This is an optimization exercise on Yosys and OpenROAD, whose aim is small area, not a production implementation.
RTL that was checked went through simulation tests only; none was proved equivalent to the original.
Some runs may be left out. An edit can pass the tests and still lose a function that they never use.
Only the layout flow was run in runs 4 to 6, 9 and 10; the RTL was not checked for function there.
Power and IR drop assume default switching activity.

==> flow/design.v <==
module SatTruncFP
  #(
    parameter	NB_XI  	= 20,
    parameter	NBF_XI	= 12,
    parameter	NB_XO	= 8,
    parameter	NBF_XO	= 6
    )
   (
    input [(NB_XI)-1:0]  i_data,
    output [(NB_XO)-1:0] o_data
    );
   localparam	NBI_XI	=	NB_XI	-	NBF_XI;
   localparam	NBI_XO	=	NB_XO	-	NBF_XO;
   wire [NB_XO-1:0] 	 aux_Sat;
   wire [NBF_XO-1:0] 	 aux_trunc;
   wire 		 condicion;
   wire [NB_XO-1:0] 	 resultado1;
   wire [NB_XO-1:0] 	 resultado2;
	generate
	   if (NBF_XI >= NBF_XO)
	     begin
		assign	aux_trunc = i_data[(NBF_XI-1):(NBF_XI - NBF_XO)];
	     end
	   else
	     begin
		assign	aux_trunc = {i_data[NBF_XI-1:0],{(NBF_XO - NBF_XI){1'b0}}};
	     end
	   if (NBI_XI > NBI_XO)
	     begin
		assign	condicion		=	(i_data[(NB_XI-2)-:(NBI_XI-NBI_XO)] == {(NBI_XI-NBI_XO){i_data[NB_XI-1]}});
		assign	resultado1		=	{i_data[(NB_XI-1)],{(NB_XO-1){~i_data[(NB_XI-1)]}}};
		assign	resultado2		=	{i_data[(NB_XI-1)],i_data[NBF_XI +:NBI_XO-1],aux_trunc};
		assign	aux_Sat			=	condicion	?	resultado2	:	resultado1;
	     end
	   else
	     begin
		if (NBI_XO == NBI_XI)
                  assign  aux_Sat = {i_data[(NB_XI-1)-:NBI_XI],aux_trunc};
		else
		  assign  aux_Sat	= {{(NBI_XO - NBI_XI){i_data[NB_XI-1]}},i_data[(NB_XI-1)-:NBI_XI],aux_trunc};
	     end
	endgenerate
   assign	o_data=aux_Sat;
endmodule
module filtro_fir
  #(
    parameter WW_INPUT  = 8,
    parameter WW_OUTPUT = 8
    ) 
   (
    input 			  clk,
    input 			  i_en,
    input 			  i_srst,
    input signed [ WW_INPUT-1:0]  i_data,
    output signed [WW_OUTPUT-1:0] o_data
    );
  localparam WW_COEFF = 8;
   reg  signed [WW_INPUT           -1:0] register [14:1];
   wire signed [         WW_COEFF  -1:0] coeff    [14:0];
   wire signed [WW_INPUT+WW_COEFF  -1:0] prod     [14:0];
   wire signed [WW_INPUT+WW_COEFF+1-1:0] sum      [8:1]; 
   wire signed [WW_INPUT+WW_COEFF+2-1:0] sum1     [4:1]; 
   wire signed [WW_INPUT+WW_COEFF+3-1:0] sum2     [2:1]; 
   wire signed [WW_INPUT+WW_COEFF+4-1:0] sum3; 
   reg signed [WW_INPUT+WW_COEFF   -1:0] prod_d   [14:0];
   reg signed [WW_INPUT+WW_COEFF+4 -1:0] sum3_d;
   reg signed [WW_INPUT+WW_COEFF+1 -1:0] sum_d    [8:1];
    assign coeff[ 0] = 8'hFF;
    assign coeff[ 1] = 8'hFF;
    assign coeff[ 2] = 8'hFF;
    assign coeff[ 3] = 8'h00;
    assign coeff[ 4] = 8'h03;
    assign coeff[ 5] = 8'h08;
    assign coeff[ 6] = 8'h0D;
    assign coeff[ 7] = 8'h10;
    assign coeff[ 8] = 8'h0D;
    assign coeff[ 9] = 8'h08;
    assign coeff[10] = 8'h03;
    assign coeff[11] = 8'h00;
    assign coeff[12] = 8'hFF;
    assign coeff[13] = 8'hFF;
    assign coeff[14] = 8'hFF;
  always @(posedge clk) begin
    if (i_srst == 1'b1) begin
      register[ 1] <= {WW_INPUT{1'b0}};
      register[ 2] <= {WW_INPUT{1'b0}};
      register[ 3] <= {WW_INPUT{1'b0}};
      register[ 4] <= {WW_INPUT{1'b0}};
      register[ 5] <= {WW_INPUT{1'b0}};
      register[ 6] <= {WW_INPUT{1'b0}};
      register[ 7] <= {WW_INPUT{1'b0}};
      register[ 8] <= {WW_INPUT{1'b0}};
      register[ 9] <= {WW_INPUT{1'b0}};
      register[10] <= {WW_INPUT{1'b0}};
      register[11] <= {WW_INPUT{1'b0}};
      register[12] <= {WW_INPUT{1'b0}};
      register[13] <= {WW_INPUT{1'b0}};
      register[14] <= {WW_INPUT{1'b0}};
    end else begin
      if (i_en == 1'b1) begin
        register[ 1] <= i_data;
        register[ 2] <= register[ 1];
        register[ 3] <= register[ 2];
        register[ 4] <= register[ 3];
        register[ 5] <= register[ 4];
        register[ 6] <= register[ 5];
        register[ 7] <= register[ 6];
        register[ 8] <= register[ 7];
        register[ 9] <= register[ 8];
        register[10] <= register[ 9];
        register[11] <= register[10];
        register[12] <= register[11];
        register[13] <= register[12];
	    register[14] <= register[13];
      end
    end
  end
  assign prod[ 0] = coeff[ 0] * i_data;
  assign prod[ 1] = coeff[ 1] * register[ 1];
  assign prod[ 2] = coeff[ 2] * register[ 2];
  assign prod[ 3] = coeff[ 3] * register[ 3];
  assign prod[ 4] = coeff[ 4] * register[ 4];
  assign prod[ 5] = coeff[ 5] * register[ 5];
  assign prod[ 6] = coeff[ 6] * register[ 6];
  assign prod[ 7] = coeff[ 7] * register[ 7];
  assign prod[ 8] = coeff[ 8] * register[ 8];
  assign prod[ 9] = coeff[ 9] * register[ 9];
  assign prod[10] = coeff[10] * register[10];
  assign prod[11] = coeff[11] * register[11];
  assign prod[12] = coeff[12] * register[12];
  assign prod[13] = coeff[13] * register[13];
  assign prod[14] = coeff[14] * register[14];
  always@(posedge clk) begin
    prod_d[ 0] <= prod[ 0];
    prod_d[ 1] <= prod[ 1];
    prod_d[ 2] <= prod[ 2];
    prod_d[ 3] <= prod[ 3];
    prod_d[ 4] <= prod[ 4];
    prod_d[ 5] <= prod[ 5];
    prod_d[ 6] <= prod[ 6];
    prod_d[ 7] <= prod[ 7];
    prod_d[ 8] <= prod[ 8];
    prod_d[ 9] <= prod[ 9];
    prod_d[10] <= prod[10];
    prod_d[11] <= prod[11];
    prod_d[12] <= prod[12];
    prod_d[13] <= prod[13];
    prod_d[14] <= prod[14];
  end
  assign sum[ 1] = prod_d[ 0] + prod_d[ 1]; 
  assign sum[ 2] = prod_d[ 2] + prod_d[ 3];
  assign sum[ 3] = prod_d[ 4] + prod_d[ 5];
  assign sum[ 4] = prod_d[ 6] + prod_d[ 7];
  assign sum[ 5] = prod_d[08] + prod_d[ 9];
  assign sum[ 6] = prod_d[10] + prod_d[11];
  assign sum[ 7] = prod_d[12] + prod_d[13];
  assign sum[ 8] = {prod_d[14][WW_INPUT+WW_COEFF-1],prod_d[14]};
  always@(posedge clk) begin
    sum_d[1] <= sum[1];
    sum_d[2] <= sum[2];
    sum_d[3] <= sum[3];
    sum_d[4] <= sum[4];
    sum_d[5] <= sum[5];
    sum_d[6] <= sum[6];
    sum_d[7] <= sum[7];
    sum_d[8] <= sum[8];
  end
  assign sum1[ 1] = sum_d[ 1] + sum_d[ 2]; 
  assign sum1[ 2] = sum_d[ 3] + sum_d[ 4];
  assign sum1[ 3] = sum_d[ 5] + sum_d[ 6];
  assign sum1[ 4] = sum_d[ 7] + sum_d[ 8];
  assign sum2[ 1] = sum1[ 1] + sum1[ 2]; 
  assign sum2[ 2] = sum1[ 3] + sum1[ 4];
  assign sum3 = sum2[ 1] + sum2[ 2]; 
  always@(posedge clk)
    sum3_d <= sum3;
  SatTruncFP
	inst_SatTruncFP_dataB
	(
	  .i_data(	sum3_d	),
	  .o_data(	o_data	)
	);
endmodule
==> flow/run.sh <==
#!/bin/bash
# synth_recipe.tcl (not shown) runs the flow's synth.tcl, then flattens the netlist and writes it again
# the make line also repeats each setting of config.mk as NAME=value (left out here)
make -C /OpenROAD-flow-scripts/flow DESIGN_CONFIG=/design/flow/config.mk WORK_HOME=/design/flow/orfs CLKGATE_MAP_FILE= SYNTH_SCRIPT=/design/flow/synth_recipe.tcl finish
==> flow/config.mk <==
export PLATFORM = sky130hd
export DESIGN_NAME = filtro_fir
export DESIGN_NICKNAME = filtro_fir
export VERILOG_FILES = /design/flow/design.v
export SDC_FILE = /design/flow/constraint.sdc
export NUM_CORES = 4
export LEC_CHECK = 0
export CAP_MARGIN = 20
export CORE_MARGIN = 2
export CORE_UTILIZATION = 40
export SLEW_MARGIN = 20
==> flow/constraint.sdc <==
create_clock -name core_clock -period 5.5 [get_ports {clk}]
set_input_delay 1.1000 -clock core_clock [delete_from_list [all_inputs] [get_ports {clk}]]
set_output_delay 1.1000 -clock core_clock [all_outputs]
set_load 0.01 [all_outputs]
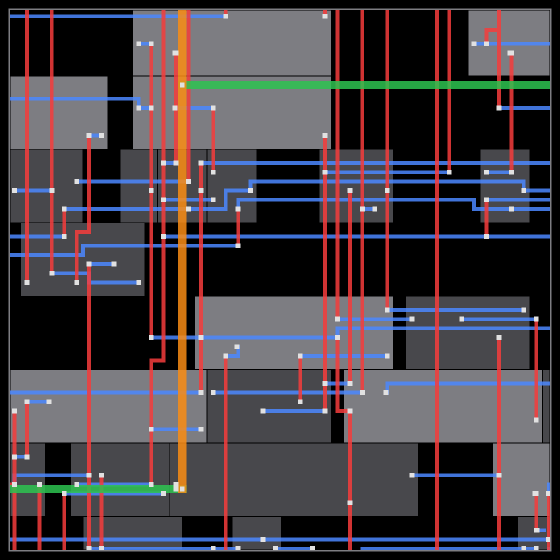
Fig. 1. Zoomed window (run 1).
Region (156, 45) to (176, 65) microns. Cells in gray, sequential cells in the stronger gray; small squares are vias.
legend:
  M1:
    color: blue
  M2:
    color: red
  M4:
    color: orange
  M3:
    color: green
netlist names of flops here include: prod_d (4), register (1)
sequential cells in the window: 5
cells with their middle in the window: 17
most frequent: dfxtp_1 (5), a21oi_1 (3), ha_1 (3)

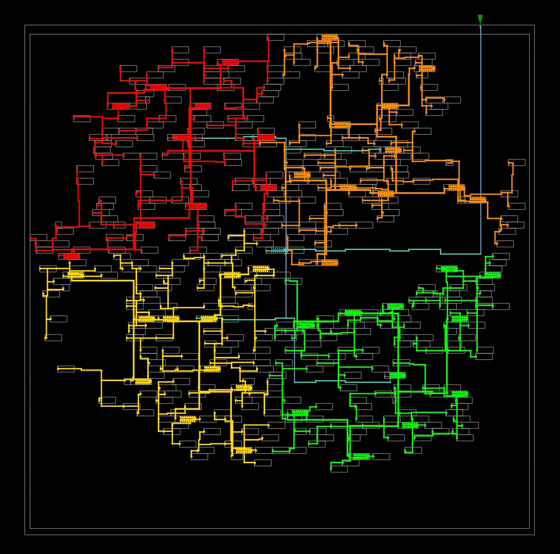
Fig. 2. The clock tree on the layout (run 1).
CTS Sinks: 411
# H-tree levels: 2

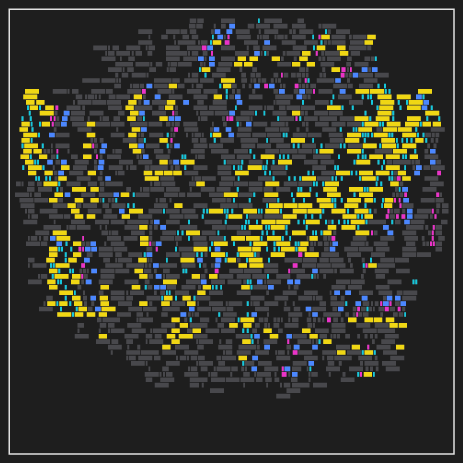
Fig. 3. Selected gate families (run 1).
Drawn at 2 px/micron.
legend:
  nand cells:
    color: magenta
    cells: 73
  xor and xnor cells:
    color: blue
    cells: 122
  fa/ha/maj cells:
    color: yellow
    cells: 284
  inv cells:
    color: cyan
    cells: 337
final std cells w/o fill: 2484
commonest non-fill, non-tap cell in the layout: dfxtp_1
multi-input combinational area share: 43.83%

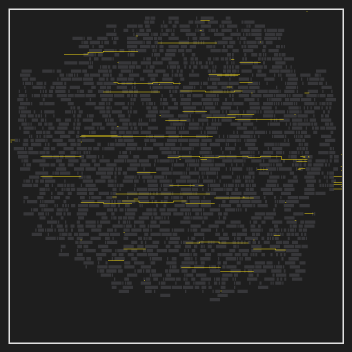
Fig. 4. Signal wires on met3 (run 1).
Drawn at 1.5 px/micron.
wire length on this layer: 1080 microns
share of all routed wire: 3.1%
longest straight run: 88.3 microns
M3 GR Usage: 2.518%
final WL: 35.26 mm
via count: 11340

==> flow_summary.ini, run 1 <==
[sta]
hold_viol = 0
fin_tns_setup_ns = 0
max_freq_ghz = 0.2106
period_needed_ns = 4.749
grt_setup_unrepaired = no
worst_slew_pin_slew_ns = 0.8828
slew_headroom_pct = 41.15

[clocking]
clkSlewWorstSetupHoldPaths_ns = 0.06
ctsLongestPathBuffers = 3
clk_latency_ns = 0.55
cts_resized = 0
cts_made_buffers = 44

[floorplanning]
initial_core_util_pct = 40.59
io_pins = 19
num_rows = 79

[grt]
grt.overflow.total = 0
grt_pass1_wl_mm = 58.72
grt_max_degree = 73
antenna_found_initial = 4
grt_pass1_vias = 11540

[setup_path]
r2r_setup_slack_ns = 0.75
cp.required_ns = 5.96
critical_path.max_fanout = 5
end_kind = flip-flop
critPathKind = reg -> reg
arrival_ns = 5.21

[detailed_routing]
drc = 0
dr.pass1.iters = 15
drtIter0Drc = 561
postRouteAntennaNets = 0
routedWlPerCell_microns = 14.20

[synth]
synthCells = 1818
synth_xor_area_share_pct = 5.642
synth_simple_gate_area_share_pct = 6.758
synth_edf_count = 0
synthArstFlopShare_pct = 0
synth_seq_cells = 411
yosysWarningCount = 4
synth_top_family_by_area = adder cells
yosysSeqAreaShare_pct = 43.44
yosys.area_share.adder_pct = 23.56

[cells_and_area]
area_growth_pct = 12.03
nets = 2142
diodes = 0

[power_and_ir_drop]
powerDensity_nw_per_um2 = 367.5
power.leakage_uw = 0.01026

[status]
status = finished clean
run 1: per-layer routing:
layer  part of all wire (%)  wire length (microns)
met5                      0                      0
met4                    2.2                    782
met3                    3.1                   1083
met2                     45                  15830
met1                     50                  17560
run 1: kinds of logic (layout without fill, tap and decap cells):
group / after synthesis / after routing
AOI/OAI and AO/OA: 223 / 223
xor gates and xnor gates: 122 / 122
adders and majority gates: 284 / 284
buffers and inverters: 375 / 434
DFF: 411 / 411
muxes: 114 / 114
and+or+nand+nor: 289 / 289
run 1: layout by cell type (no fill, tap or decap), drive strengths merged, types with 6 or more instances in the layout:
cell type,synthesis,layout
inv,337,337
clkdlybuf4s50,0,16
nor3,19,19
nand3,8,8
o211ai,8,8
nand2,44,44
nor2,166,166
a21o,17,17
dfxtp,411,411
ha,163,163
or4,6,6
a21oi,103,103
mux2i,113,113
nor2b,13,13
nand2b,14,14
fa,121,121
xor2,36,36
clkbuf,27,60
clkinv,0,10
xnor2,86,86
o21bai,12,12
o21ai,40,40
o21a,10,10
a31oi,6,6
run 1: final timing paths:
kind | startpoint | end | cells after the start
worst min-delay path | prod_d[10][1] | sum_d[6][1] | 0
worst min register to register | prod_d[10][1] | sum_d[6][1] | 0
worst max-delay path | sum_d[6][10] | sum3_d[18] | 16
worst max register to register | sum_d[6][10] | sum3_d[18] | 16
run 1: state kept, by name, indices dropped and copies added (netlist names):
signal	count
prod_d	168
register	112
sum3_d	14
sum_d	117
run 1: where the power goes:
| part | switching, uW | total (uW) | internal (uW) |
|---|---|---|---|
| clock | 1180 | 2940 | 1760 |
| sequential | 64.8 | 3230 | 3170 |
| combinational | 916 | 1620 | 703 |
run 1: final cells by class:
class | instances | area [sq um]
Fill cell | 4461 | 25440
Multi-Input combinational cell | 1032 | 9300
Sequential cell | 411 | 8228
Clock buffer | 60 | 1313
Inverter | 337 | 1265
Tap cell | 607 | 759.5
Timing Repair Buffer | 21 | 201.4
Clock inverter | 16 | 151.4
run 1: synth_stat cells, types with 2 or more instances:
master	instances	area share, %
clkbuf_1	27	0.54
nand3b_1	5	0.20
a41oi_1	3	0.14
buf_1	10	0.20
mux2i_1	113	6.0
o211ai_1	8	0.32
inv_1	337	6.7
o21bai_1	12	0.48
or2_2	4	0.13
a31oi_1	6	0.20
nor2_1	166	3.3
nand2_1	44	0.87
and2_1	2	0.066
dfxtp_1	411	43
nand3_1	8	0.21
o21a_1	10	0.40
nand2b_1	14	0.46
a31o_2	3	0.14
o21ai_0	39	1.0
a21oi_1	102	2.7
a211oi_1	5	0.20
o31a_1	2	0.093
a21o_1	17	0.67
or4_1	6	0.24
nand4_1	2	0.066
xnor2_1	86	4.0
nor2b_1	13	0.43
fa_1	121	13
a221oi_1	2	0.093
nor3_1	19	0.50
ha_1	163	11
xor2_1	36	1.7
a21boi_0	3	0.12
run 1: critical path: stages (launching register included):
cell and delay (ns):
dfxtp_1 0.29, inv_1 0.15, fa_1 0.44, inv_1 0.25, fa_1 0.47, fa_1 0.55
inv_1 0.06, fa_1 0.53, inv_1 0.04, ha_1 0.34, nand2_1 0.12, o2111ai_1 0.13
a31oi_1 0.22, o41ai_2 0.13, o21ai_1 0.20, or4b_2 0.62, o311ai_1 0.11
run 1: stage by stage:
step / worst slack (ns) / hold WS [ns] / area [sq um] / util [%]
after floorplan: 1.060 / 0.3096 / 18940 / -
after global placement: 0.8652 / 0.3126 / 19750 / 42.34
after detailed placement: 0.7216 / 0.3121 / 19750 / 42.34
after CTS: 0.7277 / 0.3200 / 21220 / 45.48
after global routing: 0.4620 / 0.3291 / 21220 / 45.48
final: 0.7508 / 0.3179 / 21220 / 45.48
Fig. 5: run 1, sequential cells colored by netlist name
Drawn at 2 px/micron.
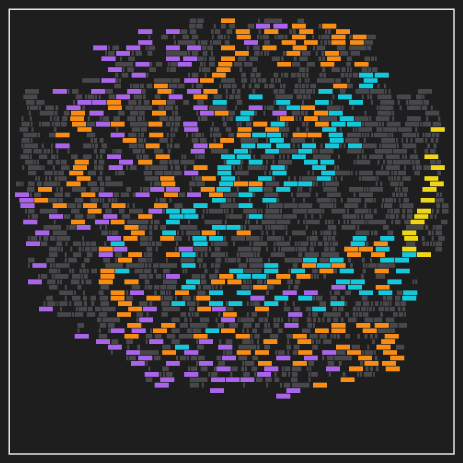

==> run 2, diff against run 1 <==
==> flow/design.v (replaced) <==
module SatTruncFP
  #(
    parameter	NB_XI  	= 20,
    parameter	NBF_XI	= 12,
    parameter	NB_XO	= 8,
    parameter	NBF_XO	= 6
    )
   (
    input [(NB_XI)-1:0]  i_data,
    output [(NB_XO)-1:0] o_data
    );
   localparam	NBI_XI	=	NB_XI	-	NBF_XI;
   localparam	NBI_XO	=	NB_XO	-	NBF_XO;
   wire [NB_XO-1:0] 	 aux_Sat;
   wire [NBF_XO-1:0] 	 aux_trunc;
   wire 		 condicion;
   wire [NB_XO-1:0] 	 resultado1;
   wire [NB_XO-1:0] 	 resultado2;
	generate
	   if (NBF_XI >= NBF_XO)
	     begin
		assign	aux_trunc = i_data[(NBF_XI-1):(NBF_XI - NBF_XO)];
	     end
	   else
	     begin
		assign	aux_trunc = {i_data[NBF_XI-1:0],{(NBF_XO - NBF_XI){1'b0}}};
	     end
	   if (NBI_XI > NBI_XO)
	     begin
		assign	condicion		=	(i_data[(NB_XI-2)-:(NBI_XI-NBI_XO)] == {(NBI_XI-NBI_XO){i_data[NB_XI-1]}});
		assign	resultado1		=	{i_data[(NB_XI-1)],{(NB_XO-1){~i_data[(NB_XI-1)]}}};
		assign	resultado2		=	{i_data[(NB_XI-1)],i_data[NBF_XI +:NBI_XO-1],aux_trunc};
		assign	aux_Sat			=	condicion	?	resultado2	:	resultado1;
	     end
	   else
	     begin
		if (NBI_XO == NBI_XI)
                  assign  aux_Sat = {i_data[(NB_XI-1)-:NBI_XI],aux_trunc};
		else
		  assign  aux_Sat	= {{(NBI_XO - NBI_XI){i_data[NB_XI-1]}},i_data[(NB_XI-1)-:NBI_XI],aux_trunc};
	     end
	endgenerate
   assign	o_data=aux_Sat;
endmodule
module filtro_fir
  #(
    parameter WW_INPUT  = 8,
    parameter WW_OUTPUT = 8
    )
   (
    input                         clk,
    input                         i_en,
    input                         i_srst,
    input  signed [ WW_INPUT-1:0] i_data,
    output signed [WW_OUTPUT-1:0] o_data
    );
  reg signed [7:0] d [1:14];
  integer k;
  always @(posedge clk) begin
    if (i_srst) begin
      for (k = 1; k <= 14; k = k + 1) d[k] <= 8'sd0;
    end else if (i_en) begin
      d[1] <= i_data;
      for (k = 2; k <= 14; k = k + 1) d[k] <= d[k-1];
    end
  end
  wire signed [8:0]  a = d[4] + d[10];
  wire signed [8:0]  b = d[5] + d[9];
  wire signed [8:0]  c = d[6] + d[8];
  wire signed [14:0] s = 3*a + 8*b + 13*c + 16*d[7]
                         - i_data - d[1] - d[2] - d[12] - d[13] - d[14];
  wire signed [7:0] sat;
  SatTruncFP #(.NB_XI(15), .NBF_XI(12), .NB_XO(8), .NBF_XO(6))
    u_sat (.i_data(s), .o_data(sat));
  reg signed [7:0] r1, r2, r3;
  always @(posedge clk) begin
    r1 <= sat;
    r2 <= r1;
    r3 <= r2;
  end
  assign o_data = r3;
endmodule
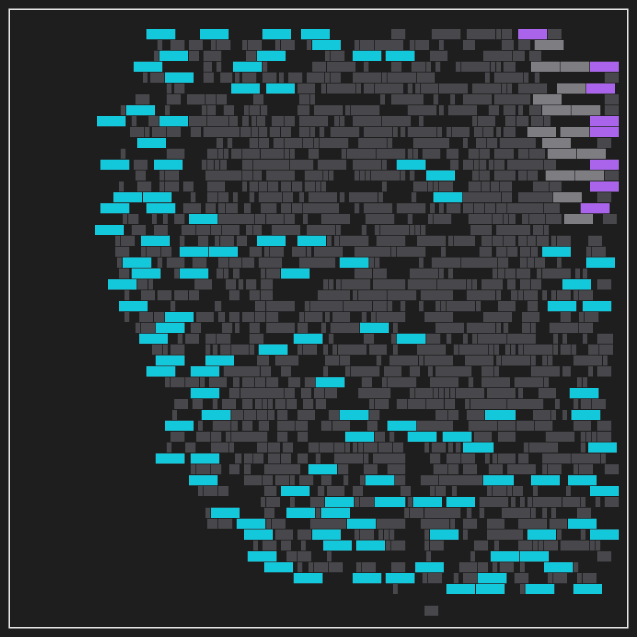
Fig. 6. Sequential cells colored by netlist name (run 2).
Drawn at 4 px/micron.
legend:
  r3:
    color: purple
    flops: 8
    where: north-east
  d:
    color: cyan
    flops: 112
    where: spread over the die
Storage cell area: 2728 sq um
final core occ: 51.57%
fraction of area in registers: 24.01%
P_seq: 1120 uW

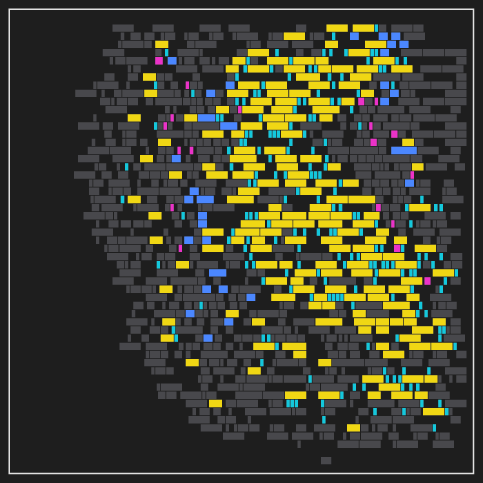
Fig. 7. Selected gate families (run 2).
Drawn at 3 px/micron.
legend:
  fa/ha/maj cells:
    color: yellow
    cells: 175
  inv cells:
    color: cyan
    cells: 194
  xor and xnor cells:
    color: blue
    cells: 31
  nand cells:
    color: magenta
    cells: 19
commonest non-fill, non-tap cell in the layout: inv_1
final std cells w/o fill: 1341
multi-input combinational area share: 50.25%

==> flow_summary.ini, run 2 <==
[floorplanning]
num_rows = 54
initial_core_util_pct = 41.01

[clocking]
cts_made_buffers = 17
ctsLongestPathBuffers = 2
clk_latency_ns = 0.43
clkSlewWorstSetupHoldPaths_ns = 0.06

[sta]
worst_slew_pin_slew_ns = 0.9525
max_freq_ghz = 0.1565
worst_slack_ns = -0.8906
period_needed_ns = 6.391
slew_headroom_pct = 36.50
setup_violations = 8
hold_viol = 0
grt_setup_unrepaired = yes

[synth]
synth_edf_count = 0
synthCells = 894
synthArstFlopShare_pct = 0
yosysTopAreaCell = dfxtp_1
synth.most_common_cell = inv_1
yosys.area.top_type_share_pct = 30.14
synth_seq_cells = 136
synth_area_leaders = dfxtp_1, fa_1, mux2i_1
yosysSeqAreaShare_pct = 30.14
yosysWarningCount = 2

[cells_and_area]
diodes = 0
largest_reg_flops = 112
finalInstanceArea_sq_um = 11360
area_growth_pct = 25.76
layout_common_cells = inv_1, buf_4, dfxtp_1
largest_register = d

[grt]
antenna_found_initial = 0
grt.overflow.total = 0

[power_and_ir_drop]
power.leakage_uw = 0.005556

[setup_path]
path_buf_inv = 5
arrival_ns = 6.70
cp.required_ns = 5.81
cp_common_cell = inv_2
critPathKind = reg -> reg
end_kind = flip-flop
cp_top_family = adder cells

[placement]
place_area_sq_um = 10500

[detailed_routing]
drc = 0
routedWlPerCell_microns = 13.16
route.vias.total = 5989
drtIter0Drc = 291
drt-total-wl_mm = 17.65
postRouteAntennaNets = 0

[status]
status = finished with violations
so.violations = negative setup slack
-- run 2: changes by cell type in the layout (fill, tap and decap cells not counted), sizes merged, moves of 14 or more --
cell,previous run,this run
clkbuf,60,18
xnor2,86,16
nor2,166,121
xor2,36,14
buf,5,144
ha,163,66
inv,337,196
fa,121,107
o21ai,40,10
a21oi,103,25
nand2,44,14
dfxtp,411,136
nor3,19,4
-- run 2: metrics by stage --
step / TNS (ns) / cells / power [uW] / util, % / setup slack, ns
after CTS: -6.703 / 1340 / 3569 / 51.27 / -0.8562
after floorplan: -5.616 / 894 / 1959 / - / -0.7850
after detailed placement: -9.882 / 1293 / 2348 / 47.68 / -1.293
after global routing: -8.857 / 1341 / 3904 / 51.57 / -1.139
after global placement: -9.144 / 1293 / 2326 / 47.68 / -1.208
final: -6.809 / 1341 / 3653 / 51.57 / -0.8906
-- run 2: worst paths after layout --
check / endpoint / depth (start not counted) / startpoint / slack, ns
setup / recovery: r1[3] / 25 / d[10][0] / -0.89
hold / removal: r3[4] / 0 / r2[4] / 0.32
setup reg to reg: r1[3] / 25 / d[10][0] / -0.89
hold reg to reg: r3[4] / 0 / r2[4] / 0.32
-- run 2: layer usage --
| layer | GRT usage (%) | wire (microns) | part of all wire [%] | up-vias |
|---|---|---|---|---|
| li1 | - | - | - | 3080 |
| met1 | 22.33 | 8974 | 51 | 2814 |
| met2 | 25.97 | 8014 | 45 | 72 |
| met3 | 2.718 | 421 | 2.4 | 23 |
| met4 | 5.071 | 244 | 1.4 | 0 |
| met5 | 0 | 0 | 0 | - |
-- run 2: where the power goes --
part | internal, uW | switching (uW) | total [uW]
logic | 706 | 678 | 1380
registers | 1100 | 23.7 | 1120
clock network | 681 | 466 | 1150
-- run 2: repair_timing --
action / CTS / global route
gates resized for setup: 26 / 15
setup endpoints to repair: 8 / 8
setup buffers: 17 / 1
hold buffers: 0 / 0
pin swaps: 29 / 4
-- run 2: final cells by class --
| class | instances | area, sq um |
|---|---|---|
| inverter | 194 | 728.2 |
| fill | 1920 | 10670 |
| timing repair buffer | 160 | 1256 |
| clock buffer | 18 | 439.2 |
| clock inverter | 14 | 150.1 |
| multi-input combinational | 539 | 5708 |
| sequential | 136 | 2728 |
| tap | 280 | 350.3 |
-- run 2: cell families (layout without fill, tap and decap cells) --
| logic type | after synthesis | after routing | synth area share [%] |
|---|---|---|---|
| buffers and inverters | 219 | 386 | 9.115 |
| adder cells (fa/ha/maj) | 175 | 175 | 33.11 |
| XOR/XNOR | 31 | 31 | 3.172 |
| flip-flops | 136 | 136 | 30.14 |
| AO/OA/AOI/OAI | 63 | 63 | 4.599 |
| multiplexers | 113 | 113 | 12.52 |
| AND/OR/NAND/NOR | 157 | 157 | 7.342 |
Fig. 8: run 2, zoomed window
Region (106, 29) to (126, 49) microns. Cells in gray, sequential cells in the stronger gray; small squares are vias.
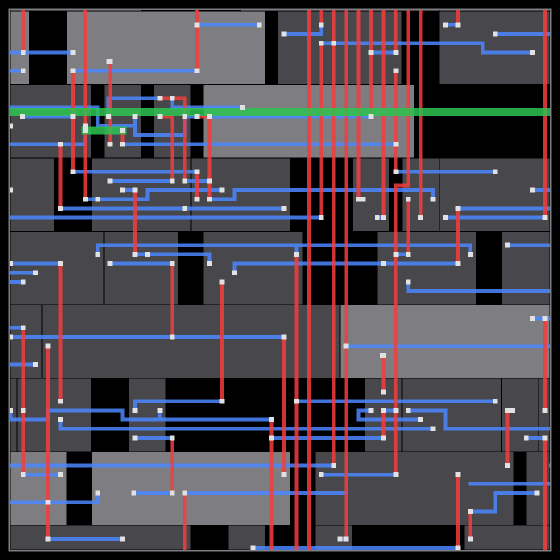

==> run 3, diff against run 2 <==
--- a/flow/design.v
+++ b/flow/design.v
@@ -71,9 +71,10 @@
                          - i_data - d[1] - d[2] - d[12] - d[13] - d[14];
-  wire signed [7:0] sat;
-  SatTruncFP #(.NB_XI(15), .NBF_XI(12), .NB_XO(8), .NBF_XO(6))
-    u_sat (.i_data(s), .o_data(sat));
-  reg signed [7:0] r1, r2, r3;
+  reg signed [8:0] r1;
+  reg signed [7:0] r2, r3;
+  wire [7:0] sat;
+  SatTruncFP #(.NB_XI(9), .NBF_XI(6), .NB_XO(8), .NBF_XO(6))
+    u_sat (.i_data(r1), .o_data(sat));
   always @(posedge clk) begin
-    r1 <= sat;
-    r2 <= r1;
+    r1 <= s[14:6];
+    r2 <= sat;
     r3 <= r2;
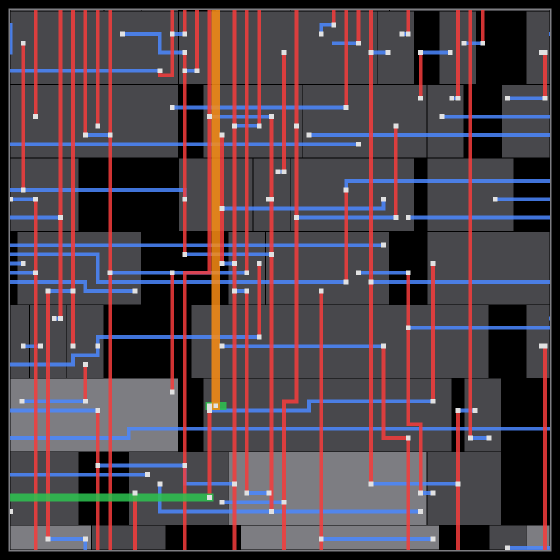
Fig. 9. Zoomed window (run 3).
Region (106, 29) to (126, 49) microns. Cells in gray, sequential cells in the stronger gray; small squares are vias.
legend:
  M3:
    color: green
  M4:
    color: orange
  M1:
    color: blue
  M2:
    color: red
netlist names of flops here include: d (2)
cells with their middle in the window: 26
most frequent: inv_1 (8), ha_1 (4)
sequential cells in the window: 2

==> flow_summary.ini, run 3 <==
[detailed_routing]
drt-total-wl_mm = 18.13
drtIter0Drc = 264
postRouteAntennaNets = 0
routedWlPerCell_microns = 13.56
route.vias.total = 6108

[clocking]
ctsLongestPathBuffers = 2
clkSlewWorstSetupHoldPaths_ns = 0.07
clk_latency_ns = 0.43
cts_made_buffers = 17

[sta]
worst_slack_ns = -0.5740
setup_violations = 8
worst_slew_pin_slew_ns = 0.7521
fin_tns_setup_ns = -3.966
max_freq_ghz = 0.1646
slew_headroom_pct = 49.86
hold_viol = 0

[cells_and_area]
diodes = 0
largest_reg_flops = 112
area_growth_pct = 23.62
layout_common_cells = inv_1, nor2_1, dfxtp_1

[setup_path]
ff2ff_path_depth = 24
arrival_ns = 6.43
end_kind = flip-flop
reg2reg_to = r1[4]
r2r_setup_slack_ns = -0.57
r2r-start = d[4][1]

[synth]
synthCells = 911
yosys.area.top_type_share_pct = 30.10
synth_area_leaders = dfxtp_1, fa_1, mux2i_1

[grt]
grt.overflow.total = 0

[placement]
dp.cells = 1299
pre_cts_slack_ns = -1.016

[status]
so.violations = negative setup slack
status = finished with violations
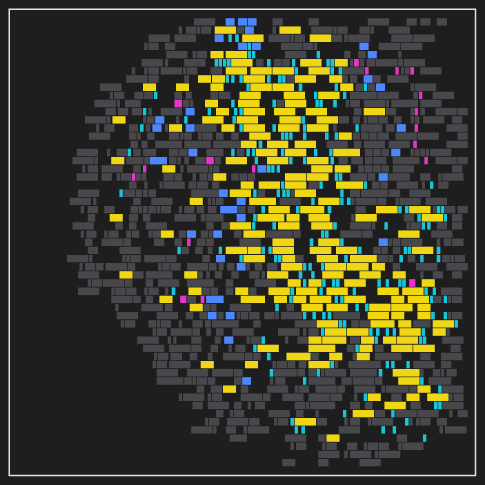
Fig. 10. Selected gate families (run 3).
Drawn at 3 px/micron.
legend:
  nand cells:
    color: magenta
    cells: 18
  inv cells:
    color: cyan
    cells: 189
  xor and xnor cells:
    color: blue
    cells: 35
  fa/ha/maj cells:
    color: yellow
    cells: 173
final std cells w/o fill: 1337
multi-input combinational area share: 51.49%

-- run 3: cell types whose count changed in the layout (fill, tap and decap cells not counted), moves of 3 or more --
cell / change
a21oi_1: -4
o21ai_2: +3
o21a_1: +3
nor2_1: +18
inv_2: +4
clkinv_4: -3
clkinv_2: -3
buf_4: -23
o21ai_0: +5
xnor2_1: +5
inv_1: -9
a21oi_2: -6
inv_8: +5
-- run 3: kinds of logic after synthesis --
logic type               after synthesis  share of synthesized area, %
buffers and inverters                215                         8.980
AO/OA/AOI/OAI                         65                         4.861
multiplexers                         113                         12.43
adder cells (fa/ha/maj)              173                         32.57
XOR/XNOR                              35                         3.364
flip-flops                           137                         30.10
AND/OR/NAND/NOR                      173                         7.703
-- run 3: area by class of cell --
cell class / instances / area (sq um) / share of cell area (%)
timing repair buffer: 135 / 1064 / 9.441
tap: 285 / 356.6 / 3.166
clock inverter: 15 / 158.9 / 1.411
sequential: 137 / 2750 / 24.41
clock buffer: 17 / 425.4 / 3.777
inverter: 189 / 709.4 / 6.298
multi-input combinational: 559 / 5801 / 51.49
-- run 3: timing repair --
item                                    CTS  global route
pin swaps                                 4            24
hold buffers                              0             0
endpoints found under the setup margin    9             9
gates resized for setup                  10            38
setup buffers                             1             5
-- run 3: how the worst max path moves through the flow --
stage | start | end | slack (ns)
finish | d[4][1] | r1[4] | -0.57
global route | d[4][1] | r1[8] | -0.81
CTS | d[4][0] | r1[8] | -0.61
detailed placement | i_data[4] | r1[4] | -1.02
global placement | i_data[4] | r1[4] | -0.96
floorplan | d[10][0] | r1[4] | -0.33
-- run 3: worst max-delay path, delay by kind of cell, from the launching register on --
family / cells / cell delay [ns]
flip-flops: 1 / 0.36
XOR/XNOR: 2 / 0.23
adder cells (fa/ha/maj): 8 / 3.39
AO/OA/AOI/OAI: 5 / 1.08
AND/OR/NAND/NOR: 3 / 0.57
buffers and inverters: 6 / 0.35
-- run 3: metal layers --
metal | vias up | part of all wire [%] | track usage [%] | routed length [microns]
li1 | 3099 | - | - | -
met1 | 2953 | 50 | 22.15 | 9070
met2 | 43 | 47 | 27.30 | 8564
met3 | 13 | 1.9 | 3.370 | 349
met4 | 0 | 0.79 | 3.968 | 143
met5 | - | 0 | 0 | 0
-- run 3: power breakdown --
part           leakage (uW)  internal, uW  switching [uW]
Clock              0.000272           641             510
Combinational       0.00398           586             504
Sequential          0.00112          1110            51.2
Total               0.00537          2330            1060
-- run 3: per-stage QoR --
step | cell area (sq um) | total power [uW]
finish | 11260 | 3398
global route | 11260 | 3642
CTS | 11110 | 3356
detailed placement | 10460 | 2171
global placement | 10460 | 2155
floorplan | 9204 | 1824
Fig. 11: run 3, signal wires on met3
Drawn at 2 px/micron.
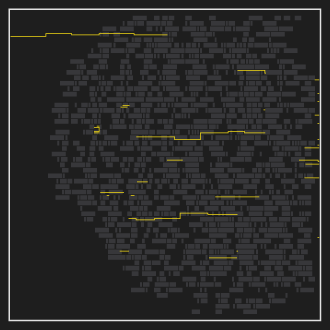

## Run 4: files that changed since run 3, shown whole
==> flow/design.v <==
module SatTruncFP
  #(
    parameter	NB_XI  	= 20,
    parameter	NBF_XI	= 12,
    parameter	NB_XO	= 8,
    parameter	NBF_XO	= 6
    )
   (
    input [(NB_XI)-1:0]  i_data,
    output [(NB_XO)-1:0] o_data
    );
   localparam	NBI_XI	=	NB_XI	-	NBF_XI;
   localparam	NBI_XO	=	NB_XO	-	NBF_XO;
   wire [NB_XO-1:0] 	 aux_Sat;
   wire [NBF_XO-1:0] 	 aux_trunc;
   wire 		 condicion;
   wire [NB_XO-1:0] 	 resultado1;
   wire [NB_XO-1:0] 	 resultado2;
	generate
	   if (NBF_XI >= NBF_XO)
	     begin
		assign	aux_trunc = i_data[(NBF_XI-1):(NBF_XI - NBF_XO)];
	     end
	   else
	     begin
		assign	aux_trunc = {i_data[NBF_XI-1:0],{(NBF_XO - NBF_XI){1'b0}}};
	     end
	   if (NBI_XI > NBI_XO)
	     begin
		assign	condicion		=	(i_data[(NB_XI-2)-:(NBI_XI-NBI_XO)] == {(NBI_XI-NBI_XO){i_data[NB_XI-1]}});
		assign	resultado1		=	{i_data[(NB_XI-1)],{(NB_XO-1){~i_data[(NB_XI-1)]}}};
		assign	resultado2		=	{i_data[(NB_XI-1)],i_data[NBF_XI +:NBI_XO-1],aux_trunc};
		assign	aux_Sat			=	condicion	?	resultado2	:	resultado1;
	     end
	   else
	     begin
		if (NBI_XO == NBI_XI)
                  assign  aux_Sat = {i_data[(NB_XI-1)-:NBI_XI],aux_trunc};
		else
		  assign  aux_Sat	= {{(NBI_XO - NBI_XI){i_data[NB_XI-1]}},i_data[(NB_XI-1)-:NBI_XI],aux_trunc};
	     end
	endgenerate
   assign	o_data=aux_Sat;
endmodule
module filtro_fir
  #(
    parameter WW_INPUT  = 8,
    parameter WW_OUTPUT = 8
    )
   (
    input                         clk,
    input                         i_en,
    input                         i_srst,
    input  signed [ WW_INPUT-1:0] i_data,
    output signed [WW_OUTPUT-1:0] o_data
    );
  reg  [7:0] d [1:14];
  wire [7:0] dn [1:14];         
  wire ld = i_en & ~i_srst;     
  wire hd = ~i_en & ~i_srst;    
  wire hs = ~ld;                
  wire ls = ~hd;                
  wire [7:0] xu = {i_data[7], ~i_data[6:0]};   
  fir_dl_f1 u_dl1_0 (.ld(ld), .ls(ls), .a(i_data[0]), .q(d[1][0]), .n(dn[1][0]));
  fir_dl_f1 u_dl1_1 (.ld(ld), .ls(ls), .a(i_data[1]), .q(d[1][1]), .n(dn[1][1]));
  fir_dl_f1 u_dl1_2 (.ld(ld), .ls(ls), .a(i_data[2]), .q(d[1][2]), .n(dn[1][2]));
  fir_dl_f1 u_dl1_3 (.ld(ld), .ls(ls), .a(i_data[3]), .q(d[1][3]), .n(dn[1][3]));
  fir_dl_f1 u_dl1_4 (.ld(ld), .ls(ls), .a(i_data[4]), .q(d[1][4]), .n(dn[1][4]));
  fir_dl_f1 u_dl1_5 (.ld(ld), .ls(ls), .a(i_data[5]), .q(d[1][5]), .n(dn[1][5]));
  fir_dl_f1 u_dl1_6 (.ld(ld), .ls(ls), .a(i_data[6]), .q(d[1][6]), .n(dn[1][6]));
  fir_dl_k0 u_dl1_7 (.ld(ld), .hd(hd), .a(i_data[7]), .q(d[1][7]), .n(dn[1][7]));
  fir_dl_k1 u_dl2_0 (.hs(hs), .ls(ls), .a(d[1][0]), .q(d[2][0]), .n(dn[2][0]));
  fir_dl_k1 u_dl2_1 (.hs(hs), .ls(ls), .a(d[1][1]), .q(d[2][1]), .n(dn[2][1]));
  fir_dl_k1 u_dl2_2 (.hs(hs), .ls(ls), .a(d[1][2]), .q(d[2][2]), .n(dn[2][2]));
  fir_dl_k1 u_dl2_3 (.hs(hs), .ls(ls), .a(d[1][3]), .q(d[2][3]), .n(dn[2][3]));
  fir_dl_k1 u_dl2_4 (.hs(hs), .ls(ls), .a(d[1][4]), .q(d[2][4]), .n(dn[2][4]));
  fir_dl_k1 u_dl2_5 (.hs(hs), .ls(ls), .a(d[1][5]), .q(d[2][5]), .n(dn[2][5]));
  fir_dl_k1 u_dl2_6 (.hs(hs), .ls(ls), .a(d[1][6]), .q(d[2][6]), .n(dn[2][6]));
  fir_dl_k0 u_dl2_7 (.ld(ld), .hd(hd), .a(d[1][7]), .q(d[2][7]), .n(dn[2][7]));
  fir_dl_k1 u_dl3_0 (.hs(hs), .ls(ls), .a(d[2][0]), .q(d[3][0]), .n(dn[3][0]));
  fir_dl_k1 u_dl3_1 (.hs(hs), .ls(ls), .a(d[2][1]), .q(d[3][1]), .n(dn[3][1]));
  fir_dl_k1 u_dl3_2 (.hs(hs), .ls(ls), .a(d[2][2]), .q(d[3][2]), .n(dn[3][2]));
  fir_dl_k1 u_dl3_3 (.hs(hs), .ls(ls), .a(d[2][3]), .q(d[3][3]), .n(dn[3][3]));
  fir_dl_k1 u_dl3_4 (.hs(hs), .ls(ls), .a(d[2][4]), .q(d[3][4]), .n(dn[3][4]));
  fir_dl_k1 u_dl3_5 (.hs(hs), .ls(ls), .a(d[2][5]), .q(d[3][5]), .n(dn[3][5]));
  fir_dl_k1 u_dl3_6 (.hs(hs), .ls(ls), .a(d[2][6]), .q(d[3][6]), .n(dn[3][6]));
  fir_dl_k0 u_dl3_7 (.ld(ld), .hd(hd), .a(d[2][7]), .q(d[3][7]), .n(dn[3][7]));
  fir_dl_f0 u_dl4_0 (.hs(hs), .hd(hd), .a(d[3][0]), .q(d[4][0]), .n(dn[4][0]));
  fir_dl_f0 u_dl4_1 (.hs(hs), .hd(hd), .a(d[3][1]), .q(d[4][1]), .n(dn[4][1]));
  fir_dl_f0 u_dl4_2 (.hs(hs), .hd(hd), .a(d[3][2]), .q(d[4][2]), .n(dn[4][2]));
  fir_dl_f0 u_dl4_3 (.hs(hs), .hd(hd), .a(d[3][3]), .q(d[4][3]), .n(dn[4][3]));
  fir_dl_f0 u_dl4_4 (.hs(hs), .hd(hd), .a(d[3][4]), .q(d[4][4]), .n(dn[4][4]));
  fir_dl_f0 u_dl4_5 (.hs(hs), .hd(hd), .a(d[3][5]), .q(d[4][5]), .n(dn[4][5]));
  fir_dl_f0 u_dl4_6 (.hs(hs), .hd(hd), .a(d[3][6]), .q(d[4][6]), .n(dn[4][6]));
  fir_dl_f1 u_dl4_7 (.ld(ld), .ls(ls), .a(d[3][7]), .q(d[4][7]), .n(dn[4][7]));
  fir_dl_k0 u_dl5_0 (.ld(ld), .hd(hd), .a(d[4][0]), .q(d[5][0]), .n(dn[5][0]));
  fir_dl_k0 u_dl5_1 (.ld(ld), .hd(hd), .a(d[4][1]), .q(d[5][1]), .n(dn[5][1]));
  fir_dl_k0 u_dl5_2 (.ld(ld), .hd(hd), .a(d[4][2]), .q(d[5][2]), .n(dn[5][2]));
  fir_dl_k0 u_dl5_3 (.ld(ld), .hd(hd), .a(d[4][3]), .q(d[5][3]), .n(dn[5][3]));
  fir_dl_k0 u_dl5_4 (.ld(ld), .hd(hd), .a(d[4][4]), .q(d[5][4]), .n(dn[5][4]));
  fir_dl_k0 u_dl5_5 (.ld(ld), .hd(hd), .a(d[4][5]), .q(d[5][5]), .n(dn[5][5]));
  fir_dl_k0 u_dl5_6 (.ld(ld), .hd(hd), .a(d[4][6]), .q(d[5][6]), .n(dn[5][6]));
  fir_dl_k1 u_dl5_7 (.hs(hs), .ls(ls), .a(d[4][7]), .q(d[5][7]), .n(dn[5][7]));
  fir_dl_k0 u_dl6_0 (.ld(ld), .hd(hd), .a(d[5][0]), .q(d[6][0]), .n(dn[6][0]));
  fir_dl_k0 u_dl6_1 (.ld(ld), .hd(hd), .a(d[5][1]), .q(d[6][1]), .n(dn[6][1]));
  fir_dl_k0 u_dl6_2 (.ld(ld), .hd(hd), .a(d[5][2]), .q(d[6][2]), .n(dn[6][2]));
  fir_dl_k0 u_dl6_3 (.ld(ld), .hd(hd), .a(d[5][3]), .q(d[6][3]), .n(dn[6][3]));
  fir_dl_k0 u_dl6_4 (.ld(ld), .hd(hd), .a(d[5][4]), .q(d[6][4]), .n(dn[6][4]));
  fir_dl_k0 u_dl6_5 (.ld(ld), .hd(hd), .a(d[5][5]), .q(d[6][5]), .n(dn[6][5]));
  fir_dl_k0 u_dl6_6 (.ld(ld), .hd(hd), .a(d[5][6]), .q(d[6][6]), .n(dn[6][6]));
  fir_dl_k1 u_dl6_7 (.hs(hs), .ls(ls), .a(d[5][7]), .q(d[6][7]), .n(dn[6][7]));
  fir_dl_k0 u_dl7_0 (.ld(ld), .hd(hd), .a(d[6][0]), .q(d[7][0]), .n(dn[7][0]));
  fir_dl_k0 u_dl7_1 (.ld(ld), .hd(hd), .a(d[6][1]), .q(d[7][1]), .n(dn[7][1]));
  fir_dl_k0 u_dl7_2 (.ld(ld), .hd(hd), .a(d[6][2]), .q(d[7][2]), .n(dn[7][2]));
  fir_dl_k0 u_dl7_3 (.ld(ld), .hd(hd), .a(d[6][3]), .q(d[7][3]), .n(dn[7][3]));
  fir_dl_k0 u_dl7_4 (.ld(ld), .hd(hd), .a(d[6][4]), .q(d[7][4]), .n(dn[7][4]));
  fir_dl_k0 u_dl7_5 (.ld(ld), .hd(hd), .a(d[6][5]), .q(d[7][5]), .n(dn[7][5]));
  fir_dl_k0 u_dl7_6 (.ld(ld), .hd(hd), .a(d[6][6]), .q(d[7][6]), .n(dn[7][6]));
  fir_dl_k1 u_dl7_7 (.hs(hs), .ls(ls), .a(d[6][7]), .q(d[7][7]), .n(dn[7][7]));
  fir_dl_k0 u_dl8_0 (.ld(ld), .hd(hd), .a(d[7][0]), .q(d[8][0]), .n(dn[8][0]));
  fir_dl_k0 u_dl8_1 (.ld(ld), .hd(hd), .a(d[7][1]), .q(d[8][1]), .n(dn[8][1]));
  fir_dl_k0 u_dl8_2 (.ld(ld), .hd(hd), .a(d[7][2]), .q(d[8][2]), .n(dn[8][2]));
  fir_dl_k0 u_dl8_3 (.ld(ld), .hd(hd), .a(d[7][3]), .q(d[8][3]), .n(dn[8][3]));
  fir_dl_k0 u_dl8_4 (.ld(ld), .hd(hd), .a(d[7][4]), .q(d[8][4]), .n(dn[8][4]));
  fir_dl_k0 u_dl8_5 (.ld(ld), .hd(hd), .a(d[7][5]), .q(d[8][5]), .n(dn[8][5]));
  fir_dl_k0 u_dl8_6 (.ld(ld), .hd(hd), .a(d[7][6]), .q(d[8][6]), .n(dn[8][6]));
  fir_dl_k1 u_dl8_7 (.hs(hs), .ls(ls), .a(d[7][7]), .q(d[8][7]), .n(dn[8][7]));
  fir_dl_k0 u_dl9_0 (.ld(ld), .hd(hd), .a(d[8][0]), .q(d[9][0]), .n(dn[9][0]));
  fir_dl_k0 u_dl9_1 (.ld(ld), .hd(hd), .a(d[8][1]), .q(d[9][1]), .n(dn[9][1]));
  fir_dl_k0 u_dl9_2 (.ld(ld), .hd(hd), .a(d[8][2]), .q(d[9][2]), .n(dn[9][2]));
  fir_dl_k0 u_dl9_3 (.ld(ld), .hd(hd), .a(d[8][3]), .q(d[9][3]), .n(dn[9][3]));
  fir_dl_k0 u_dl9_4 (.ld(ld), .hd(hd), .a(d[8][4]), .q(d[9][4]), .n(dn[9][4]));
  fir_dl_k0 u_dl9_5 (.ld(ld), .hd(hd), .a(d[8][5]), .q(d[9][5]), .n(dn[9][5]));
  fir_dl_k0 u_dl9_6 (.ld(ld), .hd(hd), .a(d[8][6]), .q(d[9][6]), .n(dn[9][6]));
  fir_dl_k1 u_dl9_7 (.hs(hs), .ls(ls), .a(d[8][7]), .q(d[9][7]), .n(dn[9][7]));
  fir_dl_k0 u_dl10_0 (.ld(ld), .hd(hd), .a(d[9][0]), .q(d[10][0]), .n(dn[10][0]));
  fir_dl_k0 u_dl10_1 (.ld(ld), .hd(hd), .a(d[9][1]), .q(d[10][1]), .n(dn[10][1]));
  fir_dl_k0 u_dl10_2 (.ld(ld), .hd(hd), .a(d[9][2]), .q(d[10][2]), .n(dn[10][2]));
  fir_dl_k0 u_dl10_3 (.ld(ld), .hd(hd), .a(d[9][3]), .q(d[10][3]), .n(dn[10][3]));
  fir_dl_k0 u_dl10_4 (.ld(ld), .hd(hd), .a(d[9][4]), .q(d[10][4]), .n(dn[10][4]));
  fir_dl_k0 u_dl10_5 (.ld(ld), .hd(hd), .a(d[9][5]), .q(d[10][5]), .n(dn[10][5]));
  fir_dl_k0 u_dl10_6 (.ld(ld), .hd(hd), .a(d[9][6]), .q(d[10][6]), .n(dn[10][6]));
  fir_dl_k1 u_dl10_7 (.hs(hs), .ls(ls), .a(d[9][7]), .q(d[10][7]), .n(dn[10][7]));
  fir_dl_k0 u_dl11_0 (.ld(ld), .hd(hd), .a(d[10][0]), .q(d[11][0]), .n(dn[11][0]));
  fir_dl_k0 u_dl11_1 (.ld(ld), .hd(hd), .a(d[10][1]), .q(d[11][1]), .n(dn[11][1]));
  fir_dl_k0 u_dl11_2 (.ld(ld), .hd(hd), .a(d[10][2]), .q(d[11][2]), .n(dn[11][2]));
  fir_dl_k0 u_dl11_3 (.ld(ld), .hd(hd), .a(d[10][3]), .q(d[11][3]), .n(dn[11][3]));
  fir_dl_k0 u_dl11_4 (.ld(ld), .hd(hd), .a(d[10][4]), .q(d[11][4]), .n(dn[11][4]));
  fir_dl_k0 u_dl11_5 (.ld(ld), .hd(hd), .a(d[10][5]), .q(d[11][5]), .n(dn[11][5]));
  fir_dl_k0 u_dl11_6 (.ld(ld), .hd(hd), .a(d[10][6]), .q(d[11][6]), .n(dn[11][6]));
  fir_dl_k1 u_dl11_7 (.hs(hs), .ls(ls), .a(d[10][7]), .q(d[11][7]), .n(dn[11][7]));
  fir_dl_f1 u_dl12_0 (.ld(ld), .ls(ls), .a(d[11][0]), .q(d[12][0]), .n(dn[12][0]));
  fir_dl_f1 u_dl12_1 (.ld(ld), .ls(ls), .a(d[11][1]), .q(d[12][1]), .n(dn[12][1]));
  fir_dl_f1 u_dl12_2 (.ld(ld), .ls(ls), .a(d[11][2]), .q(d[12][2]), .n(dn[12][2]));
  fir_dl_f1 u_dl12_3 (.ld(ld), .ls(ls), .a(d[11][3]), .q(d[12][3]), .n(dn[12][3]));
  fir_dl_f1 u_dl12_4 (.ld(ld), .ls(ls), .a(d[11][4]), .q(d[12][4]), .n(dn[12][4]));
  fir_dl_f1 u_dl12_5 (.ld(ld), .ls(ls), .a(d[11][5]), .q(d[12][5]), .n(dn[12][5]));
  fir_dl_f1 u_dl12_6 (.ld(ld), .ls(ls), .a(d[11][6]), .q(d[12][6]), .n(dn[12][6]));
  fir_dl_f0 u_dl12_7 (.hs(hs), .hd(hd), .a(d[11][7]), .q(d[12][7]), .n(dn[12][7]));
  fir_dl_k1 u_dl13_0 (.hs(hs), .ls(ls), .a(d[12][0]), .q(d[13][0]), .n(dn[13][0]));
  fir_dl_k1 u_dl13_1 (.hs(hs), .ls(ls), .a(d[12][1]), .q(d[13][1]), .n(dn[13][1]));
  fir_dl_k1 u_dl13_2 (.hs(hs), .ls(ls), .a(d[12][2]), .q(d[13][2]), .n(dn[13][2]));
  fir_dl_k1 u_dl13_3 (.hs(hs), .ls(ls), .a(d[12][3]), .q(d[13][3]), .n(dn[13][3]));
  fir_dl_k1 u_dl13_4 (.hs(hs), .ls(ls), .a(d[12][4]), .q(d[13][4]), .n(dn[13][4]));
  fir_dl_k1 u_dl13_5 (.hs(hs), .ls(ls), .a(d[12][5]), .q(d[13][5]), .n(dn[13][5]));
  fir_dl_k1 u_dl13_6 (.hs(hs), .ls(ls), .a(d[12][6]), .q(d[13][6]), .n(dn[13][6]));
  fir_dl_k0 u_dl13_7 (.ld(ld), .hd(hd), .a(d[12][7]), .q(d[13][7]), .n(dn[13][7]));
  fir_dl_k1 u_dl14_0 (.hs(hs), .ls(ls), .a(d[13][0]), .q(d[14][0]), .n(dn[14][0]));
  fir_dl_k1 u_dl14_1 (.hs(hs), .ls(ls), .a(d[13][1]), .q(d[14][1]), .n(dn[14][1]));
  fir_dl_k1 u_dl14_2 (.hs(hs), .ls(ls), .a(d[13][2]), .q(d[14][2]), .n(dn[14][2]));
  fir_dl_k1 u_dl14_3 (.hs(hs), .ls(ls), .a(d[13][3]), .q(d[14][3]), .n(dn[14][3]));
  fir_dl_k1 u_dl14_4 (.hs(hs), .ls(ls), .a(d[13][4]), .q(d[14][4]), .n(dn[14][4]));
  fir_dl_k1 u_dl14_5 (.hs(hs), .ls(ls), .a(d[13][5]), .q(d[14][5]), .n(dn[14][5]));
  fir_dl_k1 u_dl14_6 (.hs(hs), .ls(ls), .a(d[13][6]), .q(d[14][6]), .n(dn[14][6]));
  fir_dl_k0 u_dl14_7 (.ld(ld), .hd(hd), .a(d[13][7]), .q(d[14][7]), .n(dn[14][7]));
  integer k;
  always @(posedge clk)
    for (k = 1; k <= 14; k = k + 1)
      d[k] <= dn[k];
  wire s1, c2;
  fir_fa1 u_s1 (.a(d[1][2]), .b(d[2][2]), .s(s1), .co(c2));
  wire s3, c4;
  fir_fa u_s3 (.a(d[1][3]), .b(d[2][3]), .c(d[12][3]), .s(s3), .co(c4));
  wire s5, c6;
  fir_fa u_s5 (.a(d[13][3]), .b(d[14][3]), .c(d[4][3]), .s(s5), .co(c6));
  wire s7, c8;
  fir_fa u_s7 (.a(d[4][2]), .b(d[10][3]), .c(d[10][2]), .s(s7), .co(c8));
  wire s9, c10;
  fir_fa u_s9 (.a(d[1][4]), .b(d[2][4]), .c(d[12][4]), .s(s9), .co(c10));
  wire s11, c12;
  fir_fa u_s11 (.a(d[13][4]), .b(d[14][4]), .c(d[4][4]), .s(s11), .co(c12));
  wire s13, c14;
  fir_fa u_s13 (.a(d[4][3]), .b(d[10][4]), .c(d[10][3]), .s(s13), .co(c14));
  wire s15, c16;
  fir_fa u_s15 (.a(d[5][1]), .b(d[9][1]), .c(d[6][4]), .s(s15), .co(c16));
  wire s17, c18;
  fir_ha u_s17 (.a(d[6][2]), .b(d[6][1]), .s(s17), .co(c18));
  wire s19, c20;
  fir_fa u_s19 (.a(d[1][5]), .b(d[2][5]), .c(d[12][5]), .s(s19), .co(c20));
  wire s21, c22;
  fir_fa u_s21 (.a(d[13][5]), .b(d[14][5]), .c(d[4][5]), .s(s21), .co(c22));
  wire s23, c24;
  fir_fa u_s23 (.a(d[4][4]), .b(d[10][5]), .c(d[10][4]), .s(s23), .co(c24));
  wire s25, c26;
  fir_fa u_s25 (.a(d[5][2]), .b(d[9][2]), .c(d[6][5]), .s(s25), .co(c26));
  wire s27, c28;
  fir_fa u_s27 (.a(d[6][3]), .b(d[6][2]), .c(d[8][5]), .s(s27), .co(c28));
  wire s29, c30;
  fir_ha u_s29 (.a(d[8][3]), .b(d[8][2]), .s(s29), .co(c30));
  wire s31, c32;
  fir_fa u_s31 (.a(d[1][6]), .b(d[2][6]), .c(d[12][6]), .s(s31), .co(c32));
  wire s33, c34;
  fir_fa u_s33 (.a(d[13][6]), .b(d[14][6]), .c(d[4][6]), .s(s33), .co(c34));
  wire s35, c36;
  fir_fa u_s35 (.a(d[4][5]), .b(d[10][6]), .c(d[10][5]), .s(s35), .co(c36));
  wire s37, c38;
  fir_fa u_s37 (.a(d[5][3]), .b(d[9][3]), .c(d[6][6]), .s(s37), .co(c38));
  wire s39, c40;
  fir_fa u_s39 (.a(d[6][4]), .b(d[6][3]), .c(d[8][6]), .s(s39), .co(c40));
  wire s41, c42;
  fir_fa u_s41 (.a(d[8][4]), .b(d[8][3]), .c(d[7][2]), .s(s41), .co(c42));
  wire s43, c44;
  fir_fa u_s43 (.a(d[1][7]), .b(d[2][7]), .c(d[12][7]), .s(s43), .co(c44));
  wire s45, c46;
  fir_fa u_s45 (.a(d[13][7]), .b(d[14][7]), .c(d[4][7]), .s(s45), .co(c46));
  wire s47, c48;
  fir_fa u_s47 (.a(d[4][6]), .b(d[10][7]), .c(d[10][6]), .s(s47), .co(c48));
  wire s49, c50;
  fir_fa u_s49 (.a(d[5][4]), .b(d[9][4]), .c(d[6][7]), .s(s49), .co(c50));
  wire s51, c52;
  fir_fa u_s51 (.a(d[6][5]), .b(d[6][4]), .c(d[8][7]), .s(s51), .co(c52));
  wire s53, c54;
  fir_fa u_s53 (.a(d[8][5]), .b(d[8][4]), .c(d[7][3]), .s(s53), .co(c54));
  wire s55, c56;
  fir_fa1 u_s55 (.a(d[4][7]), .b(d[10][7]), .s(s55), .co(c56));
  wire s57, c58;
  fir_ha u_s57 (.a(d[5][5]), .b(d[9][5]), .s(s57), .co(c58));
  wire s59, c60;
  fir_ha u_s59 (.a(d[1][0]), .b(d[2][0]), .s(s59), .co(c60));
  wire s61, c62;
  fir_fa1 u_s61 (.a(d[1][1]), .b(d[2][1]), .s(s61), .co(c62));
  wire s63, c64;
  fir_fa u_s63 (.a(d[12][1]), .b(d[13][1]), .c(d[14][1]), .s(s63), .co(c64));
  wire s65, c66;
  fir_ha u_s65 (.a(d[4][1]), .b(d[4][0]), .s(s65), .co(c66));
  wire s67, c68;
  fir_fa u_s67 (.a(d[12][2]), .b(d[13][2]), .c(d[14][2]), .s(s67), .co(c68));
  wire s69, c70;
  fir_fa u_s69 (.a(d[4][2]), .b(d[4][1]), .c(d[10][2]), .s(s69), .co(c70));
  wire s71, c72;
  fir_fa u_s71 (.a(d[10][1]), .b(d[6][2]), .c(d[6][0]), .s(s71), .co(c72));
  wire s73, c74;
  fir_ha u_s73 (.a(d[8][2]), .b(d[8][0]), .s(s73), .co(c74));
  wire s75, c76;
  fir_fa u_s75 (.a(d[5][0]), .b(d[9][0]), .c(d[6][3]), .s(s75), .co(c76));
  wire s77, c78;
  fir_fa u_s77 (.a(d[6][1]), .b(d[6][0]), .c(d[8][3]), .s(s77), .co(c78));
  wire s79, c80;
  fir_fa u_s79 (.a(d[8][1]), .b(d[8][0]), .c(c2), .s(s79), .co(c80));
  wire s81, c82;
  fir_fa u_s81 (.a(s3), .b(s5), .c(s7), .s(s81), .co(c82));
  wire s83, c84;
  fir_fa u_s83 (.a(d[8][4]), .b(d[8][2]), .c(d[8][1]), .s(s83), .co(c84));
  wire s85, c86;
  fir_fa u_s85 (.a(d[7][0]), .b(s17), .c(c4), .s(s85), .co(c86));
  wire s87, c88;
  fir_fa u_s87 (.a(c6), .b(c8), .c(s9), .s(s87), .co(c88));
  wire s89, c90;
  fir_fa u_s89 (.a(s11), .b(s13), .c(s15), .s(s89), .co(c90));
  wire s91, c92;
  fir_fa u_s91 (.a(d[7][1]), .b(s29), .c(c18), .s(s91), .co(c92));
  wire s93, c94;
  fir_fa u_s93 (.a(c10), .b(c12), .c(c14), .s(s93), .co(c94));
  wire s95, c96;
  fir_fa u_s95 (.a(c16), .b(s19), .c(s21), .s(s95), .co(c96));
  wire s97, c98;
  fir_fa u_s97 (.a(s23), .b(s25), .c(s27), .s(s97), .co(c98));
  wire s99, c100;
  fir_fa u_s99 (.a(c30), .b(c20), .c(c22), .s(s99), .co(c100));
  wire s101, c102;
  fir_fa u_s101 (.a(c24), .b(c26), .c(c28), .s(s101), .co(c102));
  wire s103, c104;
  fir_fa u_s103 (.a(s31), .b(s33), .c(s35), .s(s103), .co(c104));
  wire s105, c106;
  fir_fa u_s105 (.a(s37), .b(s39), .c(s41), .s(s105), .co(c106));
  wire s107, c108;
  fir_fa u_s107 (.a(c32), .b(c34), .c(c36), .s(s107), .co(c108));
  wire s109, c110;
  fir_fa u_s109 (.a(c38), .b(c40), .c(c42), .s(s109), .co(c110));
  wire s111, c112;
  fir_fa u_s111 (.a(s43), .b(s45), .c(s47), .s(s111), .co(c112));
  wire s113, c114;
  fir_fa u_s113 (.a(s49), .b(s51), .c(s53), .s(s113), .co(c114));
  wire s115, c116;
  fir_fa u_s115 (.a(d[6][6]), .b(d[6][5]), .c(d[8][6]), .s(s115), .co(c116));
  wire s117, c118;
  fir_fa u_s117 (.a(d[8][5]), .b(d[7][4]), .c(s55), .s(s117), .co(c118));
  wire s119, c120;
  fir_fa u_s119 (.a(s57), .b(c44), .c(c46), .s(s119), .co(c120));
  wire s121, c122;
  fir_fa u_s121 (.a(c48), .b(c50), .c(c52), .s(s121), .co(c122));
  wire s123, c124;
  fir_fa u_s123 (.a(d[5][6]), .b(d[9][6]), .c(d[6][7]), .s(s123), .co(c124));
  wire s125, c126;
  fir_fa u_s125 (.a(d[6][6]), .b(d[8][7]), .c(d[8][6]), .s(s125), .co(c126));
  wire s127, c128;
  fir_fa u_s127 (.a(d[12][0]), .b(d[13][0]), .c(d[14][0]), .s(s127), .co(c128));
  wire s129, c130;
  fir_ha u_s129 (.a(d[4][0]), .b(d[10][0]), .s(s129), .co(c130));
  wire s131, c132;
  fir_fa u_s131 (.a(d[10][1]), .b(d[10][0]), .c(d[6][1]), .s(s131), .co(c132));
  wire s133, c134;
  fir_fa u_s133 (.a(d[8][1]), .b(s61), .c(s65), .s(s133), .co(c134));
  wire s135, c136;
  fir_ha u_s135 (.a(c60), .b(s63), .s(s135), .co(c136));
  wire s137, c138;
  fir_fa u_s137 (.a(s1), .b(s73), .c(c62), .s(s137), .co(c138));
  wire s139, c140;
  fir_fa u_s139 (.a(c66), .b(c64), .c(s67), .s(s139), .co(c140));
  wire s141, c142;
  fir_fa u_s141 (.a(s69), .b(s71), .c(xu[2]), .s(s141), .co(c142));
  wire s143, c144;
  fir_fa u_s143 (.a(c74), .b(c68), .c(c70), .s(s143), .co(c144));
  wire s145, c146;
  fir_fa u_s145 (.a(c72), .b(s75), .c(s77), .s(s145), .co(c146));
  wire s147, c148;
  fir_fa u_s147 (.a(s79), .b(s81), .c(xu[3]), .s(s147), .co(c148));
  wire s149, c150;
  fir_fa u_s149 (.a(c76), .b(c78), .c(s83), .s(s149), .co(c150));
  wire s151, c152;
  fir_fa u_s151 (.a(c80), .b(s85), .c(c82), .s(s151), .co(c152));
  wire s153, c154;
  fir_fa u_s153 (.a(s87), .b(s89), .c(xu[4]), .s(s153), .co(c154));
  wire s155, c156;
  fir_fa u_s155 (.a(c84), .b(s91), .c(c86), .s(s155), .co(c156));
  wire s157, c158;
  fir_fa u_s157 (.a(s93), .b(c88), .c(c90), .s(s157), .co(c158));
  wire s159, c160;
  fir_fa u_s159 (.a(s95), .b(s97), .c(xu[5]), .s(s159), .co(c160));
  wire s161, c162;
  fir_fa u_s161 (.a(c92), .b(c94), .c(s99), .s(s161), .co(c162));
  wire s163, c164;
  fir_fa u_s163 (.a(s101), .b(c96), .c(c98), .s(s163), .co(c164));
  wire s165, c166;
  fir_fa u_s165 (.a(s103), .b(s105), .c(xu[6]), .s(s165), .co(c166));
  wire s167, c168;
  fir_fa u_s167 (.a(c100), .b(c102), .c(s107), .s(s167), .co(c168));
  wire s169, c170;
  fir_fa u_s169 (.a(s109), .b(c104), .c(c106), .s(s169), .co(c170));
  wire s171, c172;
  fir_fa u_s171 (.a(s111), .b(s113), .c(xu[7]), .s(s171), .co(c172));
  wire s173, c174;
  fir_fa u_s173 (.a(c54), .b(s115), .c(s117), .s(s173), .co(c174));
  wire s175, c176;
  fir_fa u_s175 (.a(c108), .b(c110), .c(s119), .s(s175), .co(c176));
  wire s177, c178;
  fir_fa u_s177 (.a(s121), .b(c112), .c(c114), .s(s177), .co(c178));
  wire s179, c180;
  fir_fa u_s179 (.a(d[7][5]), .b(c56), .c(c58), .s(s179), .co(c180));
  wire s181, c182;
  fir_fa u_s181 (.a(c116), .b(s123), .c(s125), .s(s181), .co(c182));
  wire s183, c184;
  fir_fa u_s183 (.a(c118), .b(c120), .c(c122), .s(s183), .co(c184));
  wire s185, c186;
  fir_fa1 u_s185 (.a(d[5][7]), .b(d[9][7]), .s(s185), .co(c186));
  wire s187, c188;
  fir_fa u_s187 (.a(d[6][7]), .b(d[8][7]), .c(d[7][6]), .s(s187), .co(c188));
  wire s189, c190;
  fir_ha u_s189 (.a(c124), .b(c126), .s(s189), .co(c190));
  wire s191, c192;
  fir_fa u_s191 (.a(d[6][0]), .b(d[8][0]), .c(s59), .s(s191), .co(c192));
  wire s193, c194;
  fir_fa u_s193 (.a(c130), .b(c128), .c(s131), .s(s193), .co(c194));
  wire s195, c196;
  fir_ha u_s195 (.a(s133), .b(s135), .s(s195), .co(c196));
  wire s197, c198;
  fir_fa u_s197 (.a(c132), .b(c134), .c(s137), .s(s197), .co(c198));
  wire s199, c200;
  fir_fa u_s199 (.a(c136), .b(s139), .c(s141), .s(s199), .co(c200));
  wire s201, c202;
  fir_fa u_s201 (.a(c138), .b(s143), .c(c140), .s(s201), .co(c202));
  wire s203, c204;
  fir_fa u_s203 (.a(s145), .b(c142), .c(s147), .s(s203), .co(c204));
  wire s205, c206;
  fir_fa u_s205 (.a(c144), .b(c146), .c(s149), .s(s205), .co(c206));
  wire s207, c208;
  fir_fa u_s207 (.a(s151), .b(c148), .c(s153), .s(s207), .co(c208));
  wire s209, c210;
  fir_fa u_s209 (.a(c150), .b(s155), .c(c152), .s(s209), .co(c210));
  wire s211, c212;
  fir_fa u_s211 (.a(s157), .b(c154), .c(s159), .s(s211), .co(c212));
  wire s213, c214;
  fir_fa u_s213 (.a(c156), .b(c158), .c(s161), .s(s213), .co(c214));
  wire s215, c216;
  fir_fa u_s215 (.a(s163), .b(c160), .c(s165), .s(s215), .co(c216));
  wire s217, c218;
  fir_fa u_s217 (.a(c162), .b(c164), .c(s167), .s(s217), .co(c218));
  wire s219, c220;
  fir_fa u_s219 (.a(s169), .b(c166), .c(s171), .s(s219), .co(c220));
  wire s221, c222;
  fir_fa u_s221 (.a(s173), .b(c168), .c(c170), .s(s221), .co(c222));
  wire s223, c224;
  fir_fa u_s223 (.a(s175), .b(s177), .c(c172), .s(s223), .co(c224));
  wire s225, c226;
  fir_fa u_s225 (.a(s179), .b(s181), .c(c174), .s(s225), .co(c226));
  wire s227, c228;
  fir_fa u_s227 (.a(s183), .b(c176), .c(c178), .s(s227), .co(c228));
  wire s229, c230;
  fir_fa u_s229 (.a(s185), .b(s187), .c(s189), .s(s229), .co(c230));
  wire s231, c232;
  fir_fa u_s231 (.a(c180), .b(c182), .c(c184), .s(s231), .co(c232));
  wire s233, c234;
  fir_fa1 u_s233 (.a(d[7][7]), .b(c186), .s(s233), .co(c234));
  wire s235, c236;
  fir_ha u_s235 (.a(c188), .b(c190), .s(s235), .co(c236));
  wire s237, c238;
  fir_ha u_s237 (.a(s129), .b(s127), .s(s237), .co(c238));
  wire s239, c240;
  fir_fa u_s239 (.a(c192), .b(s193), .c(xu[1]), .s(s239), .co(c240));
  wire s241, c242;
  fir_fa u_s241 (.a(c194), .b(c196), .c(s197), .s(s241), .co(c242));
  wire s243, c244;
  fir_fa u_s243 (.a(c198), .b(s201), .c(c200), .s(s243), .co(c244));
  wire s245, c246;
  fir_fa u_s245 (.a(c202), .b(s205), .c(c204), .s(s245), .co(c246));
  wire s247, c248;
  fir_fa u_s247 (.a(c206), .b(s209), .c(c208), .s(s247), .co(c248));
  wire s249, c250;
  fir_fa u_s249 (.a(c210), .b(s213), .c(c212), .s(s249), .co(c250));
  wire s251, c252;
  fir_fa u_s251 (.a(c214), .b(s217), .c(c216), .s(s251), .co(c252));
  wire s253, c254;
  fir_fa u_s253 (.a(s221), .b(c218), .c(s223), .s(s253), .co(c254));
  wire s255, c256;
  fir_fa u_s255 (.a(s225), .b(c222), .c(s227), .s(s255), .co(c256));
  wire s257, c258;
  fir_fa u_s257 (.a(s229), .b(c226), .c(s231), .s(s257), .co(c258));
  wire s259, c260;
  fir_fa u_s259 (.a(s233), .b(s235), .c(c230), .s(s259), .co(c260));
  wire i261 = ~c234;
  wire s262, c263;
  fir_ha u_s262 (.a(s191), .b(s237), .s(s262), .co(c263));
  wire s264, c265;
  fir_fa u_s264 (.a(c238), .b(s195), .c(s239), .s(s264), .co(c265));
  wire s266, c267;
  fir_fa u_s266 (.a(c240), .b(s241), .c(s199), .s(s266), .co(c267));
  wire s268, c269;
  fir_fa u_s268 (.a(c242), .b(s203), .c(s243), .s(s268), .co(c269));
  wire s270, c271;
  fir_fa u_s270 (.a(s207), .b(c244), .c(s245), .s(s270), .co(c271));
  wire s272, c273;
  fir_fa u_s272 (.a(s211), .b(c246), .c(s247), .s(s272), .co(c273));
  wire s274, c275;
  fir_fa u_s274 (.a(s215), .b(c248), .c(s249), .s(s274), .co(c275));
  wire s276, c277;
  fir_fa u_s276 (.a(s219), .b(c250), .c(s251), .s(s276), .co(c277));
  wire s278, c279;
  fir_fa u_s278 (.a(c220), .b(c252), .c(s253), .s(s278), .co(c279));
  wire s280, c281;
  fir_fa u_s280 (.a(c224), .b(s255), .c(c254), .s(s280), .co(c281));
  wire s282, c283;
  fir_fa u_s282 (.a(c228), .b(s257), .c(c256), .s(s282), .co(c283));
  wire s284, c285;
  fir_fa u_s284 (.a(c232), .b(s259), .c(c258), .s(s284), .co(c285));
  wire s286, c287;
  fir_fa u_s286 (.a(i261), .b(c236), .c(c260), .s(s286), .co(c287));
  wire [14:0] ra = {1'b1, c234, s286, s284, s282, s280, s278, s276, s274, s272, s270, s268, s266, s264, xu[0]};
  wire [14:0] rb = {1'b0, c287, c285, c283, c281, c279, c277, c275, c273, c271, c269, c267, c265, c263, s262};
  wire [14:0] s = ra + rb;
  reg  [8:0] r1;
  reg  [7:0] r2, r3;
  wire [7:0] sat;
  SatTruncFP #(.NB_XI(9), .NBF_XI(6), .NB_XO(8), .NBF_XO(6))
    u_sat (.i_data(r1), .o_data(sat));
  always @(posedge clk) begin
    r1 <= s[14:6];
    r2 <= sat;
    r3 <= r2;
  end
  assign o_data = r3;
endmodule
module fir_fa (input a, input b, input c, output s, output co);
  assign s  = a ^ b ^ c;
  assign co = (a & b) | (c & (a ^ b));
endmodule
module fir_ha (input a, input b, output s, output co);
  assign s  = a ^ b;
  assign co = a & b;
endmodule
module fir_fa1 (input a, input b, output s, output co);
  assign s  = ~(a ^ b);
  assign co = a | b;
endmodule
module fir_dl_k0 (input ld, input hd, input a, input q, output n);   
  assign n = (ld & a) | (hd & q);
endmodule
module fir_dl_k1 (input hs, input ls, input a, input q, output n);   
  assign n = (a | hs) & (q | ls);
endmodule
module fir_dl_f0 (input hs, input hd, input a, input q, output n);   
  assign n = (~a & ~hs) | (hd & q);
endmodule
module fir_dl_f1 (input ld, input ls, input a, input q, output n);   
  assign n = (~a | ~ld) & (q | ls);
endmodule
==> flow/config.mk <==
export PLATFORM = sky130hd
export DESIGN_NAME = filtro_fir
export DESIGN_NICKNAME = filtro_fir
export VERILOG_FILES = /design/flow/design.v
export SDC_FILE = /design/flow/constraint.sdc
export NUM_CORES = 4
export LEC_CHECK = 0
export CAP_MARGIN = 20
export CORE_MARGIN = 2
export CORE_UTILIZATION = 60
export GPL_TIMING_DRIVEN = 0
export SLEW_MARGIN = 20
export SYNTH_HIERARCHICAL = 1
export SYNTH_MINIMUM_KEEP_SIZE = 0
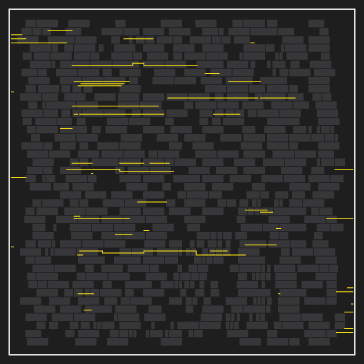
Fig. 12. Signal wires on met3 (run 4).
Drawn at 3 px/micron.
main direction: horizontal
longest straight run: 29.9 microns
wire length on this layer: 493 microns
final WL: 13.36 mm
M3 GR Usage: 5.506%
via count: 4188

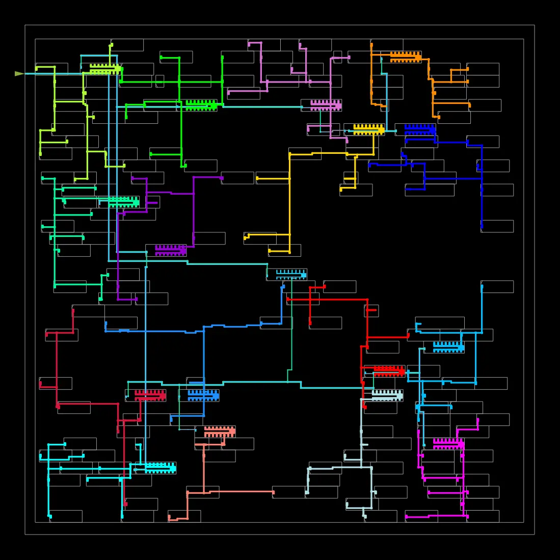
Fig. 13. The clock tree on the layout (run 4).
Seq cells: 137
clock root cell: clkbuf_16

==> flow_summary.ini, run 4 <==
[status]
status = finished clean

[clocking]
ctsHoldBuffers = 0
cts_setup_buffers = 0
ctsLongestPathBuffers = 2
clkSlewWorstSetupHoldPaths_ns = 0.06
cts_resized = 0
clk_latency_ns = 0.42
cts_made_buffers = 17

[detailed_routing]
wl_met2_mm = 6.820
routedWlPerCell_microns = 18.70
drt-met1-wl_mm = 5.805
highest_layer = met4
drc = 0
met3_length_microns = 492
drtIter0Drc = 193
postRouteAntennaNets = 0

[grt]
grt_pass1_wl_mm = 22.94
grt.overflow.total = 0

[cells_and_area]
largest_reg_flops = 112
area_growth_pct = 14.49
drive_gt1_share_pct = 12.17
ff_latch_area_sq_um = 2743
largest_register = d
layout_common_cells = dfxtp_1, fa_1, a22o_1
multi_input_area_sq_um = 4464
diodes = 0
fillers = 847

[sta]
hold_slack_ns = 0.3254
worst_slew_pin_slew_ns = 0.7041
setup_violations = 0
worst_slack_ns = 0.3096
max_freq_ghz = 0.1927
slew_headroom_pct = 53.06
hold_viol = 0
fin_worst_skew_ns = 0.01007
grt_setup_unrepaired = no

[setup_path]
arrival_ns = 5.48
ff2ff_path_depth = 13
reg2reg_to = r1[5]
r2r_setup_slack_ns = 0.31
r2r-start = d[6][5]
end_kind = flip-flop
cp-startpoint = d[6][5]

[synth]
synthCells = 514
synth.distinct_cells = 41
synth_area_leaders = dfxtp_1, fa_1, a22o_1
ys_top_cells_by_count = dfxtp_1, fa_1, a22o_1
yosys.area.top_type_share_pct = 37.32
ys.flop_type = dfxtp_1
synth.avg_cell_area_sq_um = 14.30
yosysTopAreaCell = dfxtp_1

[power_and_ir_drop]
p_total_uw = 2942
powerDensity_nw_per_um2 = 349.6

[placement]
place.gp.congestion = 0.8113
pre_cts_slack_ns = 0.2057

[worst_hold_path]
hold_path_class = reg -> reg

[floorplanning]
coreArea_sq_um = 11960
io_pins = 19
die_w_microns = 114.7
-- run 4: changes by cell type in the layout (fill, tap and decap cells not counted), sizes merged, moves of 16 or more --
cell	change
fa	+18
nor2	-131
mux2i	-111
xnor2	-16
inv	-163
a22o	+54
ha	-35
o22a	+35
buf	-113
-- run 4: Yosys stat by module, one instance, submodules excluded, a selection --
| module | area [sq um] | cells |
|---|---|---|
| fir_dl_k0 | 8.758 | 1 |
| fir_dl_k1 | 8.758 | 1 |
| fir_fa | 20.02 | 1 |
| fir_ha | 12.51 | 1 |
| fir_dl_f0 | 15.01 | 1 |
| fir_dl_f1 | 15.01 | 1 |
| fir_fa1 | 27.53 | 5 |
| filtro_fir | 3314 | 216 |
-- run 4: cells by family (layout without fill, tap and decap cells) --
group | count (synthesis) | after routing | share of synthesized area [%]
multiplexers | 1 | 1 | 0.1362
AO/OA/AOI/OAI | 143 | 143 | 17.88
buffers and inverters | 34 | 87 | 1.992
AND/OR/NAND/NOR | 38 | 38 | 2.741
adder cells (fa/ha/maj) | 156 | 156 | 39.33
XOR/XNOR | 5 | 5 | 0.5961
flip-flops | 137 | 137 | 37.32
-- run 4: critical path, stage by stage (launching register included) --
cell and delay (ns):
dfxtp_1 0.53, fa_1 0.51, fa_1 0.55, fa_1 0.44, fa_1 0.43, fa_1 0.52, fa_1 0.42, ha_1 0.37
nand3_1 0.12, a211oi_1 0.05, a211o_1 0.29, buf_6 0.14, and4b_1 0.17, or4_1 0.50
-- run 4: through the flow --
stage | setup TNS, ns | cells | cell area, sq um | util, %
CTS | 0 | 714 | 8411 | 70.31
global route | 0 | 714 | 8413 | 70.33
finish | 0 | 714 | 8413 | 70.33
floorplan | 0 | 514 | 7348 | -
global placement | -9.136 | 679 | 7712 | 64.48
detailed placement | 0 | 682 | 7792 | 65.15
-- run 4: area by class of cell --
cell class,instances,area share (%)
multi-input cells,343,53.06
flip-flops and latches,137,32.60
clock buffers,19,5.384
repair buffers,21,3.034
well taps,147,2.186
clock inverters,13,1.963
inverters,30,1.368
plain buffers,4,0.4015
-- run 4: per-layer routing --
layer  global-route usage (%)  vias to the layer above
li1                         -                     1937
met1                    30.89                     2156
met2                    38.62                       77
met3                    5.506                       18
met4                    7.805                        0
met5                        0                        -
-- run 4: report_power, final --
part	internal [uW]	total (uW)	switching, uW
registers	1100	1150	44.0
logic	302	611	309
clock network	742	1190	443
total	2150	2940	796
-- run 4: worst max-delay path by stage --
stage / to / slack [ns] / cells past startpoint
final: r1[5] / 0.31 / 13
after global routing: r1[5] / 0.12 / 13
after CTS: r1[5] / 0.29 / 13
after detailed placement: r1[5] / 0.21 / 13
after global placement: d[5][0] / -0.18 / 4
after floorplan: r1[5] / 0.65 / 13
Fig. 14: run 4, selected gate families
Drawn at 4 px/micron.
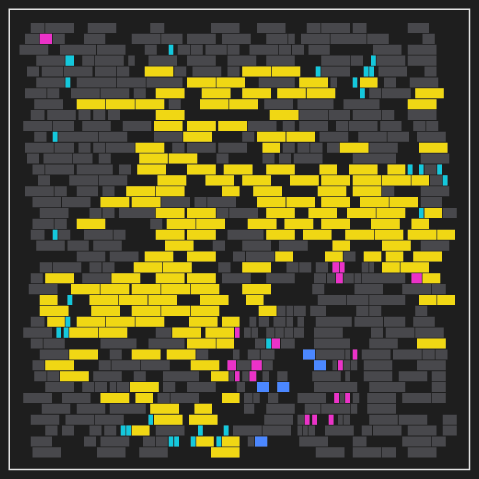

==> run 5, diff against run 4 <==
--- a/flow/config.mk
+++ b/flow/config.mk
@@ -9,4 +9,3 @@
 export CORE_MARGIN = 2
-export CORE_UTILIZATION = 60
-export GPL_TIMING_DRIVEN = 0
+export CORE_UTILIZATION = 40
 export SLEW_MARGIN = 20
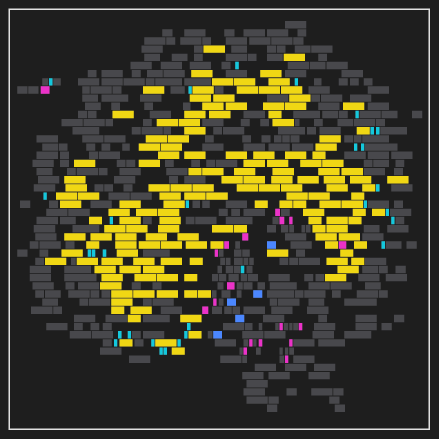
Fig. 15. Selected gate families (run 5).
Drawn at 3 px/micron.
legend:
  nand cells:
    color: magenta
    cells: 18
  fa/ha/maj cells:
    color: yellow
    cells: 156
  xor and xnor cells:
    color: blue
    cells: 5
  inv cells:
    color: cyan
    cells: 30
    where: spread over the die
commonest non-fill, non-tap cell in the layout: dfxtp_1
final std cells w/o fill: 798
multi-input combinational area share: 52.72%

==> flow_summary.ini, run 5 <==
[sta]
worst_slew_pin_slew_ns = 0.9766
hold_viol = 0
max_freq_ghz = 0.1957
grt_setup_unrepaired = no
setup_violations = 0
fin_tns_setup_ns = 0
slew_headroom_pct = 34.80

[power_and_ir_drop]
powerDensity_nw_per_um2 = 343.8

[clocking]
cts_made_buffers = 17
clkSlewWorstSetupHoldPaths_ns = 0.06
ctsHoldBuffers = 0
ctsLongestPathBuffers = 2
cts.root.buffer_cell = clkbuf_16
cts_setup_buffers = 0
cts_resized = 0

[floorplanning]
io_pins = 19
die_h_microns = 139.5
die_w_microns = 139.5
coreArea_sq_um = 18020

[placement]
place.gp.congestion = 0.8155
pre_cts_slack_ns = 0.2051
io_buffers = 18
place_area_sq_um = 7851

[setup_path]
cp_slowest_stage_delay_ns = 0.57
endpoint = r1[5]
r2r-start = d[4][4]
ff2ff_path_depth = 12
r2r_setup_slack_ns = 0.39
reg2reg_to = r1[5]
cp_common_cell = fa_1
cp_top_family = adder cells
crit_chain = fa_1 > fa_1 > fa_1 > fa_1 > fa_1 > fa_1 > ha_1 > a21oi_2 > nand2_1 > a211o_1 > and4b_1 > or4_1
path_buf_inv = 0
end_kind = flip-flop
cp.depth = 12

[cells_and_area]
largest_register = d
ff_latch_area_sq_um = 2743
drive_gt1_share_pct = 12.65
area_growth_pct = 15.17
diodes = 0
fillers = 1610
layout_common_cells = dfxtp_1, fa_1, a22o_1
finalInstanceArea_sq_um = 8463
multi_input_area_sq_um = 4462
utilization_pct = 46.95
largest_reg_flops = 112

[grt]
grt_pass1_wl_mm = 23.32
grt.overflow.total = 0

[synth]
synth_area_leaders = dfxtp_1, fa_1, a22o_1
synthCells = 514
synth.distinct_cells = 41
ys_top_cells_by_count = dfxtp_1, fa_1, a22o_1
yosys.area.top_type_share_pct = 37.32

[detailed_routing]
drc = 0
drtIter0Drc = 201
postRouteAntennaNets = 0
routedWlPerCell_microns = 17.29

[status]
status = finished clean
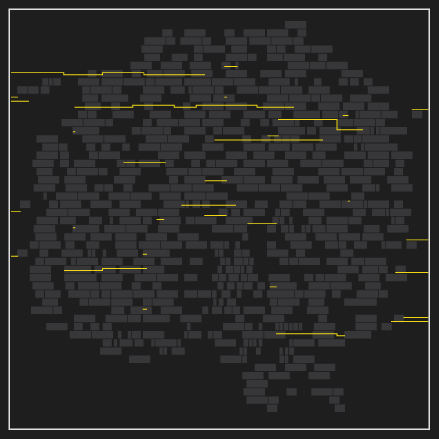
Fig. 16. Signal wires on met3 (run 5).
Drawn at 3 px/micron.
longest straight run: 35.9 microns
nets with wire on the layer: 17
M3 GR Usage: 3.923%
via count: 4094
final WL: 13.79 mm

[run 5: cell count changes in the layout (fill, tap and decap cells not counted), sizes merged]
cell	delta
buf	+3
clkbuf	-2
inv	-2
clkinvlp	+5
clkinv	-2
[run 5: cell type report]
class | count | area share (%)
multi-input cells | 343 | 52.72
well taps | 229 | 3.386
clock buffers | 18 | 5.189
repair buffers | 27 | 2.927
inverters | 30 | 1.331
flip-flops and latches | 137 | 32.41
clock inverters | 14 | 2.040
[run 5: per-stage QoR]
step           power (uW)  hold WS, ns  std cells
2_1_floorplan        1597       0.3096        514
3_5_place_dp         1761       0.3135        766
4_1_cts              2940       0.3292        798
5_1_grt              3058       0.3345        798
3_3_place_gp         1746       0.3177        766
6_report             2909       0.3278        798
[run 5: how the worst min path moves through the flow]
stage	endpoint	cells past startpoint	slack (ns)
2_1_floorplan	r3[0]	0	0.31
3_3_place_gp	r3[7]	0	0.32
3_5_place_dp	r3[6]	0	0.31
4_1_cts	r3[4]	0	0.33
5_1_grt	r3[4]	0	0.33
6_report	r3[4]	0	0.33
[run 5: power breakdown]
group	switching (uW)	internal (uW)	leakage (uW)	total (uW)
sequential	52.5	1100	0.00112	1150
combinational	301	275	0.00209	576
clock	453	726	0.000285	1180
total	806	2100	0.00349	2910
[run 5: metal layers]
layer  vias up  wire (microns)  share of wire, %  global-route usage (%)
li1       1936               -                 -                       -
met1      2098            6296                46                   19.53
met2        40            6819                49                   25.34
met3        20             389               2.8                   3.923
met4         0             288               2.1                   6.053
met5         -               0                 0                       0
[run 5: cells by family after synthesis]
logic type	count (synthesis)	synth area share (%)
simple gates	38	2.741
fa+ha+maj	156	39.33
buf+inv	34	1.992
mux	1	0.1362
xor+xnor	5	0.5961
compound gates	143	17.88
flops	137	37.32
[run 5: per-module statistics from Yosys (local to each module, per instance), excerpt]
module / cells inside / cell area, sq um
filtro_fir: 216 / 3314
fir_dl_f0: 1 / 15.01
fir_fa: 1 / 20.02
fir_dl_k0: 1 / 8.758
fir_dl_k1: 1 / 8.758
fir_dl_f1: 1 / 15.01
fir_fa1: 5 / 27.53
fir_ha: 1 / 12.51
Fig. 17: run 5, sequential cells colored by netlist name
Drawn at 4 px/micron.
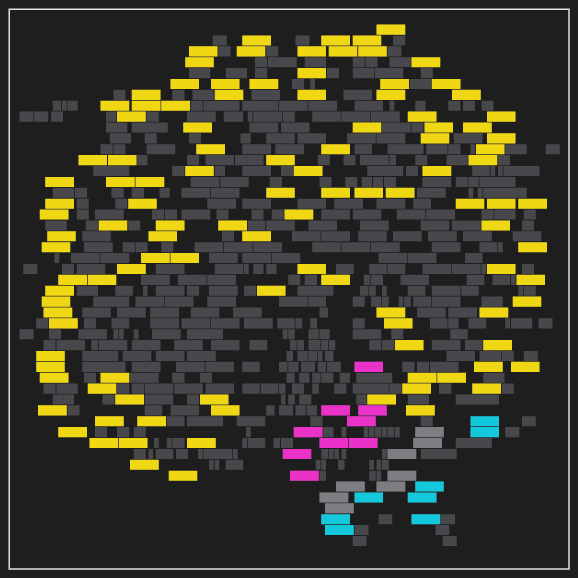

==> run 6, diff against run 5 <==
--- a/flow/config.mk
+++ b/flow/config.mk
@@ -9,3 +9,6 @@
 export CORE_MARGIN = 2
-export CORE_UTILIZATION = 40
+export CORE_UTILIZATION = 55
+export CTS_BUF_LIST = sky130_fd_sc_hd__clkbuf_2 sky130_fd_sc_hd__clkbuf_4
+export CTS_CLUSTER_DIAMETER = 60
+export CTS_CLUSTER_SIZE = 20
 export SLEW_MARGIN = 20
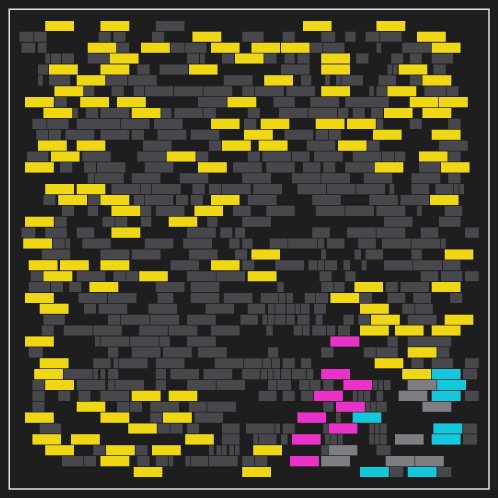
Fig. 18. Sequential cells colored by netlist name (run 6).
Drawn at 4 px/micron.
legend:
  r3:
    color: cyan
    flops: 8
    where: south-east
  d:
    color: yellow
    flops: 112
    where: spread over the die
  r1:
    color: magenta
    flops: 9
not colored: 8
final core occ: 61.75%
P_seq: 1150 uW
fraction of area in registers: 33.81%
Storage cell area: 2743 sq um

==> flow_summary.ini, run 6 <==
[status]
status = finished clean

[sta]
worst_slew_pin_slew_ns = 0.8382
max_freq_ghz = 0.1972
fin_tns_setup_ns = 0
hold_viol = 0
setup_violations = 0
slew_headroom_pct = 44.04
grt_setup_unrepaired = no

[power_and_ir_drop]
powerDensity_nw_per_um2 = 299.5
p_total_uw = 2430

[floorplanning]
die_h_microns = 119.6
io_pins = 19
die_w_microns = 119.6

[clocking]
clkSlewWorstSetupHoldPaths_ns = 0.12
cts_setup_buffers = 0
cts_made_buffers = 17
cts_resized = 0
cts.root.buffer_cell = clkbuf_4
ctsLongestPathBuffers = 2
ctsHoldBuffers = 0

[cells_and_area]
final_common_cell = dfxtp_1
layout_common_cells = dfxtp_1, fa_1, a22o_1
drive_gt1_share_pct = 12.96
finalInstanceArea_sq_um = 8113
area_growth_pct = 10.40
largest_register = d
largest_reg_flops = 112

[detailed_routing]
postRouteAntennaNets = 0
route.vias.total = 4147
drc = 0
drtIter0Drc = 155

[synth]
synth.distinct_cells = 41
syn_area_sq_um = 7348
synthCells = 514

[placement]
place_area_sq_um = 7800
place.gp.congestion = 0.8178
io_buffers = 18
pre_cts_slack_ns = 0.2198

[setup_path]
reg2reg_to = r1[5]
ff2ff_path_depth = 12
r2r_setup_slack_ns = 0.43
r2r-start = d[4][4]
end_kind = flip-flop

[grt]
grt_pass1_wl_mm = 22.85
grt.overflow.total = 0

[worst_hold_path]
min_path_cells = 0
min_to = r3[7]
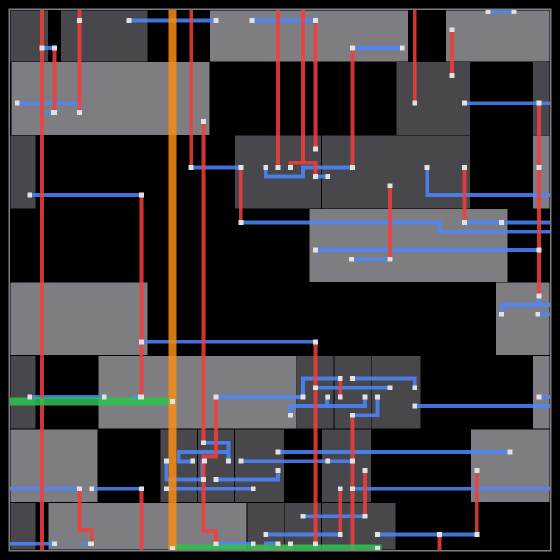
Fig. 19. Zoomed window (run 6).
Region (80, 20) to (100, 40) microns. Cells in gray, sequential cells in the stronger gray; small squares are vias.
legend:
  M3:
    color: green
  M1:
    color: blue
  M4:
    color: orange
  M2:
    color: red
most frequent: dfxtp_1 (7), nor2_1 (3), nand2_1 (3)
netlist names of flops here include: r1 (4), d (3)
cells with their middle in the window: 22
sequential cells in the window: 7

-- run 6: final cells by class --
class,count,area [sq um]
Antenna cell,1,2.502
Clock buffer,18,135.1
Clock inverter,14,175.2
Fill cell,1070,5025
Inverter,30,112.6
Multi-Input combinational cell,343,4462
Sequential cell,137,2743
Tap cell,176,220.2
Timing Repair Buffer,29,262.8
-- run 6: where the power goes --
group	internal [uW]	switching, uW
logic	276	302
registers	1100	49.5
clock network	323	380
total	1700	731
-- run 6: worst max-delay path, stage by stage, from the launching register on --
cell	delay [ns]
dfxtp_1	0.46
fa_1	0.48
fa_1	0.57
fa_1	0.46
fa_1	0.41
fa_1	0.52
fa_1	0.41
ha_1	0.34
a21oi_2	0.13
nand2_1	0.07
a211o_1	0.40
and4b_1	0.22
or4_1	0.48
-- run 6: worst max path at each step --
stage	to	slack [ns]	cells past startpoint
2_1_floorplan	r1[5]	0.65	13
3_3_place_gp	r1[5]	0.26	12
3_5_place_dp	r1[5]	0.22	12
4_1_cts	r1[5]	0.41	12
5_1_grt	r1[5]	0.22	12
6_report	r1[5]	0.43	12
-- run 6: Yosys stat by module (local to each module, per instance), excerpt --
| module | flops+latches | cell area [sq um] | cells inside |
|---|---|---|---|
| fir_dl_f0 | 0 | 15.01 | 1 |
| fir_dl_k1 | 0 | 8.758 | 1 |
| fir_ha | 0 | 12.51 | 1 |
| fir_fa | 0 | 20.02 | 1 |
| fir_fa1 | 0 | 27.53 | 5 |
| fir_dl_f1 | 0 | 15.01 | 1 |
| filtro_fir | 137 | 3314 | 216 |
| fir_dl_k0 | 0 | 8.758 | 1 |
-- run 6: through the flow --
stage,instances,hold slack [ns]
after floorplan,514,0.3096
after global placement,715,0.3109
after detailed placement,715,0.3136
after CTS,747,0.3431
after global routing,748,0.3451
final,748,0.3394
-- run 6: cells by family (layout without fill, tap and decap cells) --
kind of cell / after synthesis / count (layout) / share of synthesized area, %
xor gates and xnor gates: 5 / 5 / 0.5961
AOI/OAI and AO/OA: 143 / 143 / 17.88
buffers and inverters: 34 / 91 / 1.992
adders and majority gates: 156 / 156 / 39.33
muxes: 1 / 1 / 0.1362
DFF: 137 / 137 / 37.32
and+or+nand+nor: 38 / 38 / 2.741
other: 0 / 1 / 0
-- run 6: layer usage --
layer  track usage (%)  wire length, microns
met5                 0                     0
met4             7.353                   240
met3             4.183                   284
met2             34.00                  6579
met1             28.65                  6261
Fig. 20: run 6, selected gate families
Drawn at 4 px/micron.
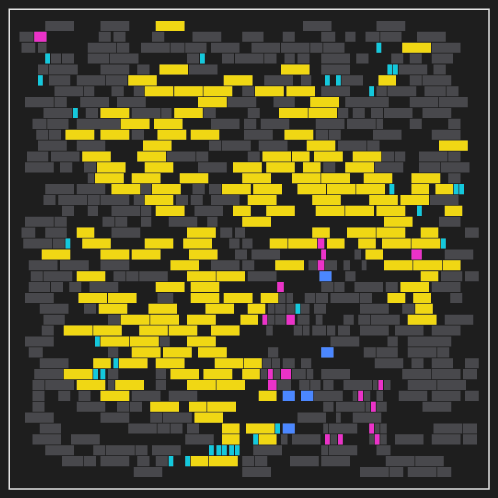

--- run 7: outline of the changes from run 6 ---
flow/design.v: 505 -> 561 lines; modules unchanged: 7
  filtro_fir: edited, 437 -> 491 lines
  fir_xnor: new, 3 lines
  fir_or: new, 3 lines
  removed: fir_fa1
==> module fir_or as of run 7 <==
module fir_or (input a, input b, output y);
  assign y = a | b;
endmodule
==> module fir_xnor as of run 7 <==
module fir_xnor (input a, input b, output y);
  assign y = ~(a ^ b);
endmodule
==> flow/flow/run.sh (new file) <==
#!/bin/bash
# Layout flow: the standard flow (standard.sh, unchanged synthesis), with two
# changes to how the layout is built:
#  - clock tree synthesis without dummy loads (clock buffers clkbuf_2/clkbuf_4),
#  - port buffers of the smallest buffer cell.
# Each tool's output goes to standard.log here (ORFS's own logs are under orfs/logs).
set -euo pipefail
bash standard.sh \
  CTS_ARGS="-sink_clustering_enable -repair_clock_nets -dont_use_dummy_load -sink_clustering_size 20 -sink_clustering_max_diameter 60 -buf_list {sky130_fd_sc_hd__clkbuf_2 sky130_fd_sc_hd__clkbuf_4}" \
  BUFFER_PORTS_ARGS="-buffer_cell sky130_fd_sc_hd__buf_1" \
  finish > standard.log 2>&1
==> flow/standard.sh (new file) <==
#!/bin/bash
# synth_recipe.tcl (not shown) runs the flow's synth.tcl, then flattens the netlist and writes it again
# the make line also repeats each setting of config.mk as NAME=value (left out here)
make -C /OpenROAD-flow-scripts/flow DESIGN_CONFIG=/design/flow/config.mk WORK_HOME=/design/flow/orfs CLKGATE_MAP_FILE= SYNTH_SCRIPT=/design/flow/synth_recipe.tcl "${@:-finish}"
removed: flow/run.sh
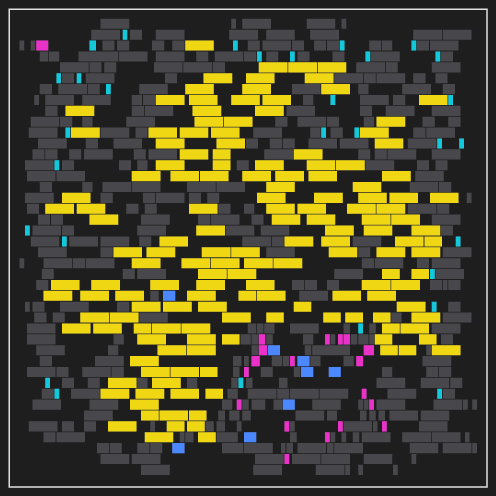
Fig. 21. Selected gate families (run 7).
Drawn at 4 px/micron.
legend:
  inv cells:
    color: cyan
    cells: 30
    where: spread over the die
  fa/ha/maj cells:
    color: yellow
    cells: 153
  nand cells:
    color: magenta
    cells: 19
  xor and xnor cells:
    color: blue
    cells: 8
    where: south
final std cells w/o fill: 733
multi-input combinational area share: 56.97%

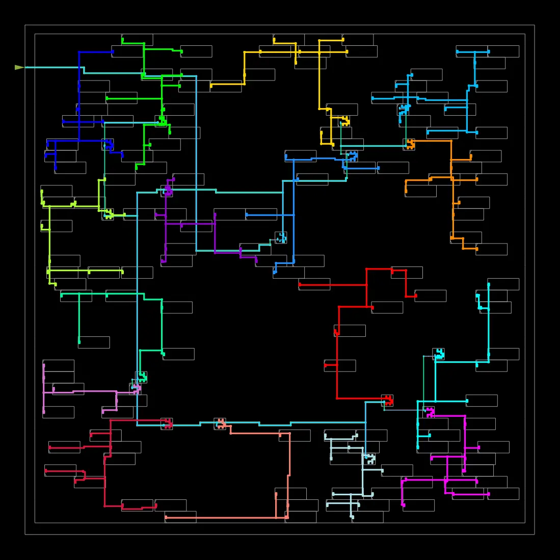
Fig. 22. The clock tree on the layout (run 7).
# H-tree levels: 4
CTS Sinks: 137
clock root cell: clkbuf_4

==> flow_summary.ini, run 7 <==
[status]
status = finished clean

[synth]
synth_compound_gate_area_share_pct = 17.19
synth_top_family_by_area = adder cells
synthCells = 525
synth_simple_gate_area_share_pct = 2.492

[sta]
hold_viol = 0
grt_setup_unrepaired = no
max_freq_ghz = 0.2018
setup_violations = 0
slew_headroom_pct = 39.36

[cells_and_area]
largest_reg_flops = 9
area_growth_pct = 5.791
fillers = 1111
ff_latch_area_sq_um = 2743
utilization_pct = 58.86
largest_register = r1
drive_gt1_share_pct = 4.668
layout_common_cells = dfxtp_1, fa_1, a22o_1
multi_input_area_sq_um = 4388

[placement]
pre_cts_slack_ns = 0.6046
dp.cells = 715
place.gp.congestion = 0.8071

[power_and_ir_drop]
netSwitchingPower_uw = 673.7
powerDensity_nw_per_um2 = 279.7
seq_power_share_pct = 53.0
pwr-share-clk_pct = 20.4
pwr-share-comb_pct = 26.7

[detailed_routing]
postRouteAntennaNets = 0
drtIter0Drc = 209
drc = 0

[clocking]
ctsLongestPathBuffers = 2
ctsHoldBuffers = 0
cts_setup_buffers = 0
cts_made_buffers = 17

[setup_path]
slowest_stage = dfxtp_1
cp_common_cell = fa_1
end_kind = flip-flop

[grt]
grt.overflow.total = 0

[floorplanning]
die_w_microns = 119.1
run 7: path summary, 6_finish.rpt:
path / start / slack (ns) / endpoint / depth (start not counted)
hold / removal: r2[5] / 0.33 / r3[5] / 0
hold reg to reg: r2[5] / 0.33 / r3[5] / 0
setup / recovery: d6[1] / 0.54 / r1[7] / 12
setup reg to reg: d6[1] / 0.54 / r1[7] / 12
run 7: logic make-up after synthesis:
family,Yosys count
xor gates and xnor gates,8
AOI/OAI and AO/OA,150
and+or+nand+nor,39
other,1
DFF,137
buffers and inverters,37
adders and majority gates,153
run 7: power by group through the flow:
stage               clock network (uW)  logic, uW  registers (uW)
CTS                                460        580            1140
detailed placement                   0        577            1170
floorplan                            0        447            1170
global placement                     0        571            1160
finish                             439        574            1140
global route                       502        653            1160
run 7: cell type report:
| class | instances | area share, % |
|---|---|---|
| Sequential cell | 137 | 35.61 |
| Multi-Input combinational cell | 352 | 56.97 |
| Timing Repair Buffer | 21 | 1.430 |
| Inverter | 30 | 1.478 |
| Clock buffer | 17 | 1.657 |
| Tap cell | 176 | 2.859 |
run 7: modules after synthesis (local to each module, per instance), excerpt:
module      flops+latches  cell area (sq um)
fir_fa                  0              20.02
fir_or                  0              6.256
fir_dl_k0               0              8.758
filtro_fir            137               3451
fir_dl_k1               0              8.758
fir_ha                  0              12.51
fir_xnor                0              8.758
run 7: layer usage:
metal  global-route usage, %  vias up  part of all wire (%)  wire, microns
li1                        -     1938                     -              -
met4                   7.143        0                   1.8            235
met5                       0        -                     0              0
met3                   4.502       22                   3.2            413
met1                   27.76     2148                    45           5910
met2                   33.19       64                    50           6537
run 7: metrics by stage:
step | hold slack [ns] | area [sq um]
6_report | 0.3254 | 7702
5_1_grt | 0.3386 | 7702
4_1_cts | 0.3248 | 7674
3_5_place_dp | 0.3135 | 7546
3_3_place_gp | 0.3119 | 7546
2_1_floorplan | 0.3096 | 7284
Fig. 23: run 7, zoomed window
Region (79, 20) to (99, 40) microns. Cells in gray, sequential cells in the stronger gray; small squares are vias.
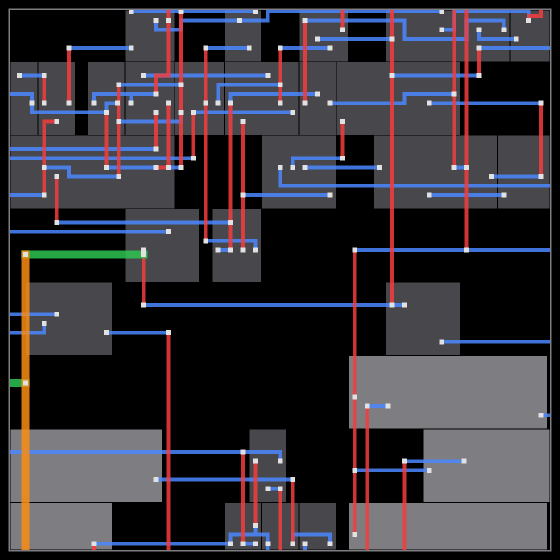

==> run 8, diff against run 7 <==
==> flow/run.sh (new file) <==
#!/bin/bash
# synth_recipe.tcl (not shown) runs the flow's synth.tcl, then flattens the netlist and writes it again
# the make line also repeats each setting of config.mk as NAME=value (left out here)
make -C /OpenROAD-flow-scripts/flow DESIGN_CONFIG=/design/flow/config.mk WORK_HOME=/design/flow/orfs CLKGATE_MAP_FILE= SYNTH_SCRIPT=/design/flow/synth_recipe.tcl finish
removed: flow/flow/run.sh
removed: flow/standard.sh
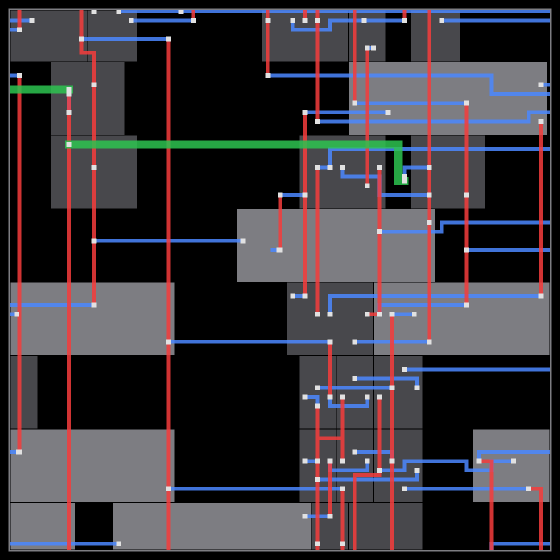
Fig. 24. Zoomed window (run 8).
Region (79, 20) to (99, 40) microns. Cells in gray, sequential cells in the stronger gray; small squares are vias.
legend:
  M3:
    color: green
  M1:
    color: blue
  M2:
    color: red
sequential cells in the window: 6
cells with their middle in the window: 24
most frequent: dfxtp_1 (6), nor2_1 (3), clkbuf_4 (3)
netlist names of flops here include: r1 (3)

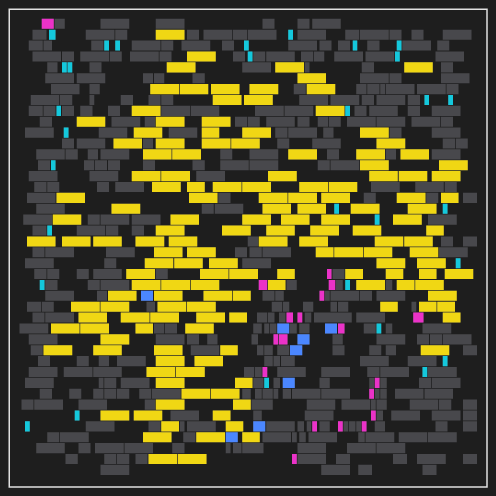
Fig. 25. Selected gate families (run 8).
Drawn at 4 px/micron.
legend:
  fa/ha/maj cells:
    color: yellow
    cells: 153
  xor and xnor cells:
    color: blue
    cells: 8
  nand cells:
    color: magenta
    cells: 19
  inv cells:
    color: cyan
    cells: 30
    where: spread over the die
multi-input combinational area share: 55.53%
final std cells w/o fill: 749

==> flow_summary.ini, run 8 <==
[status]
status = finished clean

[detailed_routing]
drtIter0Drc = 165

[clocking]
cts.sinks = 137
cts_made_buffers = 17
htreeDepth = 4
cts.root.buffer_cell = clkbuf_4
cts_setup_buffers = 0

[floorplanning]
die_w_microns = 119.1

[power_and_ir_drop]
pwr-share-comb_pct = 26.6
pwr-share-clk_pct = 24.1
seq_power_share_pct = 49.3
netSwitchingPower_uw = 749.0

[cells_and_area]
utilization_pct = 60.39
fillers = 1029
ff_latch_area_sq_um = 2743
layout_common_cells = dfxtp_1, fa_1, a22o_1
largest_register = r1

[placement]
place.gp.congestion = 0.8185

[setup_path]
slowest_stage = fa_1
end_kind = flip-flop
ff2ff_path_depth = 12
cp.depth = 12

[sta]
hold_slack_ns = 0.3385
slew_headroom_pct = 40.74
setup_violations = 0
grt_setup_unrepaired = no
hold_viol = 0
max_freq_ghz = 0.2059

[worst_hold_path]
min_path_cells = 0
run 8: cell counts after synthesis:
No cell type changed its count.
run 8: per-stage QoR:
stage	worst slack (ns)	total power [uW]	cells	area, sq um
6_report	0.6431	2317	749	7903
5_1_grt	0.3661	2476	749	7903
4_1_cts	0.6082	2350	749	7901
3_5_place_dp	0.5819	1790	717	7674
3_3_place_gp	0.6175	1775	717	7674
2_1_floorplan	0.9782	1615	526	7284
run 8: final timing paths:
path              startpoint     to  slack, ns
setup / recovery      d10[5]  r1[7]       0.64
hold / removal         r2[5]  r3[5]       0.34
setup reg to reg      d10[5]  r1[7]       0.64
hold reg to reg        r2[5]  r3[5]       0.34
run 8: kinds of logic (layout without fill, tap and decap cells):
family	count (synthesis)	after routing	share of synthesized area, %
AOI/OAI and AO/OA	150	150	17.19
xor gates and xnor gates	8	8	0.9624
adders and majority gates	153	153	39.49
buffers and inverters	37	84	2.148
DFF	137	137	37.67
other	1	2	0.05151
and+or+nand+nor	39	39	2.492
run 8: cell type report:
type,instances,area share [%]
Clock buffer,20,1.900
Clock inverter,12,0.9816
Inverter,30,1.441
Multi-Input combinational cell,352,55.53
Sequential cell,137,34.71
Tap cell,176,2.787
Timing Repair Buffer,22,2.660
run 8: routing by layer:
layer  wire length (microns)  vias up  GRT usage, %
met1                    6216     2175         28.44
met3                     352       12         4.837
met4                     165        0         6.473
met5                       0        -             0
li1                        -     1956             -
met2                    6760       51         35.02
run 8: power groups by stage:
| stage | Sequential, uW | Clock [uW] | Combinational, uW |
|---|---|---|---|
| 2_1_floorplan | 1170 | 0 | 447 |
| 3_3_place_gp | 1160 | 0 | 613 |
| 3_5_place_dp | 1170 | 0 | 623 |
| 4_1_cts | 1140 | 581 | 626 |
| 5_1_grt | 1160 | 624 | 696 |
| 6_report | 1140 | 559 | 616 |
run 8: per-module statistics from Yosys (local to each module, per instance), excerpt:
module      flip-flops and latches  cells  area, sq um  copies in the design
filtro_fir                     137    246         3451                     1
fir_xnor                         0      1        8.758                     2
fir_dl_k0                        0      1        8.758                    62
fir_fa                           0      1        20.02                   128
fir_ha                           0      1        12.51                    12
fir_dl_k1                        0      1        8.758                    50
fir_or                           0      1        6.256                     2
Fig. 26: run 8, signal wires on met3
Drawn at 3 px/micron.
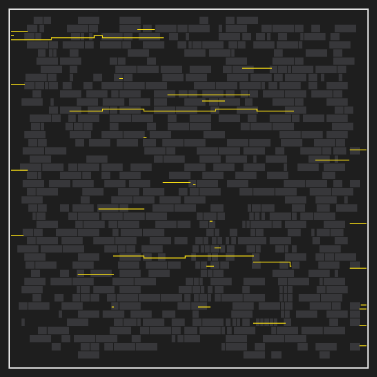

## Run 9: large edit since run 8, in outline
flow/design.v: 561 -> 571 lines; modules unchanged: 7
  filtro_fir: edited, 491 -> 504 lines
  fir_maj: new, 3 lines
  removed: fir_dl_f0, fir_dl_f1
==> module fir_maj as of run 9 <==
module fir_maj (input a, input b, input c, output y);
  assign y = (a & b) | (c & (a | b));
endmodule
==> flow/flow/run.sh (new file) <==
#!/bin/bash
# Layout flow: the standard flow (standard.sh, unchanged synthesis), with two
# changes to how the layout is built:
#  - clock tree synthesis without dummy loads (clock buffers clkbuf_2/clkbuf_4),
#  - port buffers of the smallest buffer cell.
# Each tool's output goes to standard.log here (ORFS's own logs are under orfs/logs).
set -euo pipefail
bash standard.sh \
  CTS_ARGS="-sink_clustering_enable -repair_clock_nets -dont_use_dummy_load -sink_clustering_size 20 -sink_clustering_max_diameter 60 -buf_list {sky130_fd_sc_hd__clkbuf_2 sky130_fd_sc_hd__clkbuf_4}" \
  BUFFER_PORTS_ARGS="-buffer_cell sky130_fd_sc_hd__buf_1" \
  finish > standard.log 2>&1
==> flow/standard.sh (new file) <==
#!/bin/bash
# synth_recipe.tcl (not shown) runs the flow's synth.tcl, then flattens the netlist and writes it again
# the make line also repeats each setting of config.mk as NAME=value (left out here)
make -C /OpenROAD-flow-scripts/flow DESIGN_CONFIG=/design/flow/config.mk WORK_HOME=/design/flow/orfs CLKGATE_MAP_FILE= SYNTH_SCRIPT=/design/flow/synth_recipe.tcl "${@:-finish}"
removed: flow/run.sh
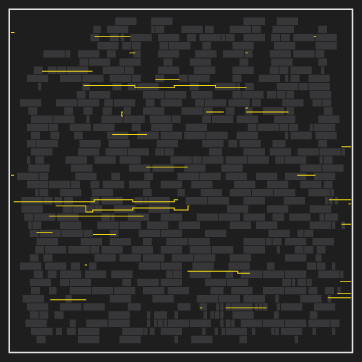
Fig. 27. Signal wires on met3 (run 9).
Drawn at 3 px/micron.
main direction: horizontal
share of all routed wire: 3.2%
longest straight run: 31.3 microns
wire length on this layer: 374 microns
nets with wire on the layer: 18
via count: 3544
final WL: 11.62 mm
M3 GR Usage: 5.260%

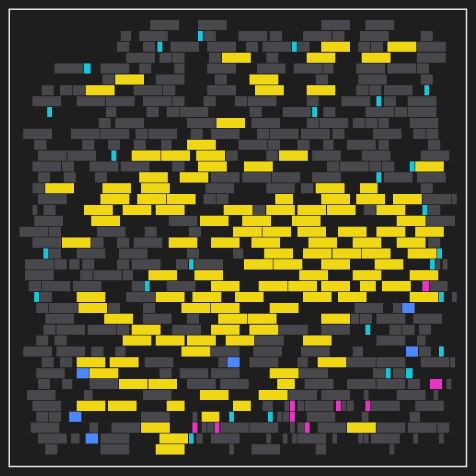
Fig. 28. Selected gate families (run 9).
Drawn at 4 px/micron.
legend:
  xor and xnor cells:
    color: blue
    cells: 6
  inv cells:
    color: cyan
    cells: 26
    where: spread over the die
  fa/ha/maj cells:
    color: yellow
    cells: 122
  nand cells:
    color: magenta
    cells: 9
final std cells w/o fill: 629
multi-input combinational area share: 51.11%

==> flow_summary.ini, run 9 <==
[synth]
synthCells = 447
yosys.area_share.adder_pct = 35.94
synth_simple_gate_area_share_pct = 1.939
muxShareOfSynthArea_pct = 0
synth_compound_gate_area_share_pct = 15.29
synth_xor_area_share_pct = 0.7908
synth_top_family_by_area = adder cells
synth_edf_count = 0
synthArstFlopShare_pct = 0

[detailed_routing]
drtIter0Drc = 198
postRouteAntennaNets = 0

[setup_path]
slowest_stage = fa_1
endpoint = r1r0_7
reg2reg_to = r1r0_7
r2r-start = d6[0]
ff2ff_path_depth = 10
crit_chain = ha_1 > fa_1 > fa_1 > fa_1 > fa_1 > fa_1 > fa_1 > fa_1 > fa_1 > fa_1
cp-startpoint = d6[0]
r2r_setup_slack_ns = 0.78
end_kind = flip-flop

[sta]
grt_setup_unrepaired = no
hold_slack_ns = 0.3368
slew_headroom_pct = 41.15
max_freq_ghz = 0.2121
fin_tns_setup_ns = 0
setup_violations = 0
hold_viol = 0

[clocking]
cts_setup_buffers = 0
clkSlewWorstSetupHoldPaths_ns = 0.10
htreeDepth = 4
cts.root.buffer_cell = clkbuf_4
cts.sinks = 147
cts_made_buffers = 17
cts_resized = 0
ctsLongestPathBuffers = 2
ctsHoldBuffers = 0

[floorplanning]
num_rows = 40
die_w_microns = 113.9
die_h_microns = 113.9

[power_and_ir_drop]
netSwitchingPower_uw = 696.5
seq_power_share_pct = 52.8
p_total_uw = 2287
pwr-share-comb_pct = 27.5
pwr-share-clk_pct = 19.7

[placement]
place.gp.congestion = 0.7357

[cells_and_area]
layout_common_cells = dfxtp_1, fa_1, a22o_1
area_growth_pct = 5.649

[status]
status = finished clean

[worst_hold_path]
min_path_cells = 0

[grt]
antenna_found_initial = 1
run 9: cell count changes after synthesis, sizes merged, moves of 5 or more:
cell / change
a21oi: -8
o21ai: -5
fa: -13
dfxtp: +10
ha: -19
a21o: -5
nand2: -5
buf: -5
run 9: layout make-up:
cell class | instances | area, sq um
fillers | 1007 | 4891
multi-input cells | 272 | 3588
flip-flops and latches | 147 | 2943
well taps | 147 | 183.9
clock buffers | 17 | 127.6
inverters | 26 | 100.1
repair buffers | 19 | 75.07
diodes | 1 | 2.502
run 9: power by group through the flow:
stage / sequential, uW / combinational [uW] / clock [uW]
final: 1210 / 629 / 450
after global routing: 1220 / 751 / 522
after CTS: 1210 / 648 / 473
after detailed placement: 1240 / 644 / 0
after global placement: 1230 / 621 / 0
after floorplan: 1240 / 500 / 0
run 9: how the worst min path moves through the flow:
stage	start	to	slack, ns
detailed placement	r2[0]	r3[0]	0.31
global route	r2[1]	r3[1]	0.34
floorplan	r2[0]	r3[0]	0.31
global placement	r2[7]	r3[7]	0.31
finish	r2[4]	r3[4]	0.34
CTS	r2[0]	r3[0]	0.34
run 9: cells by family (layout without fill, tap and decap cells):
| logic type | after synthesis | in the layout |
|---|---|---|
| DFF | 147 | 147 |
| adders and majority gates | 122 | 122 |
| AOI/OAI and AO/OA | 119 | 119 |
| buffers and inverters | 28 | 62 |
| and+or+nand+nor | 25 | 25 |
| xor gates and xnor gates | 6 | 6 |
| other | 0 | 1 |
run 9: through the flow:
step / util, % / std cells / instance area (sq um) / setup WS [ns]
finish: 58.94 / 629 / 7020 / 0.7845
floorplan: - / 447 / 6645 / 0.8980
CTS: 58.90 / 628 / 7015 / 0.7430
detailed placement: 57.83 / 611 / 6888 / 0.7617
global route: 58.94 / 629 / 7020 / 0.6011
global placement: 57.83 / 611 / 6888 / 0.7913
run 9: critical path: cells and delay by family (launching register included):
family     cells  cell delay (ns)
flops          1             0.34
fa+ha+maj     10             4.26
run 9: routing by layer:
metal  global-route usage, %  vias up  part of all wire (%)
li1                        -     1636                     -
met1                   26.92     1840                    43
met2                   33.21       49                    52
met3                   5.260       19                   3.2
met4                   9.431        0                   1.8
met5                       0        -                     0
run 9: Yosys stat by module, one instance, submodules excluded, excerpt:
module	copies in the design	cell area, sq um	cells inside	flops+latches
fir_dl_k1	50	8.758	1	0
fir_dl_k0	62	8.758	1	0
fir_fa	115	20.02	1	0
filtro_fir	1	3079	178	147
fir_or	6	6.256	1	0
fir_maj	1	11.26	1	0
Fig. 29: run 9, zoomed window
Region (75, 18) to (95, 38) microns. Cells in gray, sequential cells in the stronger gray; small squares are vias.
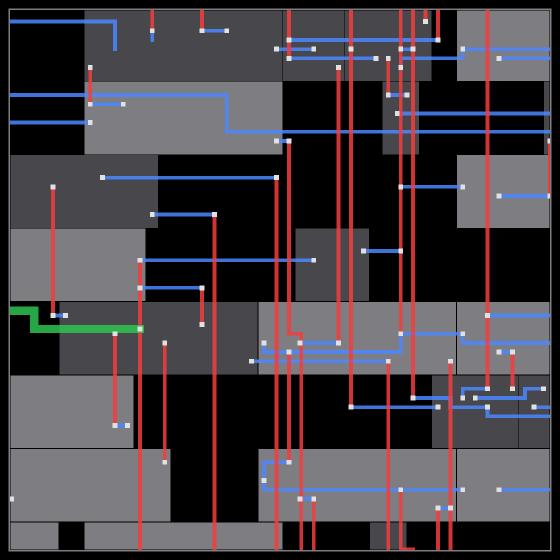

## Run 10: large edit since run 9, in outline
flow/design.v: 571 -> 565 lines; modules unchanged: 8
  filtro_fir: edited, 504 -> 498 lines
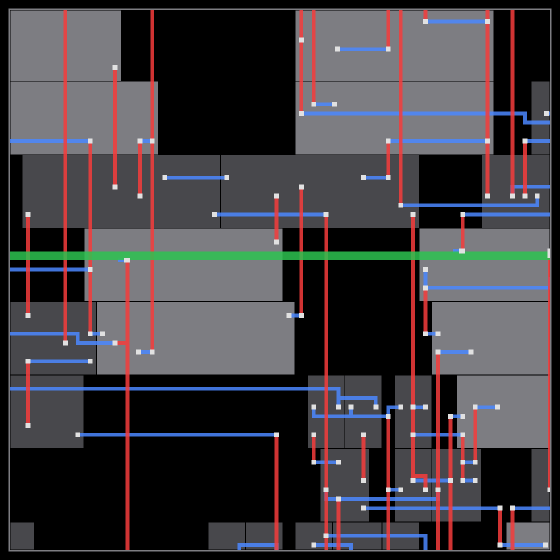
Fig. 30. Zoomed window (run 10).
Region (75, 18) to (95, 38) microns. Cells in gray, sequential cells in the stronger gray; small squares are vias.
legend:
  M2:
    color: red
  M3:
    color: green
  M1:
    color: blue
most frequent: dfxtp_1 (8)
sequential cells in the window: 8
cells with their middle in the window: 19

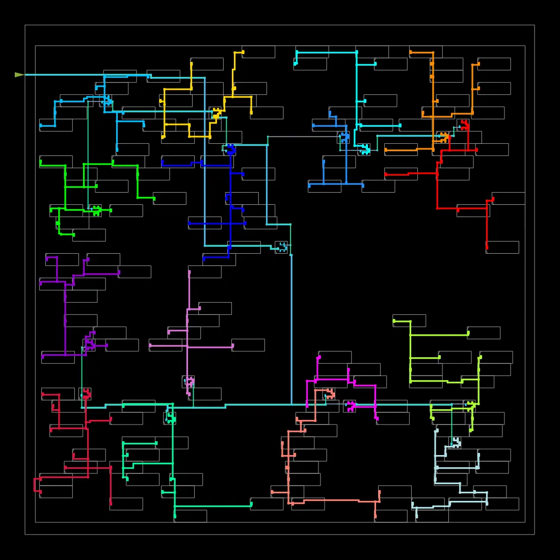
Fig. 31. The clock tree on the layout (run 10).
CTS Buf Count: 17
Seq cells: 144
CTS Sinks: 144

==> flow_summary.ini, run 10 <==
[grt]
gr-usage-met1_pct = 28.21
grt_util_met2_pct = 30.70

[placement]
pre_cts_slack_ns = 0.2846
dp.cells = 604
place.gp.congestion = 0.7797

[floorplanning]
die_w_microns = 113.4
num_rows = 39
die_h_microns = 113.4

[clocking]
clkSlewWorstSetupHoldPaths_ns = 0.11
ctsHoldBuffers = 0
cts_resized = 0
htreeDepth = 4
cts_setup_buffers = 0
cts.root.buffer_cell = clkbuf_4

[sta]
max_freq_ghz = 0.1931
fin_tns_setup_ns = 0
slew_headroom_pct = 41.17
grt_setup_unrepaired = no

[setup_path]
ff2ff_path_depth = 11
end_kind = flip-flop
r2r_setup_slack_ns = 0.32
r2r-start = d6[0]

[detailed_routing]
drtIter0Drc = 157
drt-total-wl_mm = 11.25
postRouteAntennaNets = 0
route.vias.total = 3525

[cells_and_area]
diodes = 0
area_growth_pct = 5.871
utilization_pct = 60.28
finalNonFillerCells = 622

[status]
status = finished clean

[synth]
synthCells = 444
synthArstFlopShare_pct = 0

[worst_hold_path]
min_to = r3[0]
min_path_cells = 0
## run 10: cell types whose count changed after synthesis, sizes merged
cell | before | now
dfxtp | 147 | 144
## run 10: report_power, final
part	total, uW	switching (uW)	internal [uW]
clock	439	298	141
sequential	1180	34.0	1150
combinational	557	306	251
total	2180	638	1540
## run 10: how the worst max path moves through the flow
stage | to | startpoint | cells after the start
2_1_floorplan | r1r0_8 | d4[0] | 11
3_3_place_gp | r1r1_9 | d6[0] | 11
3_5_place_dp | r1r1_9 | d6[0] | 11
4_1_cts | r1r1_9 | d6[0] | 11
5_1_grt | r1r1_9 | d6[0] | 11
6_report | r1r1_9 | d6[0] | 11
## run 10: per-module statistics from Yosys (local to each module, per instance), excerpt
module | flip-flops and latches | cell area (sq um) | cells inside | copies in the design
filtro_fir | 144 | 3019 | 175 | 1
fir_dl_k0 | 0 | 8.758 | 1 | 62
fir_dl_k1 | 0 | 8.758 | 1 | 50
fir_fa | 0 | 20.02 | 1 | 115
fir_ha | 0 | 12.51 | 1 | 6
fir_maj | 0 | 11.26 | 1 | 1
fir_or | 0 | 6.256 | 1 | 6
fir_xnor | 0 | 8.758 | 1 | 6
## run 10: kinds of logic (layout without fill, tap and decap cells)
group / Yosys count / in the layout / share of synthesized area [%]
AOI/OAI and AO/OA: 119 / 119 / 15.43
xor gates and xnor gates: 6 / 6 / 0.7980
adders and majority gates: 122 / 122 / 36.27
buffers and inverters: 28 / 63 / 1.767
DFF: 144 / 144 / 43.78
and+or+nand+nor: 25 / 25 / 1.957
## run 10: per-layer routing
metal,vias to the layer above,routed length (microns)
li1,1631,-
met1,1835,5345
met2,53,5483
met3,6,335
met4,0,88
met5,-,0
## run 10: cell type report
cell class                 instances  area, sq um  share of cell area (%)
multi-input combinational        272         3588                   51.47
sequential                       144         2883                   41.35
tap                              143        178.9                   2.566
clock buffer                      17        127.6                   1.831
inverter                          26        98.84                   1.418
timing repair buffer              20        95.09                   1.364
## run 10: worst max-delay path, stage by stage, from the launching register on
cell and delay (ns):
dfxtp_1 0.33, ha_1 0.21, fa_1 0.41, fa_1 0.41, fa_1 0.39, fa_1 0.40
fa_1 0.66, fa_1 0.48, fa_1 0.41, fa_1 0.46, fa_1 0.51, fa_1 0.41
## run 10: through the flow
step | cell area, sq um | hold slack (ns)
after global placement | 6823 | 0.3110
after CTS | 6950 | 0.3234
final | 6972 | 0.3274
after global routing | 6972 | 0.3235
after detailed placement | 6823 | 0.3121
after floorplan | 6585 | 0.3096
Fig. 32: run 10, routed clock nets over the placement
Drawn at 3 px/micron.
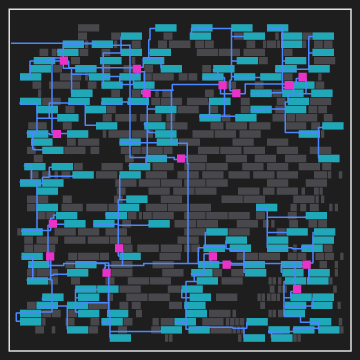

==> run 11, diff against run 10 <==
--- a/flow/design.v
+++ b/flow/design.v
@@ -467,3 +467,3 @@
   wire s237, c238;
-  fir_ha u_s237 (.a(c228), .b(s235), .s(s237), .co(c238));
+  fir_fa u_s237 (.a(c228), .b(s235), .c(c230), .s(s237), .co(c238));
   wire s239, c240;
@@ -490,3 +490,2 @@
   reg  r1r0_11;
-  reg  r1r1_11;
   reg  r1r0_12;
@@ -507,3 +506,2 @@
     r1r0_11 <= s237;
-    r1r1_11 <= c230;
     r1r0_12 <= s241;
@@ -525,3 +523,3 @@
   wire s259, c260;
-  fir_fa u_s259 (.a(r1r0_11), .b(r1r1_11), .c(c258), .s(s259), .co(c260));
+  fir_ha u_s259 (.a(r1r0_11), .b(c258), .s(s259), .co(c260));
   wire s261, c262;
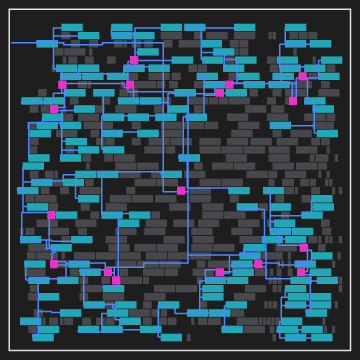
Fig. 33. Routed clock nets over the placement (run 11).
Drawn at 3 px/micron.
legend:
  clock wires:
    color: blue
    length: 1540 microns
  clock-net drivers:
    color: magenta
    count: 17
  flip-flops:
    color: cyan
    count: 143
flops lie: spread over the die
routed clock nets: 18
clock network power: 444 uW
clock power share: 20.5%

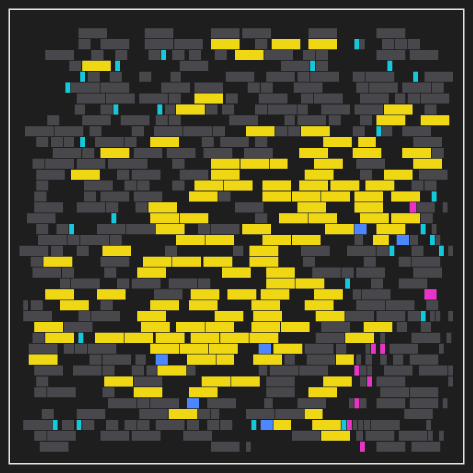
Fig. 34. Selected gate families (run 11).
Drawn at 4 px/micron.
legend:
  xor and xnor cells:
    color: blue
    cells: 6
  nand cells:
    color: magenta
    cells: 9
    where: south-east
  inv cells:
    color: cyan
    cells: 26
    where: spread over the die
  fa/ha/maj cells:
    color: yellow
    cells: 122
final std cells w/o fill: 621
multi-input combinational area share: 51.57%

==> flow_summary.ini, run 11 <==
[cells_and_area]
multi_input_area_sq_um = 3588
area_growth_pct = 5.984
ff_latch_area_sq_um = 2863
diodes = 0

[floorplanning]
die_w_microns = 113.3
die_h_microns = 113.3

[sta]
slew_headroom_pct = 27.75
fin_tns_setup_ns = 0

[placement]
pre_cts_slack_ns = 0.2853
place.gp.congestion = 0.7409

[setup_path]
end_kind = flip-flop
endpoint = r1r0_11
cp-startpoint = d13[5]
r2r-start = d13[5]
ff2ff_path_depth = 11

[power_and_ir_drop]
power.internal_uw = 1534
seq_power_share_pct = 54.2
netSwitchingPower_uw = 638.3

[detailed_routing]
drt-total-wl_mm = 11.19
route.vias.total = 3485

[clocking]
ctsHoldBuffers = 0
cts.root.buffer_cell = clkbuf_4
cts.sinks = 143
htreeDepth = 4

[status]
status = finished clean

[synth]
synthCells = 443
## run 11: per-module statistics from Yosys (local to each module, per instance), excerpt
module / area (sq um) / flip-flops and latches / copies in the design / cells
filtro_fir: 2999 / 143 / 1 / 174
fir_dl_k1: 8.758 / 0 / 50 / 1
fir_fa: 20.02 / 0 / 115 / 1
fir_ha: 12.51 / 0 / 6 / 1
fir_maj: 11.26 / 0 / 1 / 1
fir_or: 6.256 / 0 / 6 / 1
fir_xnor: 8.758 / 0 / 6 / 1
## run 11: worst min path at each step
stage,slack (ns),cells past startpoint,end
6_report,0.30,0,r3[1]
5_1_grt,0.30,0,r3[1]
4_1_cts,0.30,0,r3[1]
3_5_place_dp,0.31,0,r3[3]
3_3_place_gp,0.31,0,r3[0]
2_1_floorplan,0.31,0,r3[0]
## run 11: power by group through the flow
stage | clock network (uW) | logic, uW | registers, uW
floorplan | 0 | 441 | 1220
global placement | 0 | 546 | 1200
detailed placement | 0 | 561 | 1200
CTS | 465 | 563 | 1180
global route | 506 | 658 | 1190
finish | 444 | 550 | 1180
## run 11: cells by family after synthesis
kind of cell | Yosys count | synth area share, %
adders and majority gates | 122 | 36.38
AOI/OAI and AO/OA | 119 | 15.48
and+or+nand+nor | 25 | 1.963
xor gates and xnor gates | 6 | 0.8005
DFF | 143 | 43.61
buffers and inverters | 28 | 1.772
## run 11: area by class of cell
type	count	share of cell area, %
multi-input cells	272	51.57
flip-flops and latches	143	41.14
well taps	143	2.571
clock buffers	17	1.834
repair buffers	20	1.475
inverters	26	1.403
## run 11: metal layers
layer / routed length [microns] / share of wire, % / GRT usage [%] / up-vias
li1: - / - / - / 1631
met1: 5380 / 48 / 27.73 / 1809
met2: 5357 / 48 / 30.78 / 37
met3: 335 / 3.0 / 5.463 / 8
met4: 112 / 1.0 / 5.610 / 0
met5: 0 / 0 / 0 / -
## run 11: critical path, cell delays in order (launching register included)
cell     delay (ns)
dfxtp_1        0.40
fa_1           0.47
fa_1           0.43
fa_1           0.48
fa_1           0.40
fa_1           0.53
fa_1           0.43
fa_1           0.41
fa_1           0.45
fa_1           0.41
ha_1           0.22
fa_1           0.42
## run 11: stage by stage
stage          hold slack (ns)  cell area [sq um]  instances  power, uW
4_1_cts                 0.2985               6930        620       2209
3_3_place_gp            0.3102               6803        603       1749
3_5_place_dp            0.3121               6803        603       1766
2_1_floorplan           0.3096               6565        443       1656
6_report                0.3034               6958        621       2172
5_1_grt                 0.3020               6958        621       2353

-- port drivers added, routing unchanged --
The flow's constraints put no driver on any port. The routed layouts listed below were extracted and timed again, unchanged, in two steps.
Step 1 (the two cells are an assumption about what drives the block):
set clk [get_ports {clk}]
set_driving_cell -lib_cell sky130_fd_sc_hd__clkbuf_16 $clk
set_driving_cell -lib_cell sky130_fd_sc_hd__buf_2 [delete_from_list [all_inputs] $clk]
Step 2, shift: input delay + t, output delay - t, t = (earliest + latest rising clock arrival at the registers) / 2. This alone moves slack from input paths to output paths.
a / b / c = no drivers / after step 1 / after step 2; a / b = the first two.
run | shift t [ns] | slack for setup (ns) | slew at the worst register clock pin (ns)
run 1 | 0.607 | 0.751 / 0.751 / 0.751 | 0.06 / 0.06
run 2 | 0.467 | -0.891 / -0.891 / -1.243 | 0.06 / 0.06
run 3 | 0.475 | -0.574 / -0.574 / -0.979 | 0.07 / 0.07
run 4 | 0.456 | 0.310 / 0.310 / 0.184 | 0.06 / 0.06
run 5 | 0.465 | 0.390 / 0.390 / 0.215 | 0.06 / 0.06
run 6 | 0.580 | 0.429 / 0.429 / 0.238 | 0.12 / 0.12
run 7 | 0.532 | 0.545 / 0.545 / 0.545 | 0.12 / 0.12
run 8 | 0.558 | 0.643 / 0.643 / 0.546 | 0.12 / 0.12
run 9 | 0.564 | 0.785 / 0.785 / 0.785 | 0.11 / 0.11
run 10 | 0.530 | 0.320 / 0.320 / 0.320 | 0.11 / 0.11
run 11 | 0.544 | 0.332 / 0.332 / 0.332 | 0.12 / 0.12
The setup slack of run 3, which loses most, moves by 0.000 ns with the drivers and by -0.405 ns with both steps.
